Background: an optimization exercise with open tools, aiming at small area. Do not read the settings as production practice.
In this exercise RTL edits were held to simulation tests only and were not proved equivalent to the original.
Some runs may be left out. An edit can pass the tests and still lose a function that they never use.
In runs 11 to 14 the design's own scripts or RTL, not TritonCTS, make the clock network.
The clock input has no modelled driver; a real chip could not lean on it and would need a root buffer or a full tree.

==> design.v <==
`timescale			    1ns/1ns
`default_nettype        none
module EF_PWM32(
    input wire          clk,
    input wire          rst_n,
    output wire         pwmA,
    output wire         pwmB,
    input wire [31:0]   cmpA,
    input wire [31:0]   cmpB,
    input wire [31:0]   top,
    input wire [ 3:0]   clkdiv,
    input wire          cntr_mode,
    input wire          enA,
    input wire          enB,
    input wire          invA,
    input wire          invB,
    input wire          en,
    input wire [1:0]    pwmA_e0a,
    input wire [1:0]    pwmA_e1a,
    input wire [1:0]    pwmA_e2a,
    input wire [1:0]    pwmA_e3a,
    input wire [1:0]    pwmA_e4a,
    input wire [1:0]    pwmA_e5a,
    input wire [1:0]    pwmB_e0a,
    input wire [1:0]    pwmB_e1a,
    input wire [1:0]    pwmB_e2a,
    input wire [1:0]    pwmB_e3a,
    input wire [1:0]    pwmB_e4a,
    input wire [1:0]    pwmB_e5a,
    input wire          cntr_we,
    input wire [31:0]   cntr_wdata,
    output wire [31:0]  cntr_value
);
    reg [ 3:0] clkdiv_ctr;
    always @(posedge clk or negedge rst_n)
        if(!rst_n)
            clkdiv_ctr <= 4'b0;
        else 
            if(en)
                clkdiv_ctr <= clkdiv_ctr + 4'b1;
    wire clkdiv2 = clkdiv[0] & (clkdiv_ctr[0] == 1'b1);
    wire clkdiv4 = clkdiv[1] & (clkdiv_ctr[1:0] == 2'b11);
    wire clkdiv8 = clkdiv[2] & (clkdiv_ctr[2:0] == 3'b111);
    wire clkdiv16 = clkdiv[3] & (clkdiv_ctr[3:0] == 4'b1111);
    reg clken;
    always @(posedge clk or negedge rst_n)
        if(!rst_n)
            clken <= 1'b0;
        else
            clken <= en & (clkdiv2 | clkdiv4 | clkdiv8 | clkdiv16);
    reg [31:0] cntr;
    reg dir;
    wire cmp_top    = (cntr == top);
    wire cmp_zero   = (cntr == 32'd0);
    wire cmp_a      = (cntr == cmpA);
    wire cmp_b      = (cntr == cmpB);
    wire cmp_au     = cmp_a & ~dir;
    wire cmp_ad     = cmp_a & dir;
    wire cmp_bu     = cmp_b & ~dir;
    wire cmp_bd     = cmp_b & dir;
    always @(posedge clk or negedge rst_n)
        if(!rst_n) dir <= 1'b0;
        else if(cmp_zero) dir <= 1'b0;
        else if(cmp_top) dir <= 1'b1;
    always @(posedge clk or negedge rst_n)
        if(!rst_n) cntr <= 32'b0;
        else 
            if (cntr_we)
                cntr <= cntr_wdata;
            else if (clken) 
                if(cntr_mode) cntr <= dir ? cntr - 32'b1 : cntr + 32'b1;
                else 
                    if(cmp_top) cntr <= 32'd0; 
                    else cntr <= cntr + 32'b1;
    reg pwm_a, pwm_b;
    always @(posedge clk or negedge rst_n)
        if(!rst_n) 
            pwm_a <= 1'b0;
        else if(clken & enA) begin
            if(cmp_zero)
                case (pwmA_e0a)
                    2'b01: pwm_a <= 1'b1;
                    2'b10: pwm_a <= 1'b0;
                    2'b11: pwm_a <= ~pwm_a; 
                endcase
            else if(cmp_au)
                case (pwmA_e1a)
                    2'b01: pwm_a <= 1'b1;
                    2'b10: pwm_a <= 1'b0;
                    2'b11: pwm_a <= ~pwm_a; 
                endcase
            else if(cmp_bu)
                case (pwmA_e2a)
                    2'b01: pwm_a <= 1'b1;
                    2'b10: pwm_a <= 1'b0;
                    2'b11: pwm_a <= ~pwm_a; 
                endcase
            else if(cmp_top)
                case (pwmA_e3a)
                    2'b01: pwm_a <= 1'b1;
                    2'b10: pwm_a <= 1'b0;
                    2'b11: pwm_a <= ~pwm_a; 
                endcase
            else if(cmp_bd)
                case (pwmA_e4a)
                    2'b01: pwm_a <= 1'b1;
                    2'b10: pwm_a <= 1'b0;
                    2'b11: pwm_a <= ~pwm_a; 
                endcase
            else if(cmp_ad)
                case (pwmA_e5a)
                    2'b01: pwm_a <= 1'b1;
                    2'b10: pwm_a <= 1'b0;
                    2'b11: pwm_a <= ~pwm_a; 
                endcase
        end
    always @(posedge clk or negedge rst_n)
        if(!rst_n) pwm_b <= 1'b0;
        else if(clken & enB) begin
            if(cmp_zero)
                case (pwmB_e0a)
                    2'b01: pwm_b <= 1'b1;
                    2'b10: pwm_b <= 1'b0;
                    2'b11: pwm_b <= ~pwm_b; 
                endcase
            else if(cmp_au)
                case (pwmB_e1a)
                    2'b01: pwm_b <= 1'b1;
                    2'b10: pwm_b <= 1'b0;
                    2'b11: pwm_b <= ~pwm_b; 
                endcase
            else if(cmp_bu)
                case (pwmB_e2a)
                    2'b01: pwm_b <= 1'b1;
                    2'b10: pwm_b <= 1'b0;
                    2'b11: pwm_b <= ~pwm_b; 
                endcase
            else if(cmp_top)
                case (pwmB_e3a)
                    2'b01: pwm_b <= 1'b1;
                    2'b10: pwm_b <= 1'b0;
                    2'b11: pwm_b <= ~pwm_b; 
                endcase
            else if(cmp_bd)
                case (pwmB_e4a)
                    2'b01: pwm_b <= 1'b1;
                    2'b10: pwm_b <= 1'b0;
                    2'b11: pwm_b <= ~pwm_b; 
                endcase
            else if(cmp_ad)
                case (pwmB_e5a)
                    2'b01: pwm_b <= 1'b1;
                    2'b10: pwm_b <= 1'b0;
                    2'b11: pwm_b <= ~pwm_b; 
                endcase
        end
        assign cntr_value = cntr;
        assign pwmA = invA ? ~pwm_a : pwm_a;
        assign pwmB = invB ? ~pwm_b : pwm_b;
endmodule
`timescale			1ns/1ns
`default_nettype	none
module EF_PWM32_apb (
	output	wire 		pwmA,
	output	wire 		pwmB,
	input	wire 		PCLK,
	input	wire 		PRESETn,
	input	wire [31:0]	PADDR,
	input	wire 		PWRITE,
	input	wire 		PSEL,
	input	wire 		PENABLE,
	input	wire [31:0]	PWDATA,
	output	wire [31:0]	PRDATA,
	output	wire 		PREADY
);
	localparam[15:0] CMPA_REG_ADDR = 16'h0000;
	localparam[15:0] CMPB_REG_ADDR = 16'h0004;
	localparam[15:0] TOP_REG_ADDR = 16'h0008;
	localparam[15:0] CLKDIV_REG_ADDR = 16'h000c;
	localparam[15:0] CONTROL_REG_ADDR = 16'h0010;
	localparam[15:0] GENA_REG_ADDR = 16'h0014;
	localparam[15:0] GENB_REG_ADDR = 16'h0018;
	localparam[15:0] CNTR_REG_ADDR = 16'h001c;
	reg	[31:0]	CMPA_REG;
	reg	[31:0]	CMPB_REG;
	reg	[31:0]	TOP_REG;
	reg	[3:0]	CLKDIV_REG;
	reg	[5:0]	CONTROL_REG;
	reg	[11:0]	GENA_REG;
	reg	[11:0]	GENB_REG;
	wire[31:0]	cmpA	= CMPA_REG[31:0];
	wire[31:0]	cmpB	= CMPB_REG[31:0];
	wire[31:0]	top	= TOP_REG[31:0];
	wire[3:0]	clkdiv	= CLKDIV_REG[3:0];
	wire		en	= CONTROL_REG[0:0];
	wire		enA	= CONTROL_REG[1:1];
	wire		enB	= CONTROL_REG[2:2];
	wire		invA	= CONTROL_REG[3:3];
	wire		invB	= CONTROL_REG[4:4];
	wire		cntr_mode	= CONTROL_REG[5:5];
	wire[1:0]	pwmA_e0a	= GENA_REG[1:0];
	wire[1:0]	pwmA_e1a	= GENA_REG[3:2];
	wire[1:0]	pwmA_e2a	= GENA_REG[5:4];
	wire[1:0]	pwmA_e3a	= GENA_REG[7:6];
	wire[1:0]	pwmA_e4a	= GENA_REG[9:8];
	wire[1:0]	pwmA_e5a	= GENA_REG[11:10];
	wire[1:0]	pwmB_e0a	= GENB_REG[1:0];
	wire[1:0]	pwmB_e1a	= GENB_REG[3:2];
	wire[1:0]	pwmB_e2a	= GENB_REG[5:4];
	wire[1:0]	pwmB_e3a	= GENB_REG[7:6];
	wire[1:0]	pwmB_e4a	= GENB_REG[9:8];
	wire[1:0]	pwmB_e5a	= GENB_REG[11:10];
	wire		apb_valid	= PSEL & PENABLE;
	wire		apb_we	= PWRITE & apb_valid;
	wire		apb_re	= ~PWRITE & apb_valid;
	wire		_clk_	= PCLK;
	wire		_rst_	= ~PRESETn;
	wire		cntr_we	= apb_we & (PADDR[15:0]==CNTR_REG_ADDR);
	wire[31:0]	cntr_value;
	EF_PWM32 inst_to_wrap (
		.clk(_clk_),
		.rst_n(~_rst_),
		.pwmA(pwmA),
		.pwmB(pwmB),
		.cmpA(cmpA),
		.cmpB(cmpB),
		.top(top),
		.clkdiv(clkdiv),
		.cntr_mode(cntr_mode),
		.enA(enA),
		.enB(enB),
		.en(en),
		.invA(invA),
		.invB(invB),
		.pwmA_e0a(pwmA_e0a),
		.pwmA_e1a(pwmA_e1a),
		.pwmA_e2a(pwmA_e2a),
		.pwmA_e3a(pwmA_e3a),
		.pwmA_e4a(pwmA_e4a),
		.pwmA_e5a(pwmA_e5a),
		.pwmB_e0a(pwmB_e0a),
		.pwmB_e1a(pwmB_e1a),
		.pwmB_e2a(pwmB_e2a),
		.pwmB_e3a(pwmB_e3a),
		.pwmB_e4a(pwmB_e4a),
		.pwmB_e5a(pwmB_e5a),
		.cntr_we(cntr_we),
		.cntr_wdata(PWDATA),
		.cntr_value(cntr_value)
	);
	always @(posedge PCLK or negedge PRESETn) if(~PRESETn) CMPA_REG <= 0; else if(apb_we & (PADDR[15:0]==CMPA_REG_ADDR)) CMPA_REG <= PWDATA[32-1:0];
	always @(posedge PCLK or negedge PRESETn) if(~PRESETn) CMPB_REG <= 0; else if(apb_we & (PADDR[15:0]==CMPB_REG_ADDR)) CMPB_REG <= PWDATA[32-1:0];
	always @(posedge PCLK or negedge PRESETn) if(~PRESETn) TOP_REG <= 0; else if(apb_we & (PADDR[15:0]==TOP_REG_ADDR)) TOP_REG <= PWDATA[32-1:0];
	always @(posedge PCLK or negedge PRESETn) if(~PRESETn) CLKDIV_REG <= 0; else if(apb_we & (PADDR[15:0]==CLKDIV_REG_ADDR)) CLKDIV_REG <= PWDATA[4-1:0];
	always @(posedge PCLK or negedge PRESETn) if(~PRESETn) CONTROL_REG <= 0; else if(apb_we & (PADDR[15:0]==CONTROL_REG_ADDR)) CONTROL_REG <= PWDATA[6-1:0];
	always @(posedge PCLK or negedge PRESETn) if(~PRESETn) GENA_REG <= 0; else if(apb_we & (PADDR[15:0]==GENA_REG_ADDR)) GENA_REG <= PWDATA[12-1:0];
	always @(posedge PCLK or negedge PRESETn) if(~PRESETn) GENB_REG <= 0; else if(apb_we & (PADDR[15:0]==GENB_REG_ADDR)) GENB_REG <= PWDATA[12-1:0];
	assign	PRDATA = 
			(PADDR[15:0] == CMPA_REG_ADDR) ? CMPA_REG :
			(PADDR[15:0] == CMPB_REG_ADDR) ? CMPB_REG :
			(PADDR[15:0] == TOP_REG_ADDR) ? TOP_REG :
			(PADDR[15:0] == CLKDIV_REG_ADDR) ? CLKDIV_REG :
			(PADDR[15:0] == CONTROL_REG_ADDR) ? CONTROL_REG :
			(PADDR[15:0] == GENA_REG_ADDR) ? GENA_REG :
			(PADDR[15:0] == GENB_REG_ADDR) ? GENB_REG :
			(PADDR[15:0] == CNTR_REG_ADDR) ? cntr_value :
			32'hDEADBEEF;
	assign PREADY = 1'b1;
endmodule
==> run.sh <==
#!/bin/bash
# synth_recipe.tcl (not shown) runs the flow's synth.tcl, then flattens the netlist and writes it again
# the make line also repeats each setting of config.mk as NAME=value (left out here)
make -C /OpenROAD-flow-scripts/flow DESIGN_CONFIG=/design/flow/config.mk WORK_HOME=/design/flow/orfs CLKGATE_MAP_FILE= SYNTH_SCRIPT=/design/flow/synth_recipe.tcl finish
==> config.mk <==
export PLATFORM = sky130hd
export DESIGN_NAME = EF_PWM32_apb
export DESIGN_NICKNAME = EF_PWM32_apb
export VERILOG_FILES = /design/flow/design.v
export SDC_FILE = /design/flow/constraint.sdc
export NUM_CORES = 4
export LEC_CHECK = 0
export ABC_AREA = 1
export CAP_MARGIN = 20
export CORE_MARGIN = 2
export CORE_UTILIZATION = 40
export SLEW_MARGIN = 20
==> constraint.sdc <==
create_clock -name core_clock -period 10.0 [get_ports {PCLK}]
set_input_delay 2.0000 -clock core_clock [delete_from_list [all_inputs] [get_ports {PCLK}]]
set_output_delay 2.0000 -clock core_clock [all_outputs]
set_load 0.01 [all_outputs]
==> impl_metrics.yaml, run 1 <==
critical_path:
  critical-path-top-delay-family: "buffers and inverters"
  cp.arrival_ns: 5.69
  cpPeakStageDelay_ns: 0.69
  r2r.worst_path.cells: 13
  setup_slack_of_the_worst_register_to_register_path_ns: 7.04
  critical_path.max_fanout: 25
  startpoint: "PADDR[2]"
  count_of_buffering_cells_on_the_critical_path_with_inverters_included: 4
  worst_r2r_startpoint: "inst_to_wrap.cntr[24]$_DFFE_PN0P_"
run:
  reported_max_cap_violation_count: 0
yosys:
  synth_area_mm2: 0.01249
  syn_nets: 2000
  postSynthAreaPerCell_um2: 6.568
  synth_compound_area_share_pct: 17.64
  synthesis.yosys.warnings: 2
  post_synth_most_frequent_cells: "631 x nand2_1, 229 x o21ai_0, 221 x inv_1"
  yosys-top-cells-area: "dfrtp_1 34%, nand2_1 19%, o21ai_0 9.2%"
  yosys.cell_count.top_type: "nand2_1"
  asyncSetResetFlopFracSynth_pct: 100.0
  yosys.cell_types.count: 51
  synthesized_area_fraction_occupied_by_adder_cells_pct: 2.904
  netlist.top_cell.by_area: "dfrtp_1"
  synth_top_flop_cell: "dfrtp_1"
layout:
  layout.cells.most_common_list: "629 x nand2_1, 229 x o21ai_0, 221 x inv_1, 170 x dfrtp_1, 153 x nor2_1"
  non_clock_inverter_count: 242
  seq_area_share_pct: 30.12
  final_cells: 2336
  final_nets: 2025
  multi_input_combinational_cell_count: 1400
  num-fill-cells: 3208
  count_of_flip_flops_and_latches: 170
  signal_buffers: 96
  final-clk-cell-share_pct: 4.111
  area_share_nonclk_buffers_pct: 6.804
  design_area_mm2: 0.01412
global_routing:
  met3_usage_pct: 4.656
  use_met1_pct: 40.16
  grt_remaining_overflow: 0
  initial_antenna_violation_count: 1
timing:
  total_negative_slack_for_setup_checks_ns: 0
  final.setup.worst_slack_ns: 2.313
  finalSetupViolations: 0
  final_period_minus_worst_setup_slack_ns: 7.687
  maxSlewViolCount: 0
floorplanning:
  tap-cell-count: 396
  core_area_mm2: 0.03067
  die-width_um: 180.7
  initial_core_util_pct: 40.74
routing:
  route.met2.wl_um: 18810
  avgViaCountPerCell: 5.500
  wirelength_um: 44150
  antenna_left: 0
  dr.max_layer_used: "met4"
placed_design:
  place.detailed.instances: 2303
  dpl.hpwl_um: 32620
  placement.cell_area_mm2: 0.01352
  port_buffers: 86
cts:
  cts_root_buffer: "clkbuf_16"
  cts_num_sinks: 170
  holdBufCountCts: 0
  setup_buffers_after_cts: 0
worst_hold_path:
  launch_point_of_the_worst_hold_path: "inst_to_wrap.clkdiv_ctr[3]$_DFFE_PN0P_"
status:
  outcome: "timing/DRC/antenna clean"
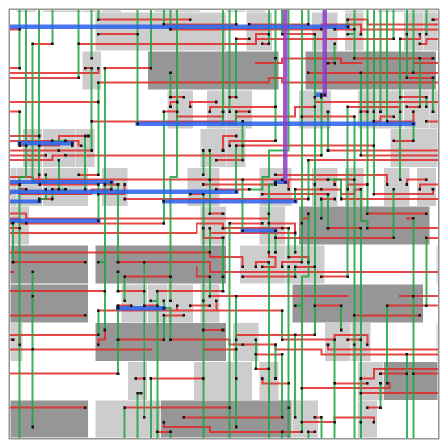
Fig. 1. Layout detail (run 1).
Region (121, 30) to (151, 60) µm. Cells in grey, sequential cells in the stronger grey; small squares are vias.
Key: green = met2; blue = met3; red = met1; purple = met4
Most frequent: nand2_1 (17), o21ai_0 (16), dfrtp_1 (10). Sequential cells in the window: 10. Netlist names of flops here include GENA_REG (3), GENB_REG (3), TOP_REG (3). 58 logic cells have their middle in the window.

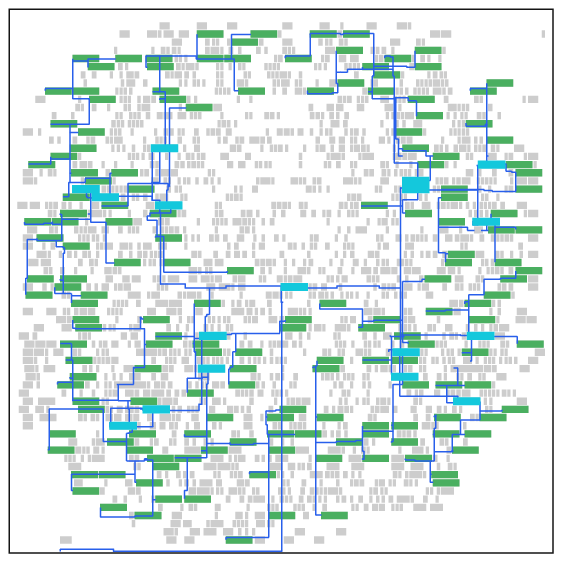
Fig. 2. Clock distribution (run 1).
Scale: 3 px per µm.
Key: cyan = cells driving clock nets [count 17]; green = flip-flops [count 170]; blue = clock wires [length 2550 µm]
Position of the flops: widely spread.
clock latency at the later pin of the worst-skew pair: 0.45 ns
setup skew after layout: 0.01464 ns

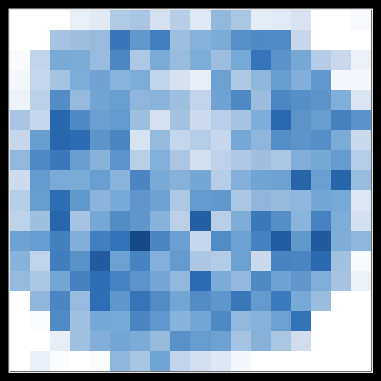
Fig. 3. Cell area per tile (run 1).
Scale: 2 px per µm. The die is cut into 18 by 18 equal tiles; white is low, dark blue is high, 0 to 100% covered.
9.6% of the tiles are nearly empty. The emptiest ninth of the die: bottom right. The fullest tile reaches 90%. 4.9% of the tiles are over 75% full.

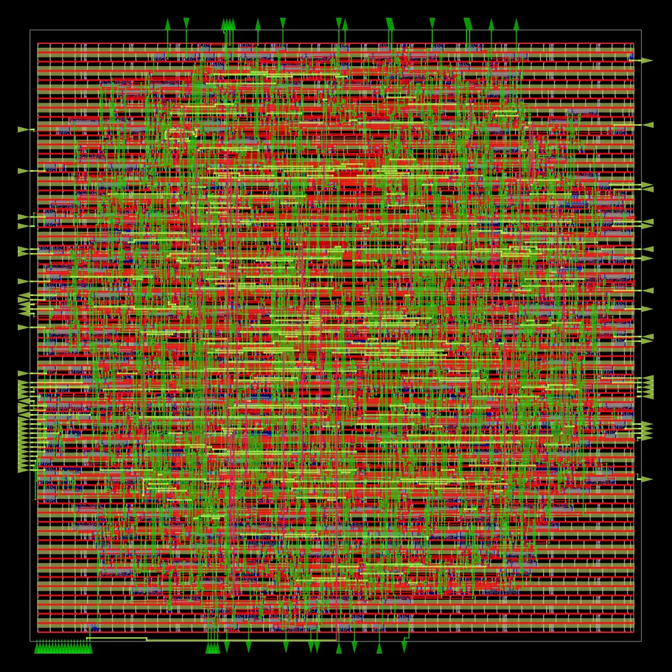
Fig. 4. The routed nets (run 1).
detailed-route wire length per cell: 18.90 µm
GRT Overall Usage: 27.14%
met1 wire length: 20840 µm

## Run 2: files that changed since run 1, shown whole
==> design.v <==
`timescale			    1ns/1ns
`default_nettype        none
module EF_PWM32(
    input wire          clk,
    input wire          rst_n,
    output wire         pwmA,
    output wire         pwmB,
    input wire [31:0]   cmpA,
    input wire [31:0]   cmpB,
    input wire [31:0]   top,
    input wire [ 3:0]   clkdiv,
    input wire          cntr_mode,
    input wire          enA,
    input wire          enB,
    input wire          invA,
    input wire          invB,
    input wire          en,
    input wire [11:0]   genA,
    input wire [11:0]   genB,
    input wire          cntr_we,
    input wire [31:0]   cntr_wdata,
    output wire [31:0]  cntr_value
);
    reg [3:0] pc;
    always @(posedge clk or negedge rst_n)
        if (!rst_n)  pc <= 4'b0;
        else if (en) pc <= pc + 4'b1;
    wire tick_n = pc[0] & (clkdiv[0] | (pc[1] & (clkdiv[1] | (pc[2] & (clkdiv[2] | (pc[3] & clkdiv[3]))))));
    reg clken;
    always @(posedge clk or negedge rst_n)
        if (!rst_n) clken <= 1'b0;
        else        clken <= en & tick_n;
    reg  [31:0] cntr;
    reg         dir;
    wire cmp_top  = (cntr == top);
    wire cmp_zero = ~|cntr;
    wire cmp_a    = (cntr == cmpA);
    wire cmp_b    = (cntr == cmpB);
    always @(posedge clk or negedge rst_n)
        if (!rst_n)        dir <= 1'b0;
        else if (cmp_zero) dir <= 1'b0;
        else if (cmp_top)  dir <= 1'b1;
    wire down = cntr_mode & dir;
    reg [31:0] carry;
    integer i;
    always @* begin
        carry[0] = clken;
        for (i = 1; i < 32; i = i + 1)
            carry[i] = carry[i-1] & (cntr[i-1] ^ down);
    end
    wire clr = clken & ~cntr_mode & cmp_top;
    wire [31:0] cnext = (cntr ^ carry) & {32{~clr}};
    always @(posedge clk or negedge rst_n)
        if (!rst_n)       cntr <= 32'b0;
        else if (cntr_we) cntr <= cntr_wdata;
        else              cntr <= cnext;
    wire e0 = cmp_zero;
    wire e1 = ~e0 & cmp_a & ~dir;
    wire e2 = ~e0 & ~e1 & cmp_b & ~dir;
    wire e3 = ~e0 & ~e1 & ~e2 & cmp_top;
    wire e4 = ~e0 & ~e1 & ~e2 & ~e3 & cmp_b & dir;
    wire e5 = ~e0 & ~e1 & ~e2 & ~e3 & ~e4 & cmp_a & dir;
    wire [1:0] actA = {2{clken & enA}} & (
        ({2{e0}} & genA[1:0]) | ({2{e1}} & genA[3:2]) | ({2{e2}} & genA[5:4]) |
        ({2{e3}} & genA[7:6]) | ({2{e4}} & genA[9:8]) | ({2{e5}} & genA[11:10]));
    wire [1:0] actB = {2{clken & enB}} & (
        ({2{e0}} & genB[1:0]) | ({2{e1}} & genB[3:2]) | ({2{e2}} & genB[5:4]) |
        ({2{e3}} & genB[7:6]) | ({2{e4}} & genB[9:8]) | ({2{e5}} & genB[11:10]));
    reg pwm_a, pwm_b;
    always @(posedge clk or negedge rst_n)
        if (!rst_n) begin
            pwm_a <= 1'b0;
            pwm_b <= 1'b0;
        end else begin
            pwm_a <= actA[0] ? ~(actA[1] & pwm_a) : (~actA[1] & pwm_a);
            pwm_b <= actB[0] ? ~(actB[1] & pwm_b) : (~actB[1] & pwm_b);
        end
    assign cntr_value = cntr;
    assign pwmA = pwm_a ^ invA;
    assign pwmB = pwm_b ^ invB;
endmodule
`timescale			1ns/1ns
`default_nettype	none
module EF_PWM32_apb (
	output	wire 		pwmA,
	output	wire 		pwmB,
	input	wire 		PCLK,
	input	wire 		PRESETn,
	input	wire [31:0]	PADDR,
	input	wire 		PWRITE,
	input	wire 		PSEL,
	input	wire 		PENABLE,
	input	wire [31:0]	PWDATA,
	output	wire [31:0]	PRDATA,
	output	wire 		PREADY
);
	reg	[31:0]	CMPA_REG;
	reg	[31:0]	CMPB_REG;
	reg	[31:0]	TOP_REG;
	reg	[3:0]	CLKDIV_REG;
	reg	[5:0]	CONTROL_REG;
	reg	[11:0]	GENA_REG;
	reg	[11:0]	GENB_REG;
	wire	[31:0]	cntr_value;
	wire		addr_ok	= ~|PADDR[15:5] & ~|PADDR[1:0];
	wire	[7:0]	sel	= {8{addr_ok}} & (8'b1 << PADDR[4:2]);
	wire		apb_we	= PSEL & PENABLE & PWRITE;
	wire	[7:0]	we	= {8{apb_we}} & sel;
	EF_PWM32 inst_to_wrap (
		.clk(PCLK),
		.rst_n(PRESETn),
		.pwmA(pwmA),
		.pwmB(pwmB),
		.cmpA(CMPA_REG),
		.cmpB(CMPB_REG),
		.top(TOP_REG),
		.clkdiv(CLKDIV_REG),
		.cntr_mode(CONTROL_REG[5]),
		.enA(CONTROL_REG[1]),
		.enB(CONTROL_REG[2]),
		.en(CONTROL_REG[0]),
		.invA(CONTROL_REG[3]),
		.invB(CONTROL_REG[4]),
		.genA(GENA_REG),
		.genB(GENB_REG),
		.cntr_we(we[7]),
		.cntr_wdata(PWDATA),
		.cntr_value(cntr_value)
	);
	always @(posedge PCLK or negedge PRESETn) if(~PRESETn) CMPA_REG <= 0; else if(we[0]) CMPA_REG <= PWDATA;
	always @(posedge PCLK or negedge PRESETn) if(~PRESETn) CMPB_REG <= 0; else if(we[1]) CMPB_REG <= PWDATA;
	always @(posedge PCLK or negedge PRESETn) if(~PRESETn) TOP_REG <= 0; else if(we[2]) TOP_REG <= PWDATA;
	always @(posedge PCLK or negedge PRESETn) if(~PRESETn) CLKDIV_REG <= 0; else if(we[3]) CLKDIV_REG <= PWDATA[3:0];
	always @(posedge PCLK or negedge PRESETn) if(~PRESETn) CONTROL_REG <= 0; else if(we[4]) CONTROL_REG <= PWDATA[5:0];
	always @(posedge PCLK or negedge PRESETn) if(~PRESETn) GENA_REG <= 0; else if(we[5]) GENA_REG <= PWDATA[11:0];
	always @(posedge PCLK or negedge PRESETn) if(~PRESETn) GENB_REG <= 0; else if(we[6]) GENB_REG <= PWDATA[11:0];
	assign	PRDATA =
			({32{sel[0]}} & CMPA_REG) |
			({32{sel[1]}} & CMPB_REG) |
			({32{sel[2]}} & TOP_REG) |
			({32{sel[3]}} & {28'd0, CLKDIV_REG}) |
			({32{sel[4]}} & {26'd0, CONTROL_REG}) |
			({32{sel[5]}} & {20'd0, GENA_REG}) |
			({32{sel[6]}} & {20'd0, GENB_REG}) |
			({32{sel[7]}} & cntr_value) |
			({32{~addr_ok}} & 32'hDEADBEEF);
	assign PREADY = 1'b1;
endmodule
==> run 2 against run 1 <==
Against the previous run:
- critical path type unchanged
- register-to-register slack got worse by 0.52 ns
- non-clock buffer count increased by 1
- maximum frequency increased by 1.1%
- utilization increased by 1.6 points
- via count decreased by 28%
- synthesized cell count decreased by 32%
- highest routed layer unchanged
- largest cell class unchanged
- clock skew decreased by 0.0015 ns
==> impl_metrics.yaml, run 2 <==
status:
  outcome: "timing/DRC/antenna clean"
critical_path:
  worst_r2r_startpoint: "CONTROL_REG[5]$_DFFE_PN0P_"
  setup_slack_of_the_worst_register_to_register_path_ns: 6.52
  cpPeakStageDelay_ns: 0.84
  critical_path.max_fanout: 26
  r2r.worst_path.cells: 15
  critical-path-top-delay-family: "buffers and inverters"
layout:
  multi_input_combinational_cell_count: 918
  final_nets: 1409
  signal_buffers: 97
  layout.cells.most_common_list: "302 x nand2_1, 174 x o21ai_0, 170 x dfrtp_1, 129 x inv_1, 85 x clkdlybuf4s50_1"
  final-clk-cell-share_pct: 5.142
  seq_area_share_pct: 36.96
  final_cells: 1676
routing:
  route.met2.wl_um: 14270
  antenna_left: 0
  avgViaCountPerCell: 5.490
  dr.max_layer_used: "met4"
  detailed_route_wire_length_per_cell_um: 18.47
global_routing:
  use_met1_pct: 35.05
  grt_remaining_overflow: 0
  grt_usage_pct: 24.56
yosys:
  asyncSetResetFlopFracSynth_pct: 100.0
  synthesized_area_fraction_occupied_by_adder_cells_pct: 0.1274
  synth_compound_area_share_pct: 18.86
  yosys.cell_count.top_type: "nand2_1"
  syn_nets: 1360
  synth_top_flop_cell: "dfrtp_1"
  synth_area_mm2: 0.009819
  post_synth_most_frequent_cells: "305 x nand2_1, 174 x o21ai_0, 170 x dfrtp_1"
worst_hold_path:
  launch_point_of_the_worst_hold_path: "inst_to_wrap.pc[3]$_DFFE_PN0P_"
cts:
  clock_latency_at_the_later_pin_of_the_worst_skew_pair_ns: 0.44
  setup_buffers_after_cts: 0
  cts_num_sinks: 170
floorplanning:
  die-width_um: 160.7
  tap-cell-count: 324
timing:
  total_negative_slack_for_setup_checks_ns: 0
  maxSlewViolCount: 0
  finalSetupViolations: 0
  clock_skew_ns: 0.01311
placed_design:
  dpl.hpwl_um: 21080
  port_buffers: 86
  place.detailed.instances: 1643
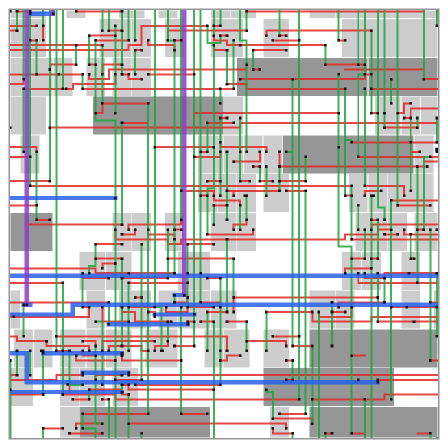
Fig. 5. Layout detail (run 2).
Region (106, 25) to (136, 55) µm. Cells in grey, sequential cells in the stronger grey; small squares are vias.
Key: red = met1; green = met2; purple = met4; blue = met3
Sequential cells in the window: 8. Most frequent: nand2_1 (25), inv_1 (10), dfrtp_1 (8). Netlist names of flops here include inst_to_wrap.cntr (5), CMPA_REG (3). 73 logic cells have their middle in the window.

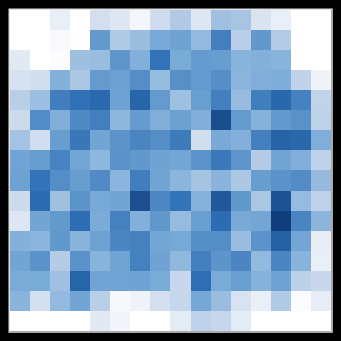
Fig. 6. Cell area per tile (run 2).
Scale: 2 px per µm. The die is cut into 16 by 16 equal tiles; white is low, dark blue is high, 0 to 100% covered.
The fullest tile reaches 95%. The mean over all tiles is 43%. 5.9% of the tiles are over 75% full. The emptiest ninth of the die: top left. 9.4% of the tiles are nearly empty.
effective utilization at floorplan: 40.61%
placeable core region: 0.02418 mm²

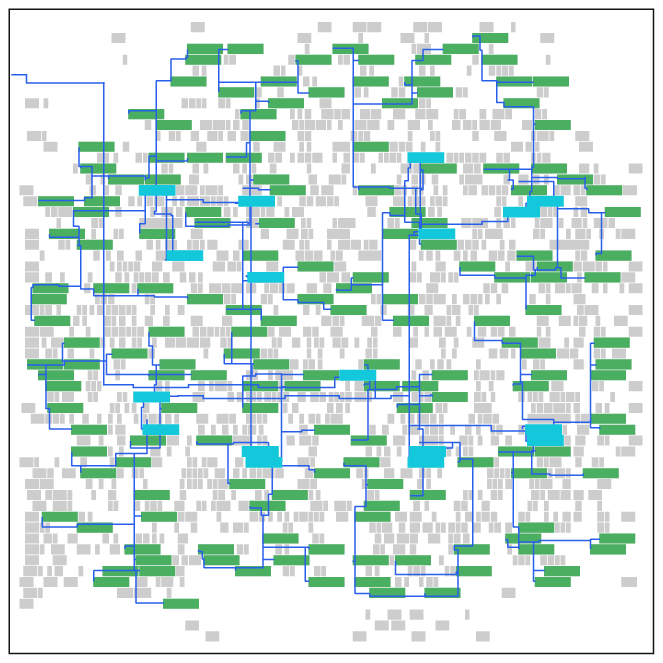
Fig. 7. Clock distribution (run 2).
Scale: 4 px per µm.
Key: green = flip-flops [count 170]; cyan = cells driving clock nets [count 17]; blue = clock wires [length 2310 µm]
There are 18 routed clock nets. Position of the flops: widely spread.

--- run 3 (diff from run 2) ---
==> flow/run.sh (new file) <==
#!/bin/bash
# Standard ORFS layout with three changes to how it is made:
#  - an area-oriented ABC script for the combinational logic (registers are
#    mapped by the standard synthesis unchanged),
#  - port buffers of the smallest buffer cell,
#  - clock tree without dummy loads, built from small clock buffers.
set -euo pipefail
W=$PWD
rm -rf "$W/scripts_copy"
cp -r "$FLOW_HOME/scripts" "$W/scripts_copy"
cp "$W/flow/abc_area.script" "$W/scripts_copy/abc_area.script"
export SCRIPTS_DIR="$W/scripts_copy"
export BUFFER_PORTS_ARGS="-buffer_cell sky130_fd_sc_hd__buf_1"
export CTS_ARGS="-sink_clustering_enable -repair_clock_nets -dont_use_dummy_load -buf_list {sky130_fd_sc_hd__clkbuf_2 sky130_fd_sc_hd__clkbuf_4 sky130_fd_sc_hd__clkbuf_8}"
bash standard.sh > "$W/flow.log" 2>&1
==> flow/abc_area.script (new file) <==
strash
dch
map -a
mfs2
strash
dch
map -a
mfs2
strash
dch
map -a
topo
==> standard.sh (new file) <==
#!/bin/bash
# synth_recipe.tcl (not shown) runs the flow's synth.tcl, then flattens the netlist and writes it again
# the make line also repeats each setting of config.mk as NAME=value (left out here)
make -C /OpenROAD-flow-scripts/flow DESIGN_CONFIG=/design/flow/config.mk WORK_HOME=/design/flow/orfs CLKGATE_MAP_FILE= SYNTH_SCRIPT=/design/flow/synth_recipe.tcl "${@:-finish}"
removed: run.sh
==> run 3 against run 2 <==
Against the previous run:
- still clean on timing, DRC and antenna
- global-route usage up 2.9 points
- synthesized area shrank 8.5%
- register-to-register slack lost 1.3 ns
- routed wire length up 2.4%
- sequential cell count unchanged
- final cell count fell by 12%
- critical path depth fell by 2
- final area down 13%
- largest cell class unchanged
==> impl_metrics.yaml, run 3 <==
cts:
  setup_buffers_after_cts: 0
  clkTransAtPathRegs_ns: 0.12
  cts_num_sinks: 170
  clock_latency_at_the_later_pin_of_the_worst_skew_pair_ns: 0.49
  cts_root_buffer: "clkbuf_8"
  holdBufCountCts: 0
floorplanning:
  tap-cell-count: 280
  core_area_mm2: 0.02196
  die-width_um: 153.8
  initial_core_util_pct: 40.89
yosys:
  synthesized_area_fraction_occupied_by_adder_cells_pct: 0.1393
  asyncSetResetFlopFracSynth_pct: 100.0
  yosys.cell_count.top_type: "nand2_1"
  yosys.cell_types.count: 31
  syn_nets: 1146
  post_synth_most_frequent_cells: "226 x nand2_1, 183 x o21ai_0, 170 x dfrtp_1"
  netlist.top_cell.by_area: "dfrtp_1"
  synth_compound_area_share_pct: 25.85
  postSynthAreaPerCell_um2: 8.346
  synth_top_flop_cell: "dfrtp_1"
critical_path:
  count_of_buffering_cells_on_the_critical_path_with_inverters_included: 5
  cpPeakStageDelay_ns: 0.69
  setup_slack_of_the_worst_register_to_register_path_ns: 5.25
  critical_path.max_fanout: 22
  cp.arrival_ns: 5.07
  worst_r2r_startpoint: "inst_to_wrap.dir$_DFFE_PN0P_"
  critical-path-top-delay-family: "buffers and inverters"
  startpoint: "PADDR[1]"
  r2r.worst_path.cells: 34
timing:
  clock_skew_ns: 0.05454
  relSlewSlack_pct: 24.80
  final.setup.worst_slack_ns: 2.935
  final_period_minus_worst_setup_slack_ns: 7.065
  total_negative_slack_for_setup_checks_ns: 0
  finalSetupViolations: 0
layout:
  final-clk-cell-share_pct: 2.341
  final_nets: 1263
  final_cells: 1471
  count_of_flip_flops_and_latches: 170
  multi_input_combinational_cell_count: 790
  non_clock_inverter_count: 115
  signal_buffers: 99
  area_share_nonclk_buffers_pct: 4.244
  design_area_mm2: 0.009993
  num-fill-cells: 2236
  layout.cells.most_common_list: "223 x nand2_1, 183 x o21ai_0, 170 x dfrtp_1, 115 x clkinv_1, 85 x buf_1"
routing:
  antenna_left: 0
  dr.max_layer_used: "met4"
  avgViaCountPerCell: 5.909
  route.met2.wl_um: 14260
status:
  outcome: "timing/DRC/antenna clean"
global_routing:
  initial_antenna_violation_count: 0
  grt_usage_pct: 27.42
  grt_remaining_overflow: 0
  use_met1_pct: 39.73
  met3_usage_pct: 5.017
placed_design:
  dpl.hpwl_um: 22390
  placement.cell_area_mm2: 0.009754
run:
  reported_max_cap_violation_count: 0
worst_hold_path:
  launch_point_of_the_worst_hold_path: "inst_to_wrap.pc[2]$_DFFE_PN0P_"
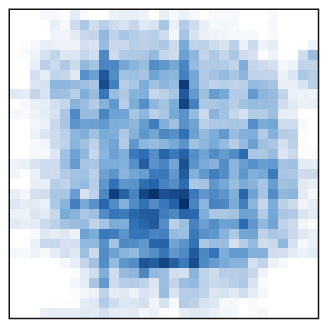
Fig. 8. Routed metal per tile (run 3).
Scale: 2 px per µm. The die is cut into 31 by 31 equal tiles; white is low, dark blue is high, scaled to the fullest tile. Values are wire area over tile area, all layers added.
The mean over all tiles is 0.22. The densest ninth of the die: middle. 14% of the tiles are nearly empty. The emptiest ninth of the die: bottom left.
detailed-route wire length per cell: 21.55 µm
total wirelength of the detailed-routed design: 31700 µm

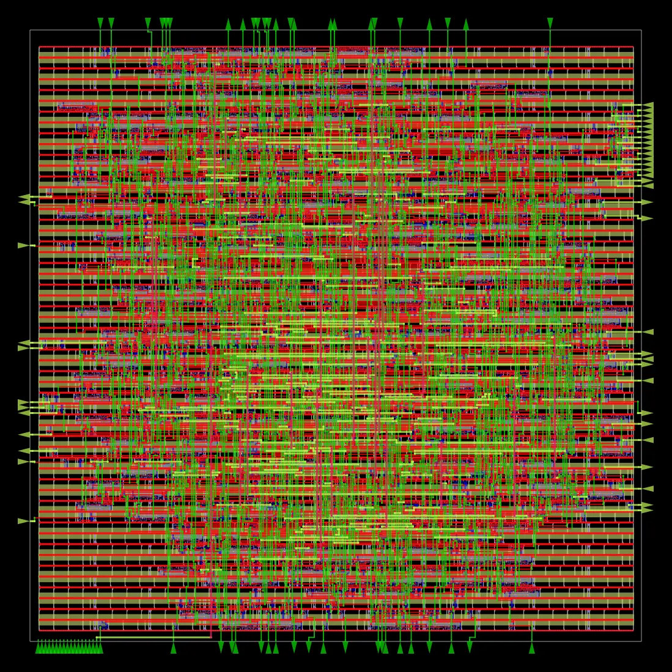
Fig. 9. The routed nets (run 3).
Met3 Routed Length: 2523 µm
via total after detailed routing: 8692
met1 wire length: 14100 µm

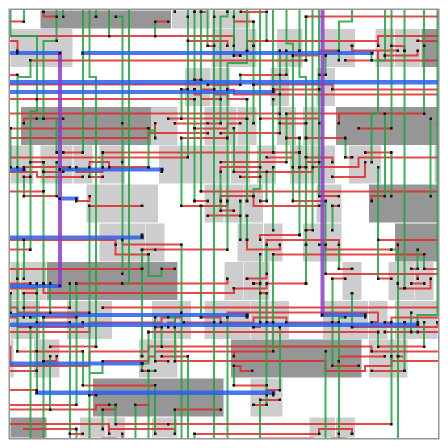
Fig. 10. Layout detail (run 3).
Region (100, 23) to (130, 53) µm. Cells in grey, sequential cells in the stronger grey; small squares are vias.
Key: blue = met3; red = met1; green = met2; purple = met4
Sequential cells in the window: 6. 67 logic cells have their middle in the window. Most frequent: o21ai_0 (12), nor2_1 (10), nand2_1 (10). Netlist names of flops here include inst_to_wrap.cntr (5), CMPB_REG (1).

--- run 4 (diff from run 3) ---
--- a/config.mk
+++ b/config.mk
@@ -9,4 +9,4 @@
 export CAP_MARGIN = 20
 export CORE_MARGIN = 2
-export CORE_UTILIZATION = 40
+export CORE_UTILIZATION = 75
 export SLEW_MARGIN = 20
==> run 4 against run 3 <==
Against the previous run:
- maximum frequency fell by 4.5%
- clock skew down 0.020 ns
- die area fell by 46%
- synthesized area stayed put
- still clean
- final cell count fell by 9.6%
- utilization increased by 39 points
- routed wire length fell by 0.24%
- highest routed layer unchanged
- hold slack better by 0.013 ns
- via count rose by 13%
- global-route usage is 22 points higher
==> impl_metrics.yaml, run 4 <==
status:
  outcome: "timing/DRC/antenna clean"
floorplanning:
  core_area_mm2: 0.01156
  die-width_um: 113.4
  tap-cell-count: 143
  initial_core_util_pct: 77.65
placed_design:
  placement.cell_area_mm2: 0.009553
  place.detailed.instances: 1313
  dpl.hpwl_um: 20810
  port_buffers: 86
critical_path:
  count_of_buffering_cells_on_the_critical_path_with_inverters_included: 4
  setup_slack_of_the_worst_register_to_register_path_ns: 4.29
  critical_path.max_fanout: 25
  worst_r2r_startpoint: "inst_to_wrap.dir$_DFFE_PN0P_"
  r2r.worst_path.cells: 31
  cpPeakStageDelay_ns: 1.06
  critical-path-top-delay-family: "buffers and inverters"
  cp.arrival_ns: 5.40
yosys:
  synth_area_mm2: 0.008980
  synth_top_flop_cell: "dfrtp_1"
  synth_xor_area_share_pct: 5.852
  synth_compound_area_share_pct: 25.85
  yosys-top-cells-area: "dfrtp_1 47%, o21ai_0 10%, nand2_1 9.4%"
  synthesized_area_fraction_occupied_by_adder_cells_pct: 0.1393
  yosys.cell_count.top_type: "nand2_1"
  yosys.cell_types.count: 31
  netlist.top_cell.by_area: "dfrtp_1"
  postSynthAreaPerCell_um2: 8.346
  asyncSetResetFlopFracSynth_pct: 100.0
  post_synth_most_frequent_cells: "226 x nand2_1, 183 x o21ai_0, 170 x dfrtp_1"
  synthesis.yosys.warnings: 2
  synth-edff-count: 0
global_routing:
  use_met1_pct: 65.57
  initial_antenna_violation_count: 0
  largest_net_degree_at_the_start_of_global_routing: 75
  grt_remaining_overflow: 0
  met3_usage_pct: 15.89
layout:
  layout.cells.most_common_list: "223 x nand2_1, 183 x o21ai_0, 170 x dfrtp_1, 115 x clkinv_1, 85 x buf_1"
  area_share_nonclk_buffers_pct: 4.021
  final-clk-cell-share_pct: 2.387
  syn_to_final_growth_pct: 9.154
  final_nets: 1259
  design_area_mm2: 0.009802
  multi_input_combinational_cell_count: 790
  num-fill-cells: 659
  signal_buffers: 95
  seq_area_share_pct: 43.40
timing:
  relSlewSlack_pct: 22.13
  finalSetupViolations: 0
  final_period_minus_worst_setup_slack_ns: 7.395
  clock_skew_ns: 0.03468
  final.setup.worst_slack_ns: 2.605
  total_negative_slack_for_setup_checks_ns: 0
  fin_hold_ws_ns: 0.5001
  maxSlewViolCount: 0
  min_period_over_period_pct: 73.95
cts:
  clock_latency_at_the_later_pin_of_the_worst_skew_pair_ns: 0.49
  cts_num_sinks: 170
  cts_root_buffer: "clkbuf_8"
  clkTransAtPathRegs_ns: 0.07
  setup_buffers_after_cts: 0
  holdBufCountCts: 0
worst_hold_path:
  launch_point_of_the_worst_hold_path: "GENA_REG[5]$_DFFE_PN0P_"
routing:
  avgViaCountPerCell: 7.370
  antenna_left: 0
  detail_route.wirelength.met1_um: 10490
  dr.max_layer_used: "met4"
  drt-initial-drc-count: 2254
run:
  reported_max_cap_violation_count: 0
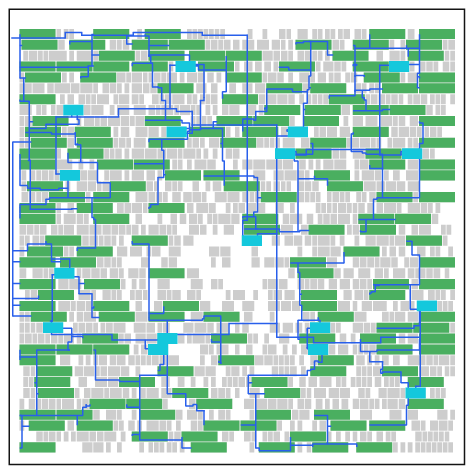
Fig. 11. Clock distribution (run 4).
Scale: 4 px per µm.
Key: cyan = cells driving clock nets [count 17]; blue = clock wires [length 1890 µm]; green = flip-flops [count 170]
Position of the flops: widely spread. There are 18 routed clock nets.

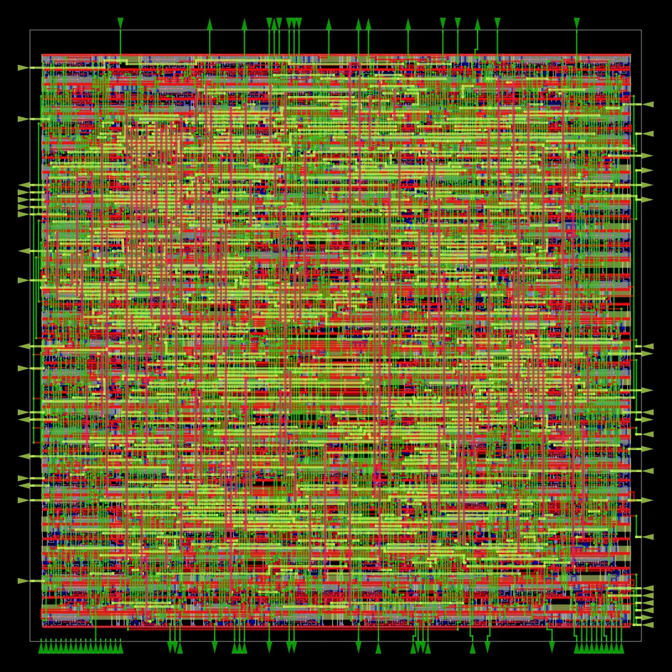
Fig. 12. The routed nets (run 4).
detailed-route wire length per cell: 23.77 µm
via total after detailed routing: 9802
met2 routed wirelength: 13550 µm
GRT Overall Usage: 49.81%
Met3 Routed Length: 5285 µm

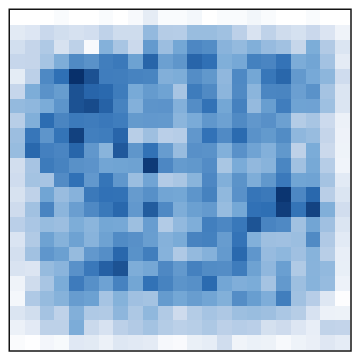
Fig. 13. Routed metal per tile (run 4).
Scale: 3 px per µm. The die is cut into 23 by 23 equal tiles; white is low, dark blue is high, scaled to the fullest tile. Values are wire area over tile area, all layers added.
The fullest tile reaches 1.0. 44% of the tiles are over half the peak. 2.5% of the tiles are nearly empty. The mean over all tiles is 0.46.
total wirelength of the detailed-routed design: 31620 µm

--- run 5 (diff from run 4) ---
--- a/config.mk
+++ b/config.mk
@@ -9,4 +9,4 @@
 export CAP_MARGIN = 20
 export CORE_MARGIN = 2
-export CORE_UTILIZATION = 75
+export CORE_UTILIZATION = 60
 export SLEW_MARGIN = 20
==> run 5 against run 4 <==
Against the previous run:
- hold slack got worse by 0.010 ns
- via count fell by 8.6%
- maximum frequency rose by 5.9%
- clock skew fell by 0.0036 ns
- critical endpoint is now PRDATA[3]
- sequential cell count did not move
- synthesized area did not move
- routed wire length fell by 4.5%
- still clean
- synthesized cell count did not move
- sequential share of layout area fell by 0.44 points
- critical path type unchanged
- global-route usage fell by 11 points
==> impl_metrics.yaml, run 5 <==
yosys:
  yosys.cell_count.top_type: "nand2_1"
  synth_area_mm2: 0.008980
  syn_nets: 1146
  synth_compound_area_share_pct: 25.85
  asyncSetResetFlopFracSynth_pct: 100.0
  synth_xor_area_share_pct: 5.852
  postSynthAreaPerCell_um2: 8.346
  yosys-top-cells-area: "dfrtp_1 47%, o21ai_0 10%, nand2_1 9.4%"
  yosys.cell_types.count: 31
  post_synth_most_frequent_cells: "226 x nand2_1, 183 x o21ai_0, 170 x dfrtp_1"
  synthesized_area_fraction_occupied_by_adder_cells_pct: 0.1393
  synth_top_flop_cell: "dfrtp_1"
  synthesis.yosys.warnings: 2
  netlist.top_cell.by_area: "dfrtp_1"
layout:
  area_share_nonclk_buffers_pct: 4.536
  layout.cells.most_common_list: "223 x nand2_1, 183 x o21ai_0, 170 x dfrtp_1, 114 x clkinv_1, 85 x buf_1"
  syn_to_final_growth_pct: 10.28
  final_nets: 1261
  num-fill-cells: 1257
  multi_input_combinational_cell_count: 790
  final-clk-cell-share_pct: 2.363
  count_of_flip_flops_and_latches: 170
  final_cells: 1373
  seq_area_share_pct: 42.96
  non_clock_inverter_count: 115
critical_path:
  required_time_reported_for_the_critical_path_endpoint_ns: 8.00
  cpPeakStageDelay_ns: 0.68
  critical-path-top-delay-family: "simple AND/OR/NAND/NOR gates"
  setup_slack_of_the_worst_register_to_register_path_ns: 4.54
  startpoint: "PADDR[12]"
  reg_to_reg_endpoint: "inst_to_wrap.cntr[31]$_DFF_PN0_"
  cp.arrival_ns: 4.98
  count_of_buffering_cells_on_the_critical_path_with_inverters_included: 4
  critical_path.max_fanout: 29
  r2r.worst_path.cells: 31
timing:
  min_period_over_period_pct: 69.84
  finalSetupViolations: 0
  maxSlewViolCount: 0
  relSlewSlack_pct: 43.43
  final.setup.worst_slack_ns: 3.016
  final_period_minus_worst_setup_slack_ns: 6.984
  fin_hold_ws_ns: 0.4898
  total_negative_slack_for_setup_checks_ns: 0
worst_hold_path:
  launch_point_of_the_worst_hold_path: "inst_to_wrap.pc[3]$_DFFE_PN0P_"
global_routing:
  grt-busiest-layer: "met1"
  wire_length_of_the_first_global_routing_pass_um: 46660
  met3_usage_pct: 12.27
  use_met1_pct: 55.76
  grt_remaining_overflow: 0
  largest_net_degree_at_the_start_of_global_routing: 80
  initial_antenna_violation_count: 0
  grt_usage_pct: 38.35
  grt.met2_usage_pct: 54.46
floorplanning:
  initial_core_util_pct: 61.55
  die-width_um: 126.3
  tap-cell-count: 184
  core_area_mm2: 0.01459
placed_design:
  port_buffers: 86
  place.detailed.instances: 1354
  dpl.hpwl_um: 20660
  placement.cell_area_mm2: 0.009609
routing:
  drt-initial-drc-count: 1296
  wirelength_um: 30190
  antenna_left: 0
  via_count: 8961
  detail_route.wirelength.met1_um: 12270
  route.met2.wl_um: 12900
  avgViaCountPerCell: 6.527
cts:
  cts_num_sinks: 170
  setup_buffers_after_cts: 0
  cts_max_level: 4
  holdBufCountCts: 0
  clkTransAtPathRegs_ns: 0.10
status:
  outcome: "timing/DRC/antenna clean"
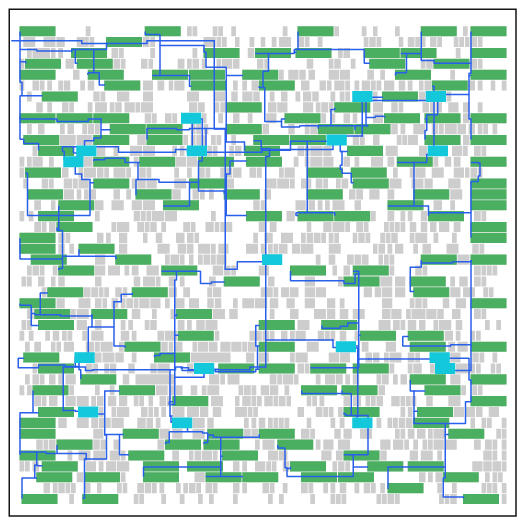
Fig. 14. Clock distribution (run 5).
Scale: 4 px per µm.
Key: cyan = cells driving clock nets [count 17]; green = flip-flops [count 170]; blue = clock wires [length 1980 µm]
There are 18 routed clock nets. Position of the flops: widely spread.
setup skew after layout: 0.03113 ns
clock latency at the later pin of the worst-skew pair: 0.48 ns

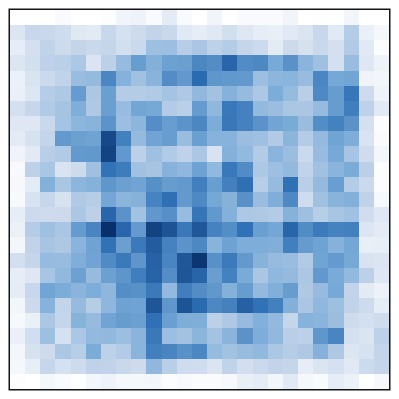
Fig. 15. Routed metal per tile (run 5).
Scale: 3 px per µm. The die is cut into 25 by 25 equal tiles; white is low, dark blue is high, scaled to the fullest tile. Values are wire area over tile area, all layers added.
The fullest tile reaches 0.88. 29% of the tiles are over half the peak. The densest ninth of the die: middle. The mean over all tiles is 0.33. 3.2% of the tiles are nearly empty.

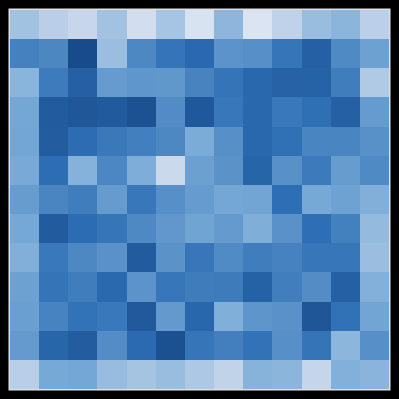
Fig. 16. Cell area per tile (run 5).
Scale: 3 px per µm. The die is cut into 13 by 13 equal tiles; white is low, dark blue is high, 0 to 100% covered.
20% of the tiles are over 75% full. The fullest tile reaches 89%. The mean over all tiles is 61%.

--- run 6 (diff from run 5) ---
==> flow/abc_area.script (replaced) <==
strash
dch
amap
mfs2
strash
dch
amap
mfs2
strash
dch
amap
mfs2
strash
dch
amap
topo
--- a/config.mk
+++ b/config.mk
@@ -9,4 +9,5 @@
 export CAP_MARGIN = 20
 export CORE_MARGIN = 2
-export CORE_UTILIZATION = 60
+export CORE_UTILIZATION = 50
+export GPL_TIMING_DRIVEN = 0
 export SLEW_MARGIN = 20
==> run 6 against run 5 <==
Against the previous run:
- still clean
- routed wire length grew 22%
- first-iteration DRC count grew 6.0%
- highest routed layer unchanged
- sequential share of layout area shrank 0.49 points
- die area grew 17%
- utilization shrank 9.8 points
- sequential cell count is the same
==> impl_metrics.yaml, run 6 <==
global_routing:
  initial_antenna_violation_count: 0
  largest_net_degree_at_the_start_of_global_routing: 38
  wire_length_of_the_first_global_routing_pass_um: 55010
  met3_usage_pct: 11.71
  use_met1_pct: 58.24
  grt-busiest-layer: "met2"
routing:
  antenna_left: 0
  avgViaCountPerCell: 7.036
  dr.max_layer_used: "met4"
  detail_route.wirelength.met1_um: 14840
  drt-initial-drc-count: 1374
placed_design:
  port_buffers: 86
  placement.cell_area_mm2: 0.009779
  place.detailed.instances: 1329
yosys:
  synthesis.yosys.warnings: 2
  synthesized_area_fraction_occupied_by_adder_cells_pct: 0.1427
  synth_area_mm2: 0.008771
  asyncSetResetFlopFracSynth_pct: 100.0
  synth_compound_area_share_pct: 33.01
  netlist.top_cell.by_area: "dfrtp_1"
  post_synth_most_frequent_cells: "232 x o22ai_1, 210 x clkinv_1, 170 x dfrtp_1"
  yosys.cell_count.top_type: "o22ai_1"
  yosys-top-cells-area: "dfrtp_1 49%, o22ai_1 17%, clkinv_1 9.0%"
  yosys.cell_types.count: 37
  synth_xor_area_share_pct: 0
  syn_nets: 1068
  postSynthAreaPerCell_um2: 8.788
timing:
  relSlewSlack_pct: 32.37
  min_period_over_period_pct: 93.99
  fin_hold_ws_ns: 0.5043
  total_negative_slack_for_setup_checks_ns: 0
  final.setup.worst_slack_ns: 0.6015
  final_period_minus_worst_setup_slack_ns: 9.399
critical_path:
  reg_to_reg_endpoint: "inst_to_wrap.cntr[31]$_DFF_PN0_"
  worst_r2r_startpoint: "CONTROL_REG[5]$_DFFE_PN0P_"
  cpPeakStageDelay_ns: 1.02
  critical-path-top-delay-family: "buffers and inverters"
  critical_path.max_fanout: 20
  count_of_buffering_cells_on_the_critical_path_with_inverters_included: 5
  setup_slack_of_the_worst_register_to_register_path_ns: 2.63
floorplanning:
  die-width_um: 136.4
  initial_core_util_pct: 50.89
  core_area_mm2: 0.01724
layout:
  count_of_flip_flops_and_latches: 170
  syn_to_final_growth_pct: 14.22
  final_cells: 1346
  non_clock_inverter_count: 210
  layout.cells.most_common_list: "232 x o22ai_1, 207 x clkinv_1, 170 x dfrtp_1, 85 x buf_1, 74 x o21ai_0"
  design_area_mm2: 0.01002
  area_share_nonclk_buffers_pct: 6.594
  signal_buffers: 107
  num-fill-cells: 1626
  multi_input_combinational_cell_count: 617
  final-clk-cell-share_pct: 2.335
  seq_area_share_pct: 42.46
cts:
  cts_num_sinks: 170
  cts_root_buffer: "clkbuf_8"
  holdBufCountCts: 0
  setup_buffers_after_cts: 0
run:
  reported_max_cap_violation_count: 0
status:
  outcome: "timing/DRC/antenna clean"
worst_hold_path:
  launch_point_of_the_worst_hold_path: "inst_to_wrap.pc[2]$_DFFE_PN0P_"
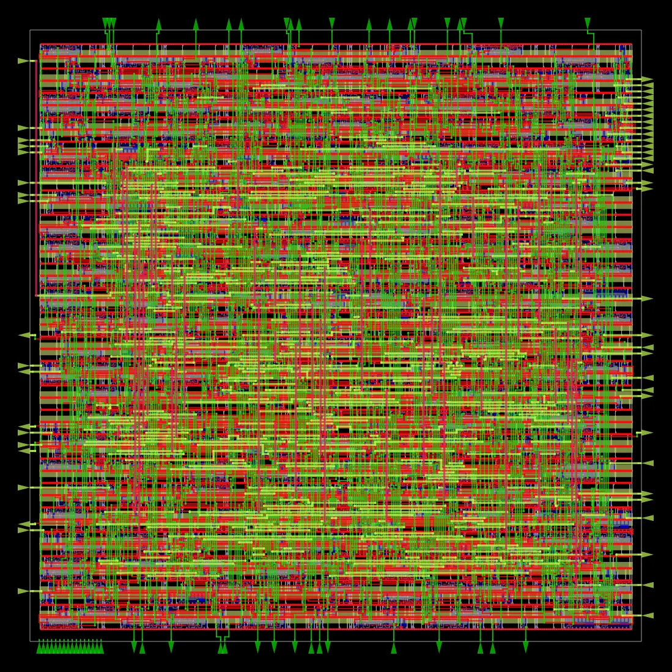
Fig. 17. The routed nets (run 6).
via total after detailed routing: 9470
Met3 Routed Length: 4715 µm
GRT Overall Usage: 40.71%
met2 routed wirelength: 15970 µm

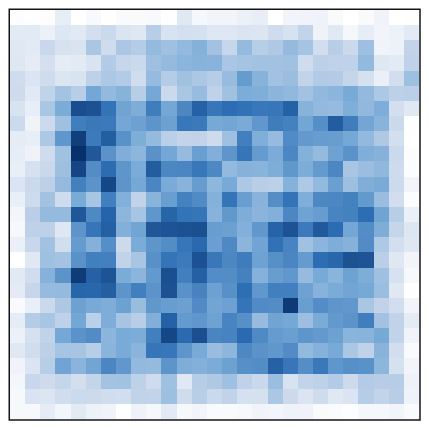
Fig. 18. Routed metal per tile (run 6).
Scale: 3 px per µm. The die is cut into 27 by 27 equal tiles; white is low, dark blue is high, scaled to the fullest tile. Values are wire area over tile area, all layers added.
35% of the tiles are over half the peak. 2.6% of the tiles are nearly empty. The fullest tile reaches 0.85. The mean over all tiles is 0.34. The densest ninth of the die: middle.
total wirelength of the detailed-routed design: 36830 µm
detailed-route wire length per cell: 27.37 µm

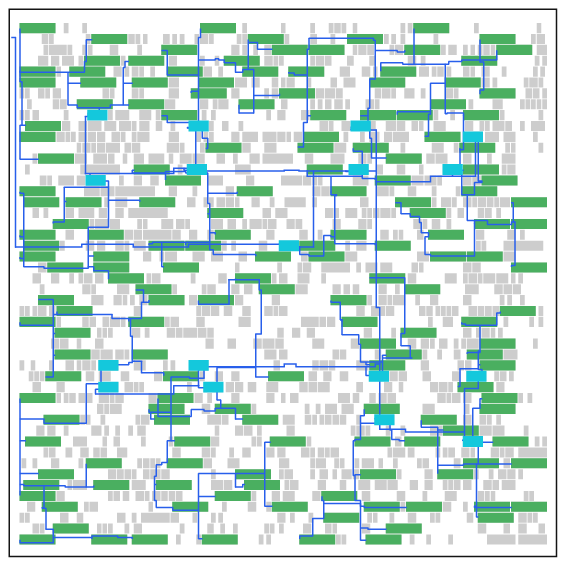
Fig. 19. Clock distribution (run 6).
Scale: 4 px per µm.
Key: blue = clock wires [length 2130 µm]; cyan = cells driving clock nets [count 17]; green = flip-flops [count 170]
There are 18 routed clock nets.
clock latency at the later pin of the worst-skew pair: 0.49 ns

--- run 7 (diff from run 6) ---
==> flow/abc_area.script (replaced) <==
strash
dch
map -a
mfs2
strash
dch
map -a
mfs2
strash
dch
map -a
mfs2
strash
dch
map -a
mfs2
strash
dch
map -a
mfs2
strash
dch
amap
topo
--- a/config.mk
+++ b/config.mk
@@ -10,4 +10,3 @@
 export CORE_MARGIN = 2
 export CORE_UTILIZATION = 50
-export GPL_TIMING_DRIVEN = 0
 export SLEW_MARGIN = 20
==> run 7 against run 6 <==
Against the previous run:
- final cell count rose by 0.52%
- non-clock buffer count unchanged
- clock-buffer cell count unchanged
- clock skew fell by 0.0025 ns
- die area increased by 0.19%
- hold slack improved by 0.0044 ns
- routed wire length shrank 0.89%
- still clean
- synthesized cell count grew 0.70%
- sequential cell count unchanged
- critical path type unchanged
- global-route usage is 0.60 points lower
==> impl_metrics.yaml, run 7 <==
status:
  outcome: "timing/DRC/antenna clean"
yosys:
  syn_nets: 1075
  synth_xor_area_share_pct: 0
  syn_inst: 1005
  combinational_family_with_the_most_area_after_synthesis: "compound AO/OA/AOI/OAI gates"
  synth-edff-count: 0
  asyncSetResetFlopFracSynth_pct: 100.0
  synth_area_mm2: 0.008788
  postSynthAreaPerCell_um2: 8.745
  synthesis.yosys.warnings: 2
  yosys.cell_count.top_type: "o22ai_1"
  netlist.top_cell.by_area: "dfrtp_1"
  synth_top_flop_cell: "dfrtp_1"
  post_synth_most_frequent_cells: "226 x o22ai_1, 214 x clkinv_1, 170 x dfrtp_1"
  synthesized_area_fraction_occupied_by_adder_cells_pct: 0.1424
  yosys.cell_types.count: 35
  synth_compound_area_share_pct: 33.67
  yosys-top-cells-area: "dfrtp_1 48%, o22ai_1 16%, clkinv_1 9.1%"
layout:
  area_share_nonclk_buffers_pct: 4.942
  count_of_flip_flops_and_latches: 170
  final_nets: 1200
  design_area_mm2: 0.009798
  syn_to_final_growth_pct: 11.49
  multi_input_combinational_cell_count: 620
  final_cells: 1353
  multiInputGateArea_mm2: 0.003741
  layout.cells.most_common_list: "226 x o22ai_1, 214 x clkinv_1, 170 x dfrtp_1, 85 x buf_1"
  final-clk-cell-share_pct: 2.388
  non_clock_inverter_count: 214
  seq_area_share_pct: 43.42
  utilization_pct: 56.85
  num-fill-cells: 1648
  signal_buffers: 107
cts:
  clkTransAtPathRegs_ns: 0.09
  cts_made_buffers: 17
  cts_num_sinks: 170
  clock_latency_at_the_later_pin_of_the_worst_skew_pair_ns: 0.49
  cts_root_buffer: "clkbuf_8"
  clock_tree_from_tritoncts: "built"
  cts_max_level: 4
  setup_buffers_after_cts: 0
  holdBufCountCts: 0
global_routing:
  use_met1_pct: 56.97
  grt_remaining_overflow: 0
  met3_usage_pct: 11.11
  grt-busiest-layer: "met2"
  wire_length_of_the_first_global_routing_pass_um: 54230
  grt.met2_usage_pct: 59.64
  initial_antenna_violation_count: 0
  largest_net_degree_at_the_start_of_global_routing: 77
placed_design:
  port_buffers: 86
  post_placement_setup_slack_ns: 2.787
  place.detailed.instances: 1336
  dpl.hpwl_um: 24730
  placement.cell_area_mm2: 0.009564
routing:
  wirelength_um: 36510
  drc_errors: 0
  detail_route.wirelength.met1_um: 14790
  detailroute.wirelength.met3_um: 4641
  drt-initial-drc-count: 1209
  avgViaCountPerCell: 6.998
  detailed_route_wire_length_per_cell_um: 26.98
  antenna_left: 0
  via_count: 9468
floorplanning:
  initial_core_util_pct: 50.99
  die-width_um: 136.6
  tap-cell-count: 225
  core_area_mm2: 0.01724
timing:
  relSlewSlack_pct: 31.19
  min_period_over_period_pct: 74.05
  fin_hold_ws_ns: 0.5087
  maxSlewViolCount: 0
  clock_skew_ns: 0.03362
  final.setup.worst_slack_ns: 2.595
  final_period_minus_worst_setup_slack_ns: 7.405
  finalSetupViolations: 0
  worst_pin_slew_ns: 1.032
  total_negative_slack_for_setup_checks_ns: 0
run:
  reported_max_cap_violation_count: 0
critical_path:
  critical-path-top-delay-family: "buffers and inverters"
  cpPeakStageDelay_ns: 0.79
  critPathKind: "in2out"
  worst_r2r_startpoint: "CONTROL_REG[5]$_DFFE_PN0P_"
  cp.arrival_ns: 5.41
  startpoint: "PADDR[12]"
  setup_slack_of_the_worst_register_to_register_path_ns: 2.76
  r2r.worst_path.cells: 28
  critical_path.max_fanout: 17
  required_time_reported_for_the_critical_path_endpoint_ns: 8.00
  count_of_buffering_cells_on_the_critical_path_with_inverters_included: 7
  reg_to_reg_endpoint: "inst_to_wrap.cntr[31]$_DFF_PN0_"
worst_hold_path:
  launch_point_of_the_worst_hold_path: "inst_to_wrap.pc[2]$_DFFE_PN0P_"
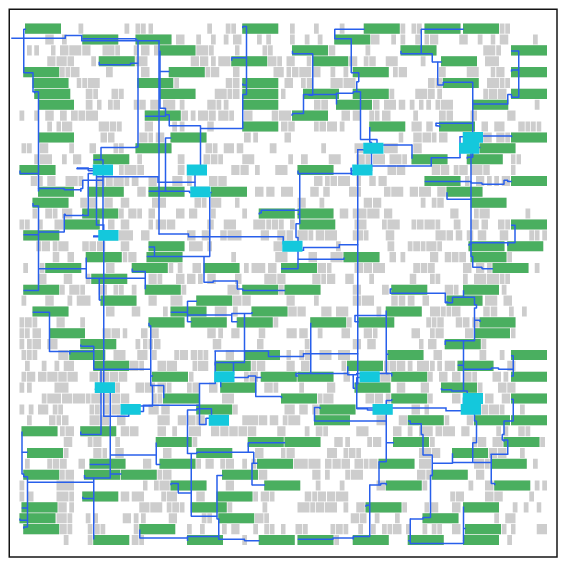
Fig. 20. Clock distribution (run 7).
Scale: 4 px per µm.
Key: cyan = cells driving clock nets [count 17]; green = flip-flops [count 170]; blue = clock wires [length 2180 µm]
There are 18 routed clock nets.

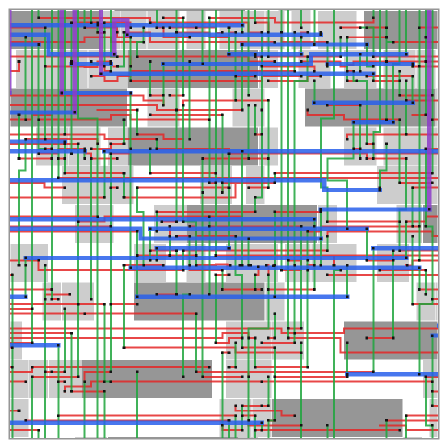
Fig. 21. Layout detail (run 7).
Region (87, 19) to (117, 49) µm. Cells in grey, sequential cells in the stronger grey; small squares are vias.
Key: green = met2; purple = met4; blue = met3; red = met1
Sequential cells in the window: 11. Netlist names of flops here include TOP_REG (3), inst_to_wrap.cntr (3), CMPA_REG (2). 62 logic cells have their middle in the window. Most frequent: o22ai_1 (17), clkinv_1 (13), dfrtp_1 (11).

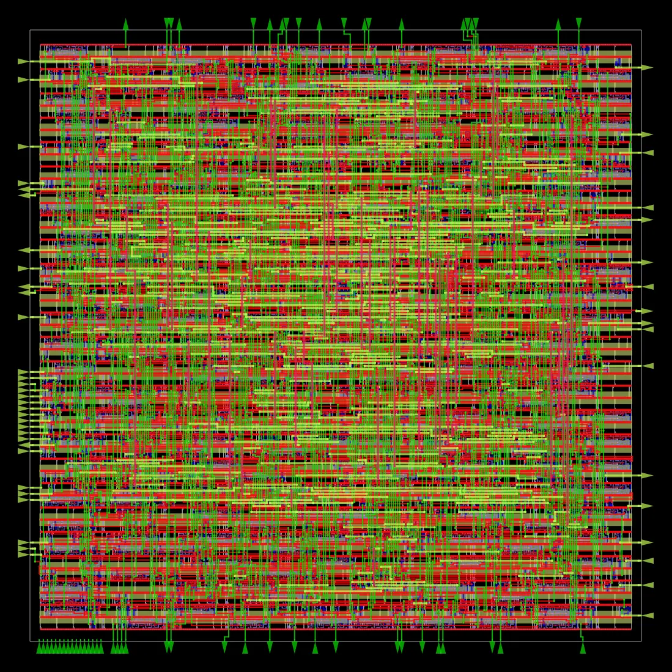
Fig. 22. The routed nets (run 7).
GRT Overall Usage: 40.11%
max layer used: met4
met2 routed wirelength: 15710 µm

--- run 8 (diff from run 7) ---
==> flow/abc_area.script (replaced) <==
strash
dch
map -a
mfs2
strash
dch
map -a
mfs2
strash
dch
map -a
mfs2
strash
dch
amap
topo
==> run 8 against run 7 <==
Against the previous run:
- first-iteration DRC count up 12%
- routed wire length up 0.61%
- non-clock buffer count down 1
- synthesized area up 0.61%
- critical path type is now reg2reg
==> impl_metrics.yaml, run 8 <==
layout:
  syn_to_final_growth_pct: 11.49
  seq_area_share_pct: 43.15
  final_nets: 1208
  design_area_mm2: 0.009858
  layout.cells.most_common_list: "237 x o22ai_1, 216 x clkinv_1, 170 x dfrtp_1, 93 x nor2_1, 85 x buf_1"
  area_share_nonclk_buffers_pct: 4.836
routing:
  antenna_left: 0
  drc_errors: 0
  detail_route.wirelength.met1_um: 15290
  route.met2.wl_um: 15660
  dr.max_layer_used: "met4"
run:
  reported_max_cap_violation_count: 0
cts:
  setup_buffers_after_cts: 0
  cts_max_level: 4
  holdBufCountCts: 0
timing:
  worst_pin_slew_ns: 0.9901
  relSlewSlack_pct: 33.99
  finalSetupViolations: 0
  total_negative_slack_for_setup_checks_ns: 0
yosys:
  synth_xor_area_share_pct: 0
  syn_inst: 1014
  netlist.top_cell.by_area: "dfrtp_1"
  synth_area_mm2: 0.008842
  synth-edff-count: 0
  synthesis.yosys.warnings: 2
  synthesized_area_fraction_occupied_by_adder_cells_pct: 0.1415
  yosys-top-cells-area: "dfrtp_1 48%, o22ai_1 17%, clkinv_1 9.2%"
  yosys.cell_count.top_type: "o22ai_1"
  asyncSetResetFlopFracSynth_pct: 100.0
global_routing:
  wire_length_of_the_first_global_routing_pass_um: 54590
  grt_usage_pct: 40.00
  grt-busiest-layer: "met1"
  largest_net_degree_at_the_start_of_global_routing: 74
  grt_remaining_overflow: 0
critical_path:
  r2r.worst_path.cells: 33
  cpPeakStageDelay_ns: 0.73
  required_time_reported_for_the_critical_path_endpoint_ns: 10.38
  critical-path-top-delay-family: "simple AND/OR/NAND/NOR gates"
  critical_path.max_fanout: 19
  reg_to_reg_endpoint: "inst_to_wrap.cntr[31]$_DFF_PN0_"
  worst_r2r_startpoint: "CONTROL_REG[5]$_DFFE_PN0P_"
  cp.arrival_ns: 8.39
placed_design:
  dpl.hpwl_um: 25170
  place.detailed.instances: 1344
  post_placement_setup_slack_ns: 2.384
  placement.cell_area_mm2: 0.009619
status:
  outcome: "timing/DRC/antenna clean"
floorplanning:
  tap-cell-count: 225
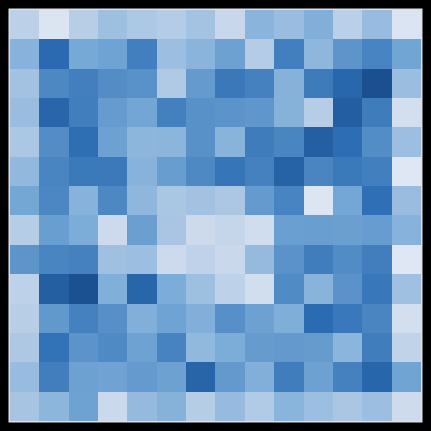
Fig. 23. Cell area per tile (run 8).
Scale: 3 px per µm. The die is cut into 14 by 14 equal tiles; white is low, dark blue is high, 0 to 100% covered.
7.1% of the tiles are over 75% full. The emptiest ninth of the die: middle. The fullest tile reaches 87%.
effective utilization at floorplan: 51.12%
placeable core region: 0.01730 mm²
share of the core filled with cells: 57.00%

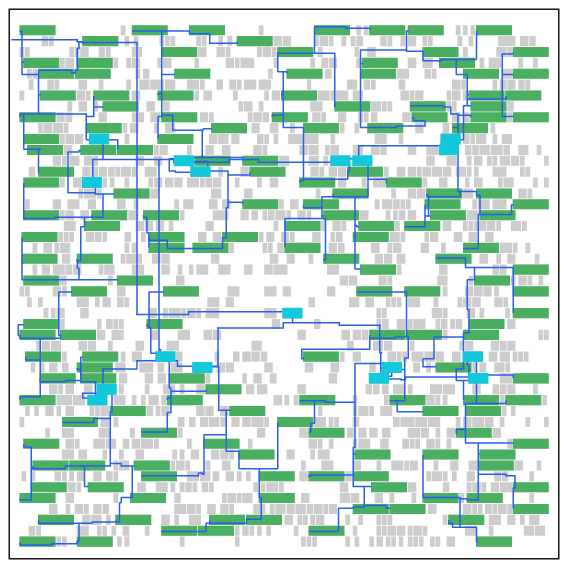
Fig. 24. Clock distribution (run 8).
Scale: 4 px per µm.
Key: green = flip-flops [count 170]; cyan = cells driving clock nets [count 17]; blue = clock wires [length 2180 µm]
There are 18 routed clock nets.
clock latency at the later pin of the worst-skew pair: 0.47 ns
setup skew after layout: 0.03719 ns

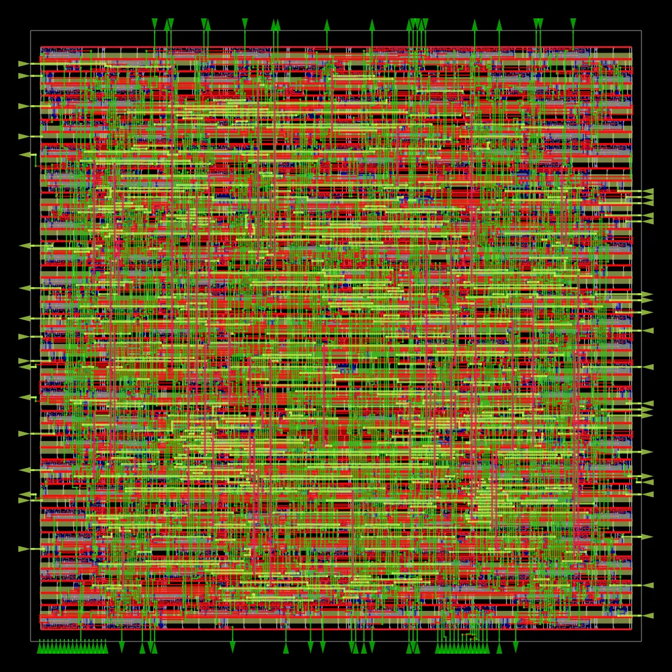
Fig. 25. The routed nets (run 8).
Met3 Routed Length: 4489 µm
total wirelength of the detailed-routed design: 36730 µm

--- run 9 (diff from run 8) ---
==> flow/abc_area.script (replaced) <==
strash
dch
amap
mfs2
strash
dch
amap
mfs2
strash
dch
amap
mfs2
strash
dch
amap
topo
==> run 9 against run 8 <==
Against the previous run:
- still clean on timing, DRC and antenna
- clock skew shrank 0.0064 ns
- first-iteration DRC count fell by 5.6%
- final area down 0.44%
- register-to-register slack improved by 0.95 ns
- synthesized cell count decreased by 1.6%
- global-route usage is 0.40 points lower
- critical path type is now in2out
- highest routed layer unchanged
==> impl_metrics.yaml, run 9 <==
status:
  outcome: "timing/DRC/antenna clean"
floorplanning:
  die-width_um: 136.4
  initial_core_util_pct: 50.89
  core_area_mm2: 0.01724
critical_path:
  setup_slack_of_the_worst_register_to_register_path_ns: 2.94
  reg_to_reg_endpoint: "inst_to_wrap.cntr[31]$_DFF_PN0_"
  cpPeakStageDelay_ns: 0.81
  required_time_reported_for_the_critical_path_endpoint_ns: 8.00
  r2r.worst_path.cells: 37
  count_of_buffering_cells_on_the_critical_path_with_inverters_included: 7
  critical-path-top-delay-family: "buffers and inverters"
  critPathKind: "in2out"
  startpoint: "PADDR[10]"
timing:
  worst_pin_slew_ns: 0.9724
  maxSlewViolCount: 0
  final.setup.worst_slack_ns: 2.224
  clock_skew_ns: 0.03076
  finalSetupViolations: 0
  final_period_minus_worst_setup_slack_ns: 7.776
yosys:
  synth-edff-count: 0
  yosys.cell_count.top_type: "o22ai_1"
  combinational_family_with_the_most_area_after_synthesis: "compound AO/OA/AOI/OAI gates"
  synthesized_area_fraction_occupied_by_adder_cells_pct: 0.1427
  yosys.cell_types.count: 37
  synth_top_flop_cell: "dfrtp_1"
  asyncSetResetFlopFracSynth_pct: 100.0
  postSynthAreaPerCell_um2: 8.788
  netlist.top_cell.by_area: "dfrtp_1"
routing:
  antenna_left: 0
  drc_errors: 0
  dr.max_layer_used: "met4"
placed_design:
  post_placement_setup_slack_ns: 2.412
  port_buffers: 86
  placement.cell_area_mm2: 0.009580
cts:
  setup_buffers_after_cts: 0
  clock_tree_from_tritoncts: "built"
  cts_max_level: 4
  cts_made_buffers: 17
layout:
  seq_area_share_pct: 43.35
  area_share_nonclk_buffers_pct: 5.087
  utilization_pct: 56.94
  num-fill-cells: 1673
  non_clock_inverter_count: 210
  signal_buffers: 109
  final_cells: 1348
  multiInputGateArea_mm2: 0.003757
  final_nets: 1195
  count_of_flip_flops_and_latches: 170
global_routing:
  grt-busiest-layer: "met1"
  grt_remaining_overflow: 0
  largest_net_degree_at_the_start_of_global_routing: 71
  initial_antenna_violation_count: 0
  met3_usage_pct: 9.732
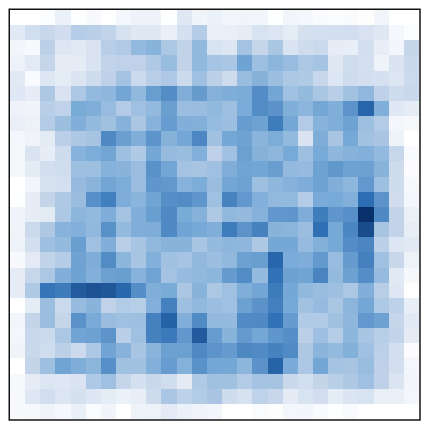
Fig. 26. Routed metal per tile (run 9).
Scale: 3 px per µm. The die is cut into 27 by 27 equal tiles; white is low, dark blue is high, scaled to the fullest tile. Values are wire area over tile area, all layers added.
The fullest tile reaches 0.97. 22% of the tiles are over half the peak. The densest ninth of the die: middle. The mean over all tiles is 0.34.
detailed-route wire length per cell: 26.98 µm
via total after detailed routing: 9428
GRT Overall Usage: 39.60%

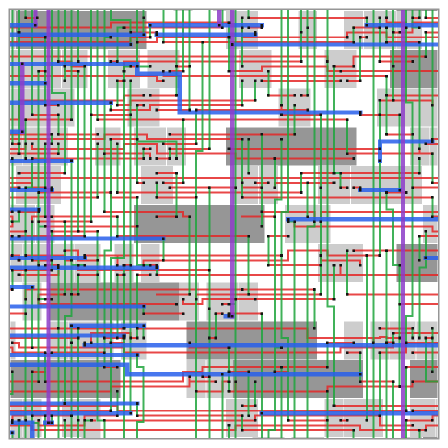
Fig. 27. Layout detail (run 9).
Region (87, 19) to (117, 49) µm. Cells in grey, sequential cells in the stronger grey; small squares are vias.
Key: red = met1; green = met2; blue = met3; purple = met4
Netlist names of flops here include inst_to_wrap.cntr (4). 62 logic cells have their middle in the window. Sequential cells in the window: 7. Most frequent: o22ai_1 (13), clkinv_1 (9).

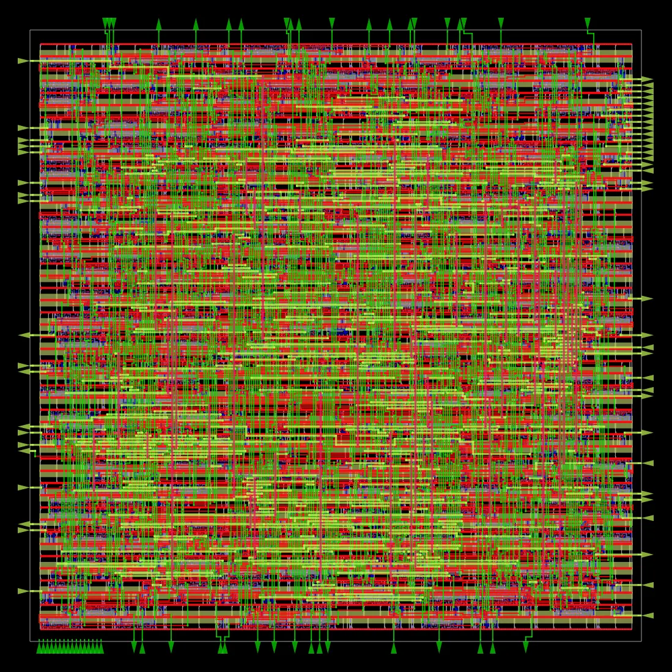
Fig. 28. The routed nets (run 9).
met2 routed wirelength: 15490 µm
Met3 Routed Length: 4493 µm
met1 wire length: 15120 µm
total wirelength of the detailed-routed design: 36370 µm

--- run 10 (diff from run 9) ---
--- a/config.mk
+++ b/config.mk
@@ -7,6 +7,6 @@
 export LEC_CHECK = 0
 export ABC_AREA = 1
-export CAP_MARGIN = 20
+export CAP_MARGIN = 5
 export CORE_MARGIN = 2
 export CORE_UTILIZATION = 50
-export SLEW_MARGIN = 20
+export SLEW_MARGIN = 5
==> run 10 against run 9 <==
Against the previous run:
- critical endpoint unchanged
- global-route usage did not move
- synthesized area did not move
- critical path depth unchanged
- still clean on timing, DRC and antenna
==> impl_metrics.yaml, run 10 <==
floorplanning:
  core_area_mm2: 0.01724
  die-width_um: 136.4
  initial_core_util_pct: 50.89
  die_height_um: 136.4
  tap-cell-count: 225
routing:
  wirelength_um: 36370
  detailroute.wirelength.met3_um: 4493
  drc_errors: 0
  drt-initial-drc-count: 1273
  antenna_left: 0
  detail_route.wirelength.met1_um: 15120
  via_count: 9428
  route.met2.wl_um: 15490
  dr.max_layer_used: "met4"
  detailed_route_wire_length_per_cell_um: 26.98
  avgViaCountPerCell: 6.994
layout:
  signal_buffers: 109
  non_clock_inverter_count: 210
  multiInputGateArea_mm2: 0.003757
  final-clk-cell-share_pct: 2.384
  num-fill-cells: 1673
  layout.cells.most_common: "o22ai_1"
  utilization_pct: 56.94
  syn_to_final_growth_pct: 11.90
  final_cells: 1348
  layout.cells.most_common_list: "232 x o22ai_1, 210 x clkinv_1, 170 x dfrtp_1, 85 x buf_1, 74 x o21ai_0"
  seq_area_share_pct: 43.35
  area_share_nonclk_buffers_pct: 5.087
  drive_gt1_share_pct: 4.274
  design_area_mm2: 0.009814
  ff_latch_area_mm2: 0.004254
  final_nets: 1195
  multi_input_combinational_cell_count: 617
  count_of_flip_flops_and_latches: 170
critical_path:
  reg_to_reg_endpoint: "inst_to_wrap.cntr[31]$_DFF_PN0_"
  cpPeakStageDelay_ns: 0.81
  cp_slowest_cell: "clkinv_1"
  r2r.worst_path.cells: 37
  worst_r2r_startpoint: "CONTROL_REG[5]$_DFFE_PN0P_"
  required_time_reported_for_the_critical_path_endpoint_ns: 8.00
  critPathKind: "in2out"
  critical_path.max_fanout: 20
  critical-path-top-delay-family: "buffers and inverters"
  count_of_buffering_cells_on_the_critical_path_with_inverters_included: 7
  worstSetupEndpoint: "PRDATA[0]"
  startpoint: "PADDR[10]"
  setup_slack_of_the_worst_register_to_register_path_ns: 2.94
  cp.arrival_ns: 5.78
placed_design:
  place.detailed.instances: 1331
  post_placement_setup_slack_ns: 2.412
  dpl.hpwl_um: 25360
  placement.cell_area_mm2: 0.009580
  port_buffers: 86
cts:
  clkTransAtPathRegs_ns: 0.09
  clock_tree_from_tritoncts: "built"
  cts_max_level: 4
  cts_num_sinks: 170
  holdBufCountCts: 0
  cts_root_buffer: "clkbuf_8"
  setup_buffers_after_cts: 0
  cts_made_buffers: 17
yosys:
  syn_nets: 1068
  synth-edff-count: 0
  synth_area_mm2: 0.008771
  synth_compound_area_share_pct: 33.01
  synthesized_area_fraction_occupied_by_adder_cells_pct: 0.1427
  synthesis.yosys.warnings: 2
  syn_inst: 998
  combinational_family_with_the_most_area_after_synthesis: "compound AO/OA/AOI/OAI gates"
  synth_xor_area_share_pct: 0
  asyncSetResetFlopFracSynth_pct: 100.0
  postSynthAreaPerCell_um2: 8.788
  yosys.cell_count.top_type: "o22ai_1"
  synth_top_flop_cell: "dfrtp_1"
  netlist.top_cell.by_area: "dfrtp_1"
  ys_ff_latch: 170
  yosys-top-cells-area: "dfrtp_1 49%, o22ai_1 17%, clkinv_1 9.0%"
  yosys.cell_types.count: 37
  post_synth_most_frequent_cells: "232 x o22ai_1, 210 x clkinv_1, 170 x dfrtp_1"
timing:
  final_period_minus_worst_setup_slack_ns: 7.776
  worst_pin_slew_ns: 0.9724
  finalHoldViolations: 0
  min_period_over_period_pct: 77.76
  finalSetupViolations: 0
  maxSlewViolCount: 0
  fin_hold_ws_ns: 0.5140
  total_negative_slack_for_setup_checks_ns: 0
  relSlewSlack_pct: 35.17
  final.setup.worst_slack_ns: 2.224
global_routing:
  use_met1_pct: 58.07
  grt_remaining_overflow: 0
  initial_antenna_violation_count: 0
  met3_usage_pct: 9.732
  largest_net_degree_at_the_start_of_global_routing: 71
  grt.met2_usage_pct: 57.48
  grt_usage_pct: 39.60
  wire_length_of_the_first_global_routing_pass_um: 53270
  grt-busiest-layer: "met1"
worst_hold_path:
  launch_point_of_the_worst_hold_path: "inst_to_wrap.pc[2]$_DFFE_PN0P_"
  timing.hold.worst_endpoint: "inst_to_wrap.pc[2]$_DFFE_PN0P_"
run:
  reported_max_cap_violation_count: 0
status:
  outcome: "timing/DRC/antenna clean"
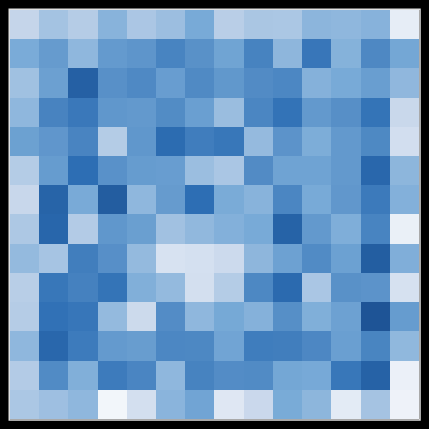
Fig. 29. Cell area per tile (run 10).
Scale: 3 px per µm. The die is cut into 14 by 14 equal tiles; white is low, dark blue is high, 0 to 100% covered.
The mean over all tiles is 51%. The fullest tile reaches 85%. 6.6% of the tiles are over 75% full.

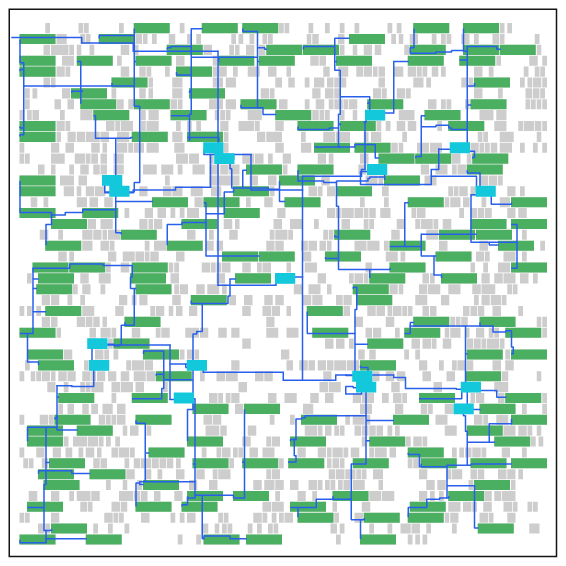
Fig. 30. Clock distribution (run 10).
Scale: 4 px per µm.
Key: green = flip-flops [count 170]; blue = clock wires [length 2100 µm]; cyan = cells driving clock nets [count 17]
There are 18 routed clock nets. Position of the flops: widely spread.
setup skew after layout: 0.03076 ns
clock latency at the later pin of the worst-skew pair: 0.48 ns

--- run 11 (diff from run 10) ---
==> flow/run.sh (replaced) <==
#!/bin/bash
# Standard ORFS layout with these changes to how it is made:
#  - an area-oriented ABC script for the combinational logic (registers are
#    mapped by the standard synthesis unchanged),
#  - port buffers of the smallest buffer cell,
#  - a two-level clock tree built by flow/mycts.tcl (one root buffer, a grid
#    of equal-size register groups each driven by one leaf buffer) in place
#    of TritonCTS; the rest of the CTS step (legalisation, repair) is kept.
set -euo pipefail
W=$PWD
rm -rf "$W/scripts_copy"
cp -r "$FLOW_HOME/scripts" "$W/scripts_copy"
cp "$W/flow/abc_area.script" "$W/scripts_copy/abc_area.script"
sed -i 's|^log_cmd clock_tree_synthesis {\*}$cts_args|source $::env(MYCTS_TCL)|' "$W/scripts_copy/cts.tcl"
grep -q 'MYCTS_TCL' "$W/scripts_copy/cts.tcl"
export SCRIPTS_DIR="$W/scripts_copy"
export BUFFER_PORTS_ARGS="-buffer_cell sky130_fd_sc_hd__buf_1"
export MYCTS_TCL="$W/flow/mycts.tcl"
export MYCTS_CLK=PCLK
export MYCTS_ROWS=5
export MYCTS_COLS=4
export MYCTS_LEAF=sky130_fd_sc_hd__clkbuf_4
export MYCTS_ROOT=sky130_fd_sc_hd__clkbuf_16
bash standard.sh > "$W/flow.log" 2>&1
==> flow/mycts.tcl (new file) <==
# Two-level clock tree built by hand: the clock port drives one root buffer,
# which drives MYCTS_ROWS x MYCTS_COLS leaf buffers; each leaf drives a
# compact, equal-size group of the registers (grid partition by location).
proc mycts_build {} {
  set rows $::env(MYCTS_ROWS)
  set cols $::env(MYCTS_COLS)
  set leaf_cell $::env(MYCTS_LEAF)
  set root_cell $::env(MYCTS_ROOT)
  set db [ord::get_db]
  set block [ord::get_db_block]
  set clk [$block findNet $::env(MYCTS_CLK)]
  set sinks {}
  foreach it [$clk getITerms] {
    set inst [$it getInst]
    set loc [$inst getLocation]
    lappend sinks [list $it [lindex $loc 0] [lindex $loc 1]]
  }
  set n [llength $sinks]
  puts "mycts: $n sinks, $rows x $cols leaves of $leaf_cell, root $root_cell"
  set lm [$db findMaster $leaf_cell]
  set rm [$db findMaster $root_cell]
  # root buffer and net
  set rootnet [odb::dbNet_create $block clknet_root]
  $rootnet setSigType CLOCK
  set root [odb::dbInst_create $block $rm clkbuf_root]
  # split by y into rows, then each row by x
  set byy [lsort -integer -index 2 $sinks]
  set k 0
  set lx {}; set ly {}
  for {set r 0} {$r < $rows} {incr r} {
    set a [expr {($r * $n) / $rows}]
    set b [expr {(($r + 1) * $n) / $rows - 1}]
    set row [lsort -integer -index 1 [lrange $byy $a $b]]
    set m [llength $row]
    for {set c 0} {$c < $cols} {incr c} {
      set a2 [expr {($c * $m) / $cols}]
      set b2 [expr {(($c + 1) * $m) / $cols - 1}]
      set grp [lrange $row $a2 $b2]
      if {[llength $grp] == 0} continue
      set sx 0; set sy 0
      foreach s $grp { incr sx [lindex $s 1]; incr sy [lindex $s 2] }
      set cx [expr {$sx / [llength $grp]}]
      set cy [expr {$sy / [llength $grp]}]
      set net [odb::dbNet_create $block clknet_leaf_$k]
      $net setSigType CLOCK
      set buf [odb::dbInst_create $block $lm clkbuf_leaf_$k]
      $buf setLocation $cx $cy
      $buf setPlacementStatus PLACED
      [$buf findITerm A] connect $rootnet
      [$buf findITerm X] connect $net
      foreach s $grp {
        set it [lindex $s 0]
        $it disconnect
        $it connect $net
      }
      lappend lx $cx; lappend ly $cy
      incr k
    }
  }
  set sx 0; set sy 0
  foreach x $lx { incr sx $x }
  foreach y $ly { incr sy $y }
  $root setLocation [expr {$sx / $k}] [expr {$sy / $k}]
  $root setPlacementStatus PLACED
  [$root findITerm A] connect $clk
  [$root findITerm X] connect $rootnet
  puts "mycts: built $k leaf buffers"
}
mycts_build
set_propagated_clock [all_clocks]
--- a/config.mk
+++ b/config.mk
@@ -7,6 +7,6 @@
 export LEC_CHECK = 0
 export ABC_AREA = 1
-export CAP_MARGIN = 5
+export CAP_MARGIN = 20
 export CORE_MARGIN = 2
 export CORE_UTILIZATION = 50
-export SLEW_MARGIN = 5
+export SLEW_MARGIN = 20
==> run 11 against run 10 <==
Against the previous run:
- global-route usage down 0.70 points
- final area down 0.60%
- maximum frequency about the same
- first-iteration DRC count down 5.1%
- utilization down 0.34 points
- sequential cell count unchanged
- setup slack better by 0.0046 ns
- via count down 0.42%
- die area unchanged
- hold slack worse by 0.0021 ns
- final cell count up 0.30%
- highest routed layer unchanged
==> impl_metrics.yaml, run 11 <==
yosys:
  synthesized_area_fraction_occupied_by_adder_cells_pct: 0.1427
  asyncSetResetFlopFracSynth_pct: 100.0
  synthesis.yosys.warnings: 2
  syn_inst: 998
  ys_ff_latch: 170
  syn_nets: 1068
  synth_area_mm2: 0.008771
  synth_top_flop_cell: "dfrtp_1"
  synth_top_cell_area_share_pct: 48.50
  netlist.top_cell.by_area: "dfrtp_1"
  yosys-top-cells-area: "dfrtp_1 49%, o22ai_1 17%, clkinv_1 9.0%"
  yosys.cell_types.count: 37
  postSynthAreaPerCell_um2: 8.788
  post_synth_most_frequent_cells: "232 x o22ai_1, 210 x clkinv_1, 170 x dfrtp_1"
  synth_xor_area_share_pct: 0
  synth_compound_area_share_pct: 33.01
floorplanning:
  initial_core_util_pct: 50.89
  tap-cell-count: 225
  die_height_um: 136.4
  core_area_mm2: 0.01724
routing:
  route.met2.wl_um: 15230
  wirelength_um: 36330
  antenna_left: 0
  detailroute.wirelength.met3_um: 4667
  detail_route.first_pass.iterations: 6
  via_count: 9388
  drt-initial-drc-count: 1208
  avgViaCountPerCell: 6.944
  detailed_route_wire_length_per_cell_um: 26.87
  dr.max_layer_used: "met4"
placed_design:
  globalplace.congestion: 1.009
  dpl.hpwl_um: 25360
  place.detailed.instances: 1331
  post_placement_setup_slack_ns: 2.412
timing:
  final_period_minus_worst_setup_slack_ns: 7.771
  total_negative_slack_for_setup_checks_ns: 0
  finalHoldViolations: 0
  worst_pin_slew_ns: 1.006
  final.setup.worst_slack_ns: 2.229
  clock_skew_ns: 0.02455
  fin_hold_ws_ns: 0.5118
  finalSetupViolations: 0
  maxSlewViolCount: 0
global_routing:
  grt_remaining_overflow: 0
  grt-busiest-layer: "met1"
  wire_length_of_the_first_global_routing_pass_um: 53540
  use_met1_pct: 58.31
  largest_net_degree_at_the_start_of_global_routing: 71
  met3_usage_pct: 6.972
  grt.met2_usage_pct: 57.09
  grt_usage_pct: 38.90
critical_path:
  critical-path-top-delay-family: "buffers and inverters"
  startpoint: "PADDR[10]"
  r2r.worst_path.cells: 37
  cp.arrival_ns: 5.77
  cpPeakStageDelay_ns: 0.79
  required_time_reported_for_the_critical_path_endpoint_ns: 8.00
  critical_path.max_fanout: 20
  worst_r2r_startpoint: "CONTROL_REG[5]$_DFFE_PN0P_"
  worstSetupEndpoint: "PRDATA[0]"
  critPathKind: "in2out"
  cp_slowest_cell: "clkinv_1"
  count_of_buffering_cells_on_the_critical_path_with_inverters_included: 7
layout:
  drive_gt1_share_pct: 4.614
  multi_input_combinational_cell_count: 617
  syn_to_final_growth_pct: 11.23
  layout.cells.most_common: "o22ai_1"
  num-fill-cells: 1682
  design_area_mm2: 0.009756
  non_clock_inverter_count: 210
  utilization_pct: 56.60
  multiInputGateArea_mm2: 0.003757
  final_nets: 1199
  final_cells: 1352
  multi_input_area_share_pct: 38.51
worst_hold_path:
  timing.hold.worst_endpoint: "inst_to_wrap.pc[2]$_DFFE_PN0P_"
cts:
  setup_buffers_after_cts: 0
  holdBufCountCts: 0
  clkTransAtPathRegs_ns: 0.08
  clock_latency_at_the_later_pin_of_the_worst_skew_pair_ns: 0.44
status:
  outcome: "timing/DRC/antenna clean"
run:
  reported_max_cap_violation_count: 0
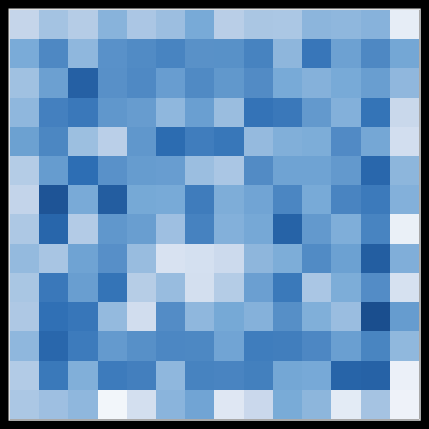
Fig. 31. Cell area per tile (run 11).
Scale: 3 px per µm. The die is cut into 14 by 14 equal tiles; white is low, dark blue is high, 0 to 100% covered.
6.6% of the tiles are over 75% full. The mean over all tiles is 51%. The fullest tile reaches 88%.

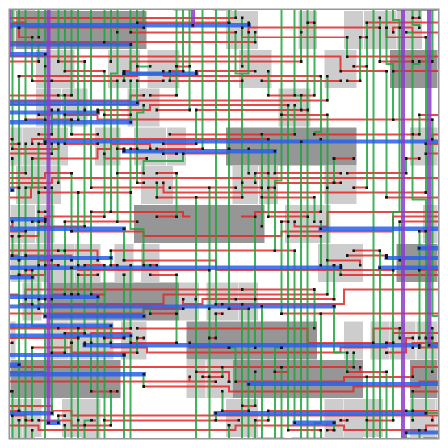
Fig. 32. Layout detail (run 11).
Region (87, 19) to (117, 49) µm. Cells in grey, sequential cells in the stronger grey; small squares are vias.
Key: green = met2; red = met1; purple = met4; blue = met3
Most frequent: o22ai_1 (13), clkinv_1 (9). Netlist names of flops here include inst_to_wrap.cntr (4). 60 logic cells have their middle in the window. Sequential cells in the window: 7.

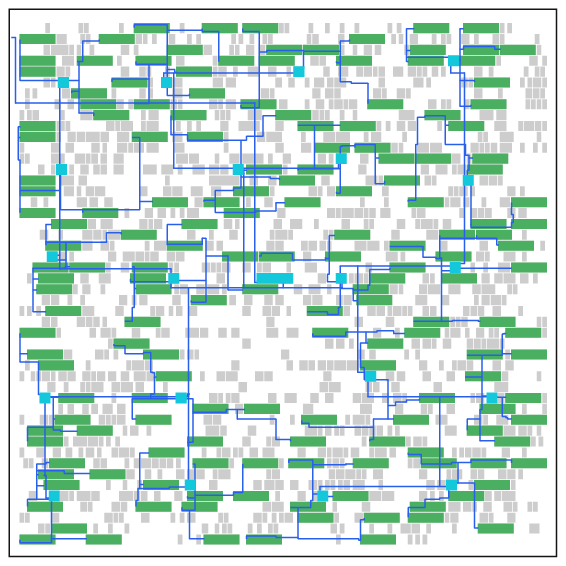
Fig. 33. Clock distribution (run 11).
Scale: 4 px per µm.
Key: green = flip-flops [count 170]; cyan = cells driving clock nets [count 21]; blue = clock wires [length 2270 µm]
Position of the flops: widely spread.

--- run 12 (diff from run 11) ---
--- a/flow/run.sh
+++ b/flow/run.sh
@@ -18,7 +18,7 @@
 export MYCTS_TCL="$W/flow/mycts.tcl"
 export MYCTS_CLK=PCLK
-export MYCTS_ROWS=5
+export MYCTS_ROWS=6
 export MYCTS_COLS=4
 export MYCTS_LEAF=sky130_fd_sc_hd__clkbuf_4
-export MYCTS_ROOT=sky130_fd_sc_hd__clkbuf_16
+export MYCTS_ROOT=sky130_fd_sc_hd__clkbuf_8
 bash standard.sh > "$W/flow.log" 2>&1
==> flow/abc_area.script (replaced) <==
strash
dch
map -a
mfs2
strash
dch
map -a
mfs2
strash
dch
map -a
mfs2
strash
dch
map -a
mfs2
strash
dch
map -a
mfs2
strash
dch
amap
topo
==> run 12 against run 11 <==
Against the previous run:
- highest routed layer unchanged
- largest cell class unchanged
- setup slack improved by 0.36 ns
- utilization about the same
- die area increased by 0.19%
- first-iteration DRC count decreased by 4.3%
- via count increased by 1.1%
- synthesized area increased by 0.20%
- sequential cell count unchanged
- maximum frequency increased by 4.9%
==> impl_metrics.yaml, run 12 <==
status:
  outcome: "timing/DRC/antenna clean"
layout:
  final_cells: 1361
  syn_to_final_growth_pct: 11.03
  seq_area_share_pct: 43.60
  layout.cells.most_common: "o22ai_1"
  num-fill-cells: 1670
  multi_input_area_share_pct: 38.34
  count_of_flip_flops_and_latches: 170
  layout.cells.most_common_list: "226 x o22ai_1, 214 x clkinv_1, 170 x dfrtp_1, 85 x buf_1"
  drive_gt1_share_pct: 4.577
  multiInputGateArea_mm2: 0.003741
  design_area_mm2: 0.009758
  non_clock_inverter_count: 214
  final_nets: 1208
  multi_input_combinational_cell_count: 620
routing:
  antenna_left: 0
  drc_errors: 0
  detail_route.first_pass.iterations: 6
  avgViaCountPerCell: 6.976
  dr.max_layer_used: "met4"
  via_count: 9494
  detailed_route_wire_length_per_cell_um: 26.96
  drt-initial-drc-count: 1156
  detail_route.wirelength.met1_um: 15030
critical_path:
  startpoint: "PADDR[12]"
  r2r.worst_path.cells: 28
  worstSetupEndpoint: "PRDATA[11]"
  setup_slack_of_the_worst_register_to_register_path_ns: 2.76
  critical-path-top-delay-family: "buffers and inverters"
  count_of_buffering_cells_on_the_critical_path_with_inverters_included: 6
  critical_path.max_fanout: 18
  critPathKind: "in2out"
  reg_to_reg_endpoint: "inst_to_wrap.cntr[31]$_DFF_PN0_"
  required_time_reported_for_the_critical_path_endpoint_ns: 8.00
  cp_slowest_cell: "clkinv_1"
  cp.arrival_ns: 5.41
  worst_r2r_startpoint: "CONTROL_REG[5]$_DFFE_PN0P_"
  cp-start-kind: "input port"
  cpPeakStageDelay_ns: 0.86
yosys:
  yosys-top-cells-area: "dfrtp_1 48%, o22ai_1 16%, clkinv_1 9.1%"
  yosys.cell_count.top_type: "o22ai_1"
  asyncSetResetFlopFracSynth_pct: 100.0
  post_synth_most_frequent_cells: "226 x o22ai_1, 214 x clkinv_1, 170 x dfrtp_1"
  netlist.top_cell.by_area: "dfrtp_1"
  synthesis.yosys.warnings: 2
  synth_top_flop_cell: "dfrtp_1"
  yosys.cell_types.count: 35
  synth_top_cell_area_share_pct: 48.41
  syn_nets: 1075
  postSynthAreaPerCell_um2: 8.745
  synth_xor_area_share_pct: 0
  synth_compound_area_share_pct: 33.67
  synth_area_mm2: 0.008788
  synth_simple_gate_area_share_pct: 8.514
  ys_ff_latch: 170
  syn_inst: 1005
floorplanning:
  die_height_um: 136.6
  die-width_um: 136.6
  initial_core_util_pct: 50.99
  ios: 104
  row_count: 48
  core_area_mm2: 0.01724
  tap-cell-count: 225
timing:
  finalSetupViolations: 0
  total_negative_slack_for_setup_checks_ns: 0
  worst_pin_slew_ns: 1.019
  fin_hold_ws_ns: 0.5056
  maxSlewViolCount: 0
  min_period_over_period_pct: 74.12
  clock_skew_ns: 0.02176
  relSlewSlack_pct: 32.09
  final.setup.worst_slack_ns: 2.588
global_routing:
  met3_usage_pct: 9.815
  grt.met2_usage_pct: 58.53
  initial_antenna_violation_count: 0
  wire_length_of_the_first_global_routing_pass_um: 54640
  grt_remaining_overflow: 0
  largest_net_degree_at_the_start_of_global_routing: 77
  grt-busiest-layer: "met2"
  use_met1_pct: 56.99
cts:
  setup_buffers_after_cts: 0
  clock_latency_at_the_later_pin_of_the_worst_skew_pair_ns: 0.57
  clkTransAtPathRegs_ns: 0.08
  cts_resized: 0
worst_hold_path:
  timing.hold.worst_endpoint: "inst_to_wrap.pc[2]$_DFFE_PN0P_"
  launch_point_of_the_worst_hold_path: "inst_to_wrap.pc[2]$_DFFE_PN0P_"
placed_design:
  globalplace.congestion: 0.9830
  port_buffers: 86
  dpl.hpwl_um: 24730
  placement.cell_area_mm2: 0.009564
  post_placement_setup_slack_ns: 2.787
  place.detailed.instances: 1336
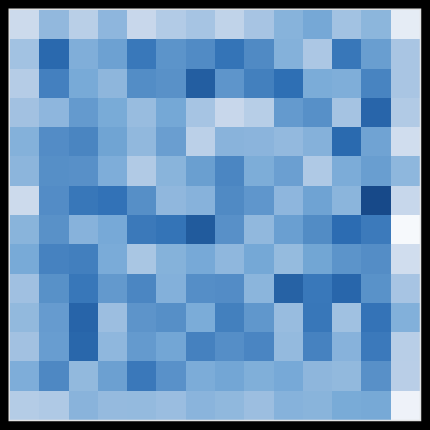
Fig. 34. Cell area per tile (run 12).
Scale: 3 px per µm. The die is cut into 14 by 14 equal tiles; white is low, dark blue is high, 0 to 100% covered.
5.6% of the tiles are over 75% full. The mean over all tiles is 51%. The fullest tile reaches 90%.

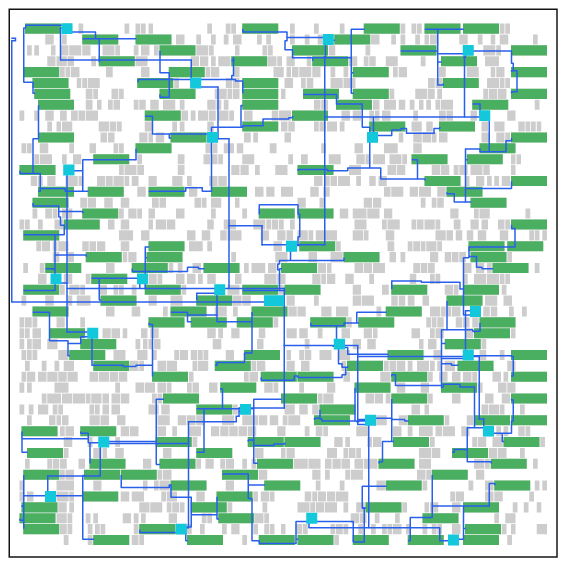
Fig. 35. Clock distribution (run 12).
Scale: 4 px per µm.
Key: green = flip-flops [count 170]; cyan = cells driving clock nets [count 25]; blue = clock wires [length 2400 µm]
Position of the flops: widely spread.

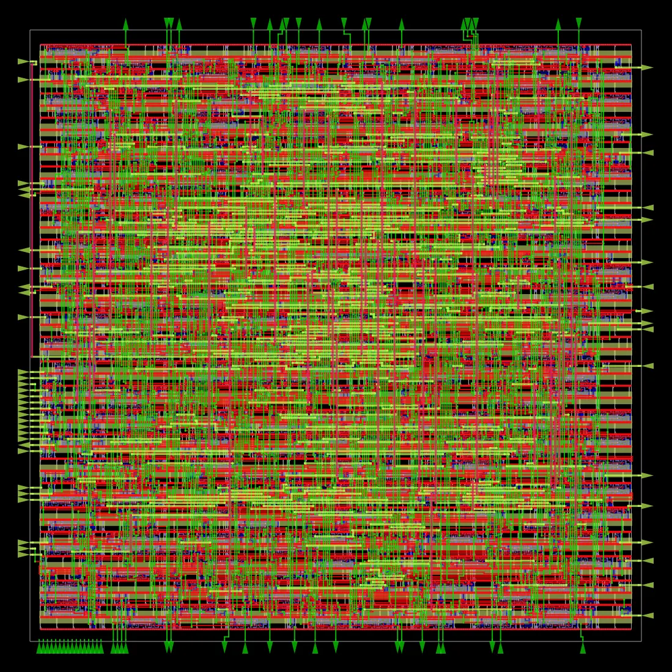
Fig. 36. The routed nets (run 12).
GRT Overall Usage: 39.52%
met2 routed wirelength: 15660 µm
Met3 Routed Length: 4482 µm
total wirelength of the detailed-routed design: 36700 µm

--- run 13 (diff from run 12) ---
--- a/config.mk
+++ b/config.mk
@@ -9,4 +9,5 @@
 export CAP_MARGIN = 20
 export CORE_MARGIN = 2
-export CORE_UTILIZATION = 50
+export CORE_UTILIZATION = 60
+export PLACE_DENSITY = 0.7
 export SLEW_MARGIN = 20
==> run 13 against run 12 <==
Against the previous run:
- still clean on timing, DRC and antenna
- via count grew 0.99%
- utilization grew 11 points
- final area shrank 0.58%
==> impl_metrics.yaml, run 13 <==
yosys:
  yosys-top-cells-area: "dfrtp_1 48%, o22ai_1 16%, clkinv_1 9.1%"
  synth_simple_gate_area_share_pct: 8.514
  combinational_family_with_the_most_area_after_synthesis: "compound AO/OA/AOI/OAI gates"
  syn_inst: 1005
  post_synth_most_frequent_cells: "226 x o22ai_1, 214 x clkinv_1, 170 x dfrtp_1"
  synthesized_area_fraction_occupied_by_adder_cells_pct: 0.1424
  synth-edff-count: 0
  postSynthAreaPerCell_um2: 8.745
  ys_ff_latch: 170
  synth_compound_area_share_pct: 33.67
  synth_top_flop_cell: "dfrtp_1"
  synth_top_cell_area_share_pct: 48.41
  asyncSetResetFlopFracSynth_pct: 100.0
  netlist.top_cell.by_area: "dfrtp_1"
  yosys.cell_count.top_type: "o22ai_1"
routing:
  via_count: 9588
  detail_route.first_pass.iterations: 10
  route.met2.wl_um: 14360
  avgViaCountPerCell: 7.264
  dr.max_layer_used: "met5"
  drc_errors: 0
critical_path:
  r2r.worst_path.cells: 29
  worstSetupEndpoint: "PRDATA[0]"
  setup_slack_of_the_worst_register_to_register_path_ns: 3.53
  cp_slowest_cell: "nand4_1"
  required_time_reported_for_the_critical_path_endpoint_ns: 8.00
  cpPeakStageDelay_ns: 0.90
  cp-start-kind: "input port"
  cp.arrival_ns: 6.24
  critical_path.max_fanout: 18
  reg_to_reg_endpoint: "inst_to_wrap.cntr[31]$_DFF_PN0_"
  startpoint: "PADDR[12]"
  count_of_buffering_cells_on_the_critical_path_with_inverters_included: 5
layout:
  num-fill-cells: 1275
  multi_input_combinational_cell_count: 620
  final_nets: 1208
  ff_latch_area_mm2: 0.004254
  count_of_flip_flops_and_latches: 170
  layout.cells.most_common: "o22ai_1"
  seq_area_share_pct: 43.85
  multiInputGateArea_mm2: 0.003736
cts:
  clock_latency_at_the_later_pin_of_the_worst_skew_pair_ns: 0.56
  holdBufCountCts: 0
  clkTransAtPathRegs_ns: 0.09
  setup_buffers_after_cts: 0
  cts_resized: 0
global_routing:
  use_met1_pct: 62.64
  grt_remaining_overflow: 0
  grt.met2_usage_pct: 63.71
  largest_net_degree_at_the_start_of_global_routing: 76
worst_hold_path:
  timing.hold.worst_endpoint: "inst_to_wrap.pc[3]$_DFFE_PN0P_"
timing:
  min_period_over_period_pct: 82.37
  finalSetupViolations: 0
  maxSlewViolCount: 0
  clock_skew_ns: 0.02159
  final.setup.worst_slack_ns: 1.763
floorplanning:
  initial_core_util_pct: 60.93
  tap-cell-count: 184
  ios: 104
status:
  outcome: "timing/DRC/antenna clean"
placed_design:
  port_buffers: 86
  post_placement_setup_slack_ns: 2.071
  placement.cell_area_mm2: 0.009508
  place.detailed.instances: 1295
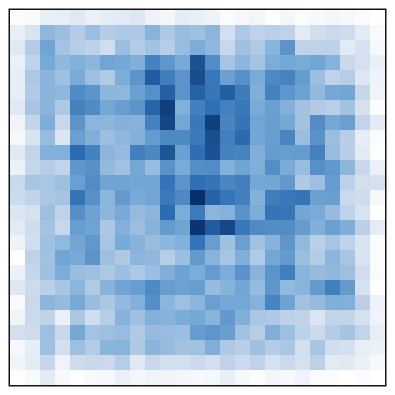
Fig. 37. Routed metal per tile (run 13).
Scale: 3 px per µm. The die is cut into 25 by 25 equal tiles; white is low, dark blue is high, scaled to the fullest tile. Values are wire area over tile area, all layers added.
31% of the tiles are over half the peak. The fullest tile reaches 1.0. The densest ninth of the die: middle. 1.9% of the tiles are nearly empty. The mean over all tiles is 0.41.

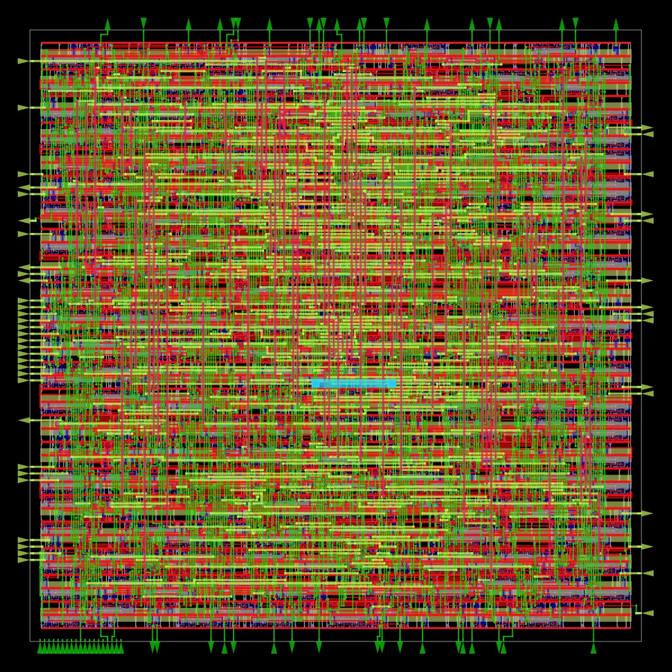
Fig. 38. The routed nets (run 13).
total wirelength of the detailed-routed design: 34830 µm
detailed-route wire length per cell: 26.39 µm

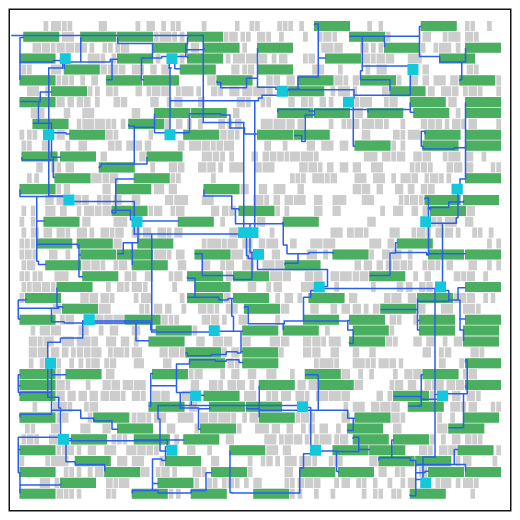
Fig. 39. Clock distribution (run 13).
Scale: 4 px per µm.
Key: blue = clock wires [length 2100 µm]; cyan = cells driving clock nets [count 25]; green = flip-flops [count 170]
Position of the flops: widely spread. There are 26 routed clock nets.

--- run 14 (diff from run 13) ---
--- a/flow/run.sh
+++ b/flow/run.sh
@@ -7,4 +7,6 @@
 #    of equal-size register groups each driven by one leaf buffer) in place
 #    of TritonCTS; the rest of the CTS step (legalisation, repair) is kept.
+#  - power recovery (downsizing of gates off the critical paths) after
+#    global routing, through ORFS's RECOVER_POWER.
 set -euo pipefail
 W=$PWD
@@ -16,4 +18,5 @@
 export SCRIPTS_DIR="$W/scripts_copy"
 export BUFFER_PORTS_ARGS="-buffer_cell sky130_fd_sc_hd__buf_1"
+export RECOVER_POWER=100
 export MYCTS_TCL="$W/flow/mycts.tcl"
 export MYCTS_CLK=PCLK
==> run 14 against run 13 <==
Against the previous run:
- the layout now fails its checks (max-capacitance violations, max-slew violations)
- sequential cell count unchanged
- register-to-register slack about the same
- global-route usage unchanged
- final cell count unchanged
- hold slack worse by 0.00061 ns
- highest routed layer unchanged
- clock skew up 0.0038 ns
- setup slack worse by 0.62 ns
- utilization down 0.46 points
- critical path depth up 1
==> impl_metrics.yaml, run 14 <==
cts:
  cts_resized: 0
  setup_buffers_after_cts: 0
  clkTransAtPathRegs_ns: 0.08
  holdBufCountCts: 0
timing:
  relSlewSlack_pct: -179.5
  final.setup.worst_slack_ns: 1.144
  maxSlewViolCount: 409
  finalHoldViolations: 0
  fin_hold_ws_ns: 0.5014
  worst_pin_slew_ns: 4.192
  finalSetupViolations: 0
  final_period_minus_worst_setup_slack_ns: 8.856
critical_path:
  setup_slack_of_the_worst_register_to_register_path_ns: 3.54
  required_time_reported_for_the_critical_path_endpoint_ns: 8.00
  count_of_buffering_cells_on_the_critical_path_with_inverters_included: 6
  path_cells: "buf_1 -> nor4_1 -> nand4_1 -> clkinv_1 -> clkbuf_1 -> nand2_1 -> nor2_1 -> buf_4 -> clkinv_1 -> o22ai_1 -> nor4_1 -> o221ai_1 -> buf_1"
  r2r.worst_path.cells: 28
  worst_r2r_startpoint: "inst_to_wrap.dir$_DFFE_PN0P_"
  cpPeakStageDelay_ns: 0.94
  cp-start-kind: "input port"
  critical_path.max_fanout: 17
  startpoint: "PADDR[8]"
  cp_slowest_cell: "clkbuf_1"
  reg_to_reg_endpoint: "inst_to_wrap.cntr[31]$_DFF_PN0_"
  critical-path-top-delay-family: "buffers and inverters"
  worstSetupEndpoint: "PRDATA[2]"
  critPathKind: "in2out"
  cp.arrival_ns: 6.86
yosys:
  post_synth_most_frequent_cells: "226 x o22ai_1, 214 x clkinv_1, 170 x dfrtp_1"
  synth_top_cell_area_share_pct: 48.41
  postSynthAreaPerCell_um2: 8.745
  synthesis.yosys.warnings: 2
  syn_nets: 1075
  synth_compound_area_share_pct: 33.67
  synthesized_area_fraction_occupied_by_adder_cells_pct: 0.1424
  synth-edff-count: 0
  synth_simple_gate_area_share_pct: 8.514
  combinational_family_with_the_most_area_after_synthesis: "compound AO/OA/AOI/OAI gates"
  yosys-top-cells-area: "dfrtp_1 48%, o22ai_1 16%, clkinv_1 9.1%"
  yosys.cell_types.count: 35
  synth_area_mm2: 0.008788
  synth_xor_area_share_pct: 0
  syn_inst: 1005
  netlist.top_cell.by_area: "dfrtp_1"
routing:
  detail_route.wirelength.met1_um: 13250
  drc_errors: 0
  drt-initial-drc-count: 1475
  antenna_left: 0
  detailroute.wirelength.met3_um: 5145
  avgViaCountPerCell: 7.273
  route.met2.wl_um: 14410
  dr.max_layer_used: "met5"
  detail_route.first_pass.iterations: 6
  wirelength_um: 34860
layout:
  non_clock_inverter_count: 214
  layout.cells.most_common_list: "226 x o22ai_1, 214 x clkinv_1, 170 x dfrtp_1, 85 x buf_1, 72 x nor2_1"
  design_area_mm2: 0.009635
  seq_area_share_pct: 44.15
  utilization_pct: 66.80
  layout.cells.most_common: "o22ai_1"
  multiInputGateArea_mm2: 0.003726
  drive_gt1_share_pct: 2.905
  final_cells: 1320
  final_nets: 1208
  syn_to_final_growth_pct: 9.638
  multi_input_area_share_pct: 38.67
  multi_input_combinational_cell_count: 620
  count_of_flip_flops_and_latches: 170
  num-fill-cells: 1296
floorplanning:
  ios: 104
  die_height_um: 125.0
  core_area_mm2: 0.01442
  tap-cell-count: 184
  row_count: 44
  initial_core_util_pct: 60.93
  die-width_um: 125.0
global_routing:
  largest_net_degree_at_the_start_of_global_routing: 76
  wire_length_of_the_first_global_routing_pass_um: 53990
  use_met1_pct: 62.64
  grt_remaining_overflow: 0
  initial_antenna_violation_count: 2
  met3_usage_pct: 12.75
  grt.met2_usage_pct: 63.71
  grt-busiest-layer: "met2"
placed_design:
  post_placement_setup_slack_ns: 2.071
  port_buffers: 86
  globalplace.congestion: 1.020
  dpl.hpwl_um: 23400
  placement.cell_area_mm2: 0.009508
  place.detailed.instances: 1295
worst_hold_path:
  timing.hold.worst_endpoint: "inst_to_wrap.pc[3]$_DFFE_PN0P_"
  launch_point_of_the_worst_hold_path: "inst_to_wrap.pc[3]$_DFFE_PN0P_"
status:
  check.faults: "max-capacitance violations, max-slew violations"
  outcome: "finished with violations"
run:
  reported_max_cap_violation_count: 10
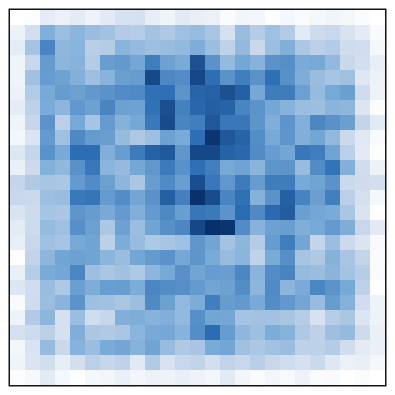
Fig. 40. Routed metal per tile (run 14).
Scale: 3 px per µm. The die is cut into 25 by 25 equal tiles; white is low, dark blue is high, scaled to the fullest tile. Values are wire area over tile area, all layers added.
The mean over all tiles is 0.40. The fullest tile reaches 0.97. 39% of the tiles are over half the peak. The densest ninth of the die: middle. 1.9% of the tiles are nearly empty.
GRT Overall Usage: 44.25%
via total after detailed routing: 9601
detailed-route wire length per cell: 26.41 µm

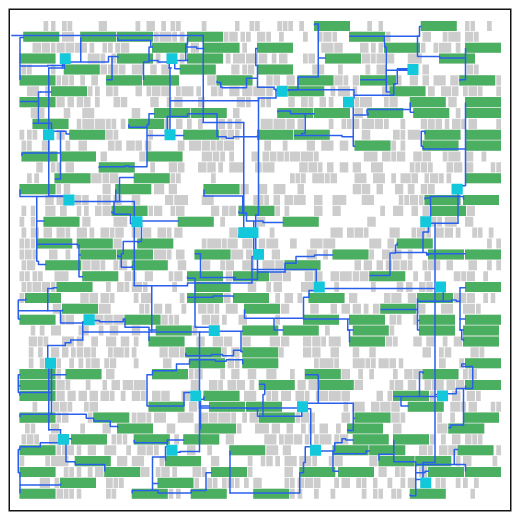
Fig. 41. Clock distribution (run 14).
Scale: 4 px per µm.
Key: cyan = cells driving clock nets [count 25]; green = flip-flops [count 170]; blue = clock wires [length 2100 µm]
There are 26 routed clock nets. Position of the flops: widely spread.
clock latency at the later pin of the worst-skew pair: 0.56 ns
setup skew after layout: 0.02542 ns

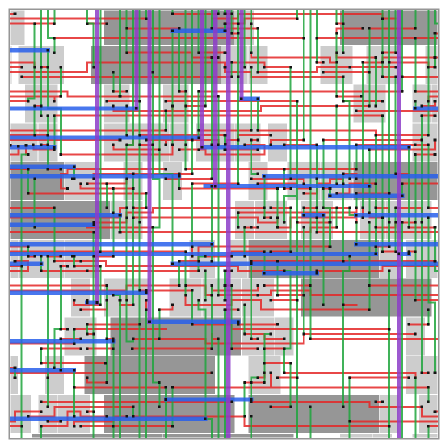
Fig. 42. Layout detail (run 14).
Region (79, 16) to (109, 46) µm. Cells in grey, sequential cells in the stronger grey; small squares are vias.
Key: purple = met4; blue = met3; red = met1; green = met2
Netlist names of flops here include inst_to_wrap.cntr (4), GENB_REG (3), CMPA_REG (2). 67 logic cells have their middle in the window. Sequential cells in the window: 11. Most frequent: o22ai_1 (17), clkinv_1 (14), dfrtp_1 (11).


## Gallery

Cell area per tile.
Plate I
Scale: 3 px per µm. The die is cut into 11 by 11 equal tiles; white is low, dark blue is high, 0 to 100% covered.
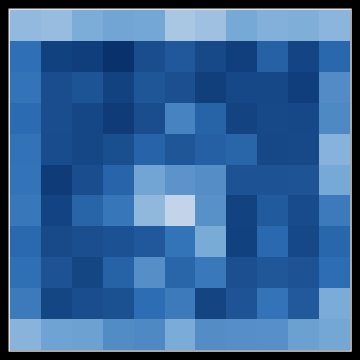
Plate II
Scale: 3 px per µm. The die is cut into 13 by 13 equal tiles; white is low, dark blue is high, 0 to 100% covered.
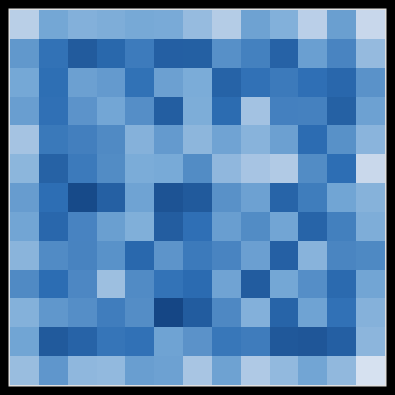
Plate III
Scale: 3 px per µm. The die is cut into 14 by 14 equal tiles; white is low, dark blue is high, 0 to 100% covered.
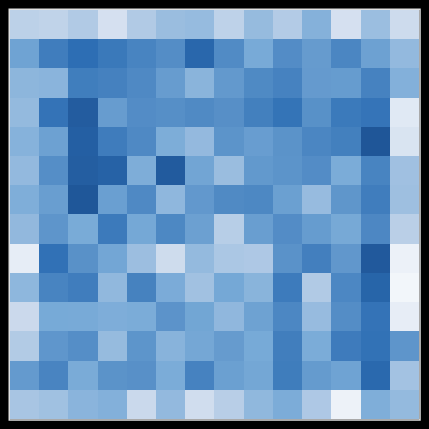
Plate IV
Scale: 2 px per µm. The die is cut into 15 by 15 equal tiles; white is low, dark blue is high, 0 to 100% covered.
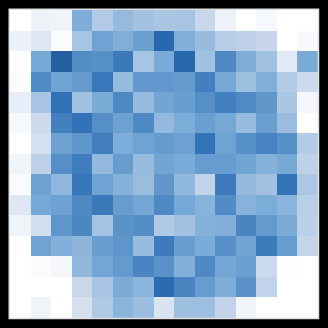
Plate V
Scale: 3 px per µm. The die is cut into 14 by 14 equal tiles; white is low, dark blue is high, 0 to 100% covered.
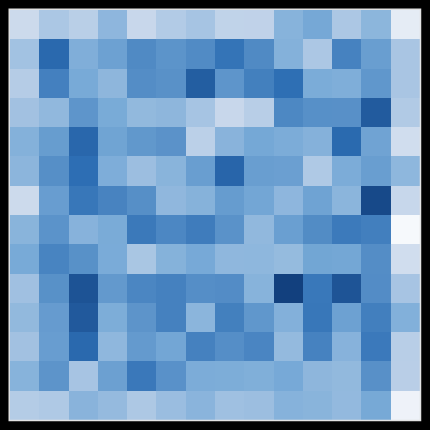
run 4: Plate I
run 7: Plate V
run 6: Plate III
run 3: Plate IV
run 14: Plate II
Of these, largest die: Plate IV
Of these, smallest die: Plate I

## afterwards: timing with drivers on the ports
How much do the figures lean on ideal ports? The routed layouts below were timed once more, with nothing changed but the port constraints. Step 1: set_driving_cell puts a clkbuf_16 on PCLK and a buf_2 on each other input, an assumption about the parent block. Step 2 adds t to the input delays and takes it off the output delays; t is the mean of the earliest and latest rising clock arrival at the registers after step 1. Input paths then give back, and output paths get back, about the clock's delay inside the block. Slacks: ideal ports / drivers / drivers and shift; pairs: ideal ports / drivers.
| run | t, ns | setup slack, ns | hold slack, ns |
|---|---|---|---|
| run 1 | 0.494 | 2.313 / 2.283 / 2.283 | 0.483 / 0.483 / 0.483 |
| run 2 | 0.483 | 2.393 / 2.366 / 2.366 | 0.484 / 0.484 / 0.484 |
| run 3 | 0.504 | 2.935 / 2.909 / 2.909 | 0.488 / 0.488 / 0.488 |
| run 4 | 0.514 | 2.605 / 2.583 / 2.583 | 0.500 / 0.500 / 0.500 |
| run 5 | 0.504 | 3.016 / 2.995 / 2.995 | 0.490 / 0.490 / 0.490 |
| run 6 | 0.508 | 0.601 / 0.578 / 0.578 | 0.504 / 0.504 / 0.504 |
| run 7 | 0.512 | 2.595 / 2.573 / 2.573 | 0.509 / 0.509 / 0.509 |
| run 8 | 0.500 | 1.986 / 1.986 / 1.986 | 0.501 / 0.501 / 0.501 |
| run 9 | 0.504 | 2.224 / 2.205 / 2.205 | 0.514 / 0.514 / 0.514 |
| run 10 | 0.504 | 2.224 / 2.205 / 2.205 | 0.514 / 0.514 / 0.514 |
| run 11 | 0.476 | 2.229 / 2.209 / 2.209 | 0.512 / 0.512 / 0.512 |
| run 12 | 0.603 | 2.588 / 2.567 / 2.567 | 0.506 / 0.506 / 0.506 |
| run 13 | 0.592 | 1.763 / 1.739 / 1.739 | 0.502 / 0.502 / 0.502 |
| run 14 | 0.590 | 1.144 / 1.120 / 1.120 | 0.501 / 0.501 / 0.501 |
For run 1, which loses most, drivers alone change the setup slack by -0.030 ns; drivers and shift together by -0.030 ns.
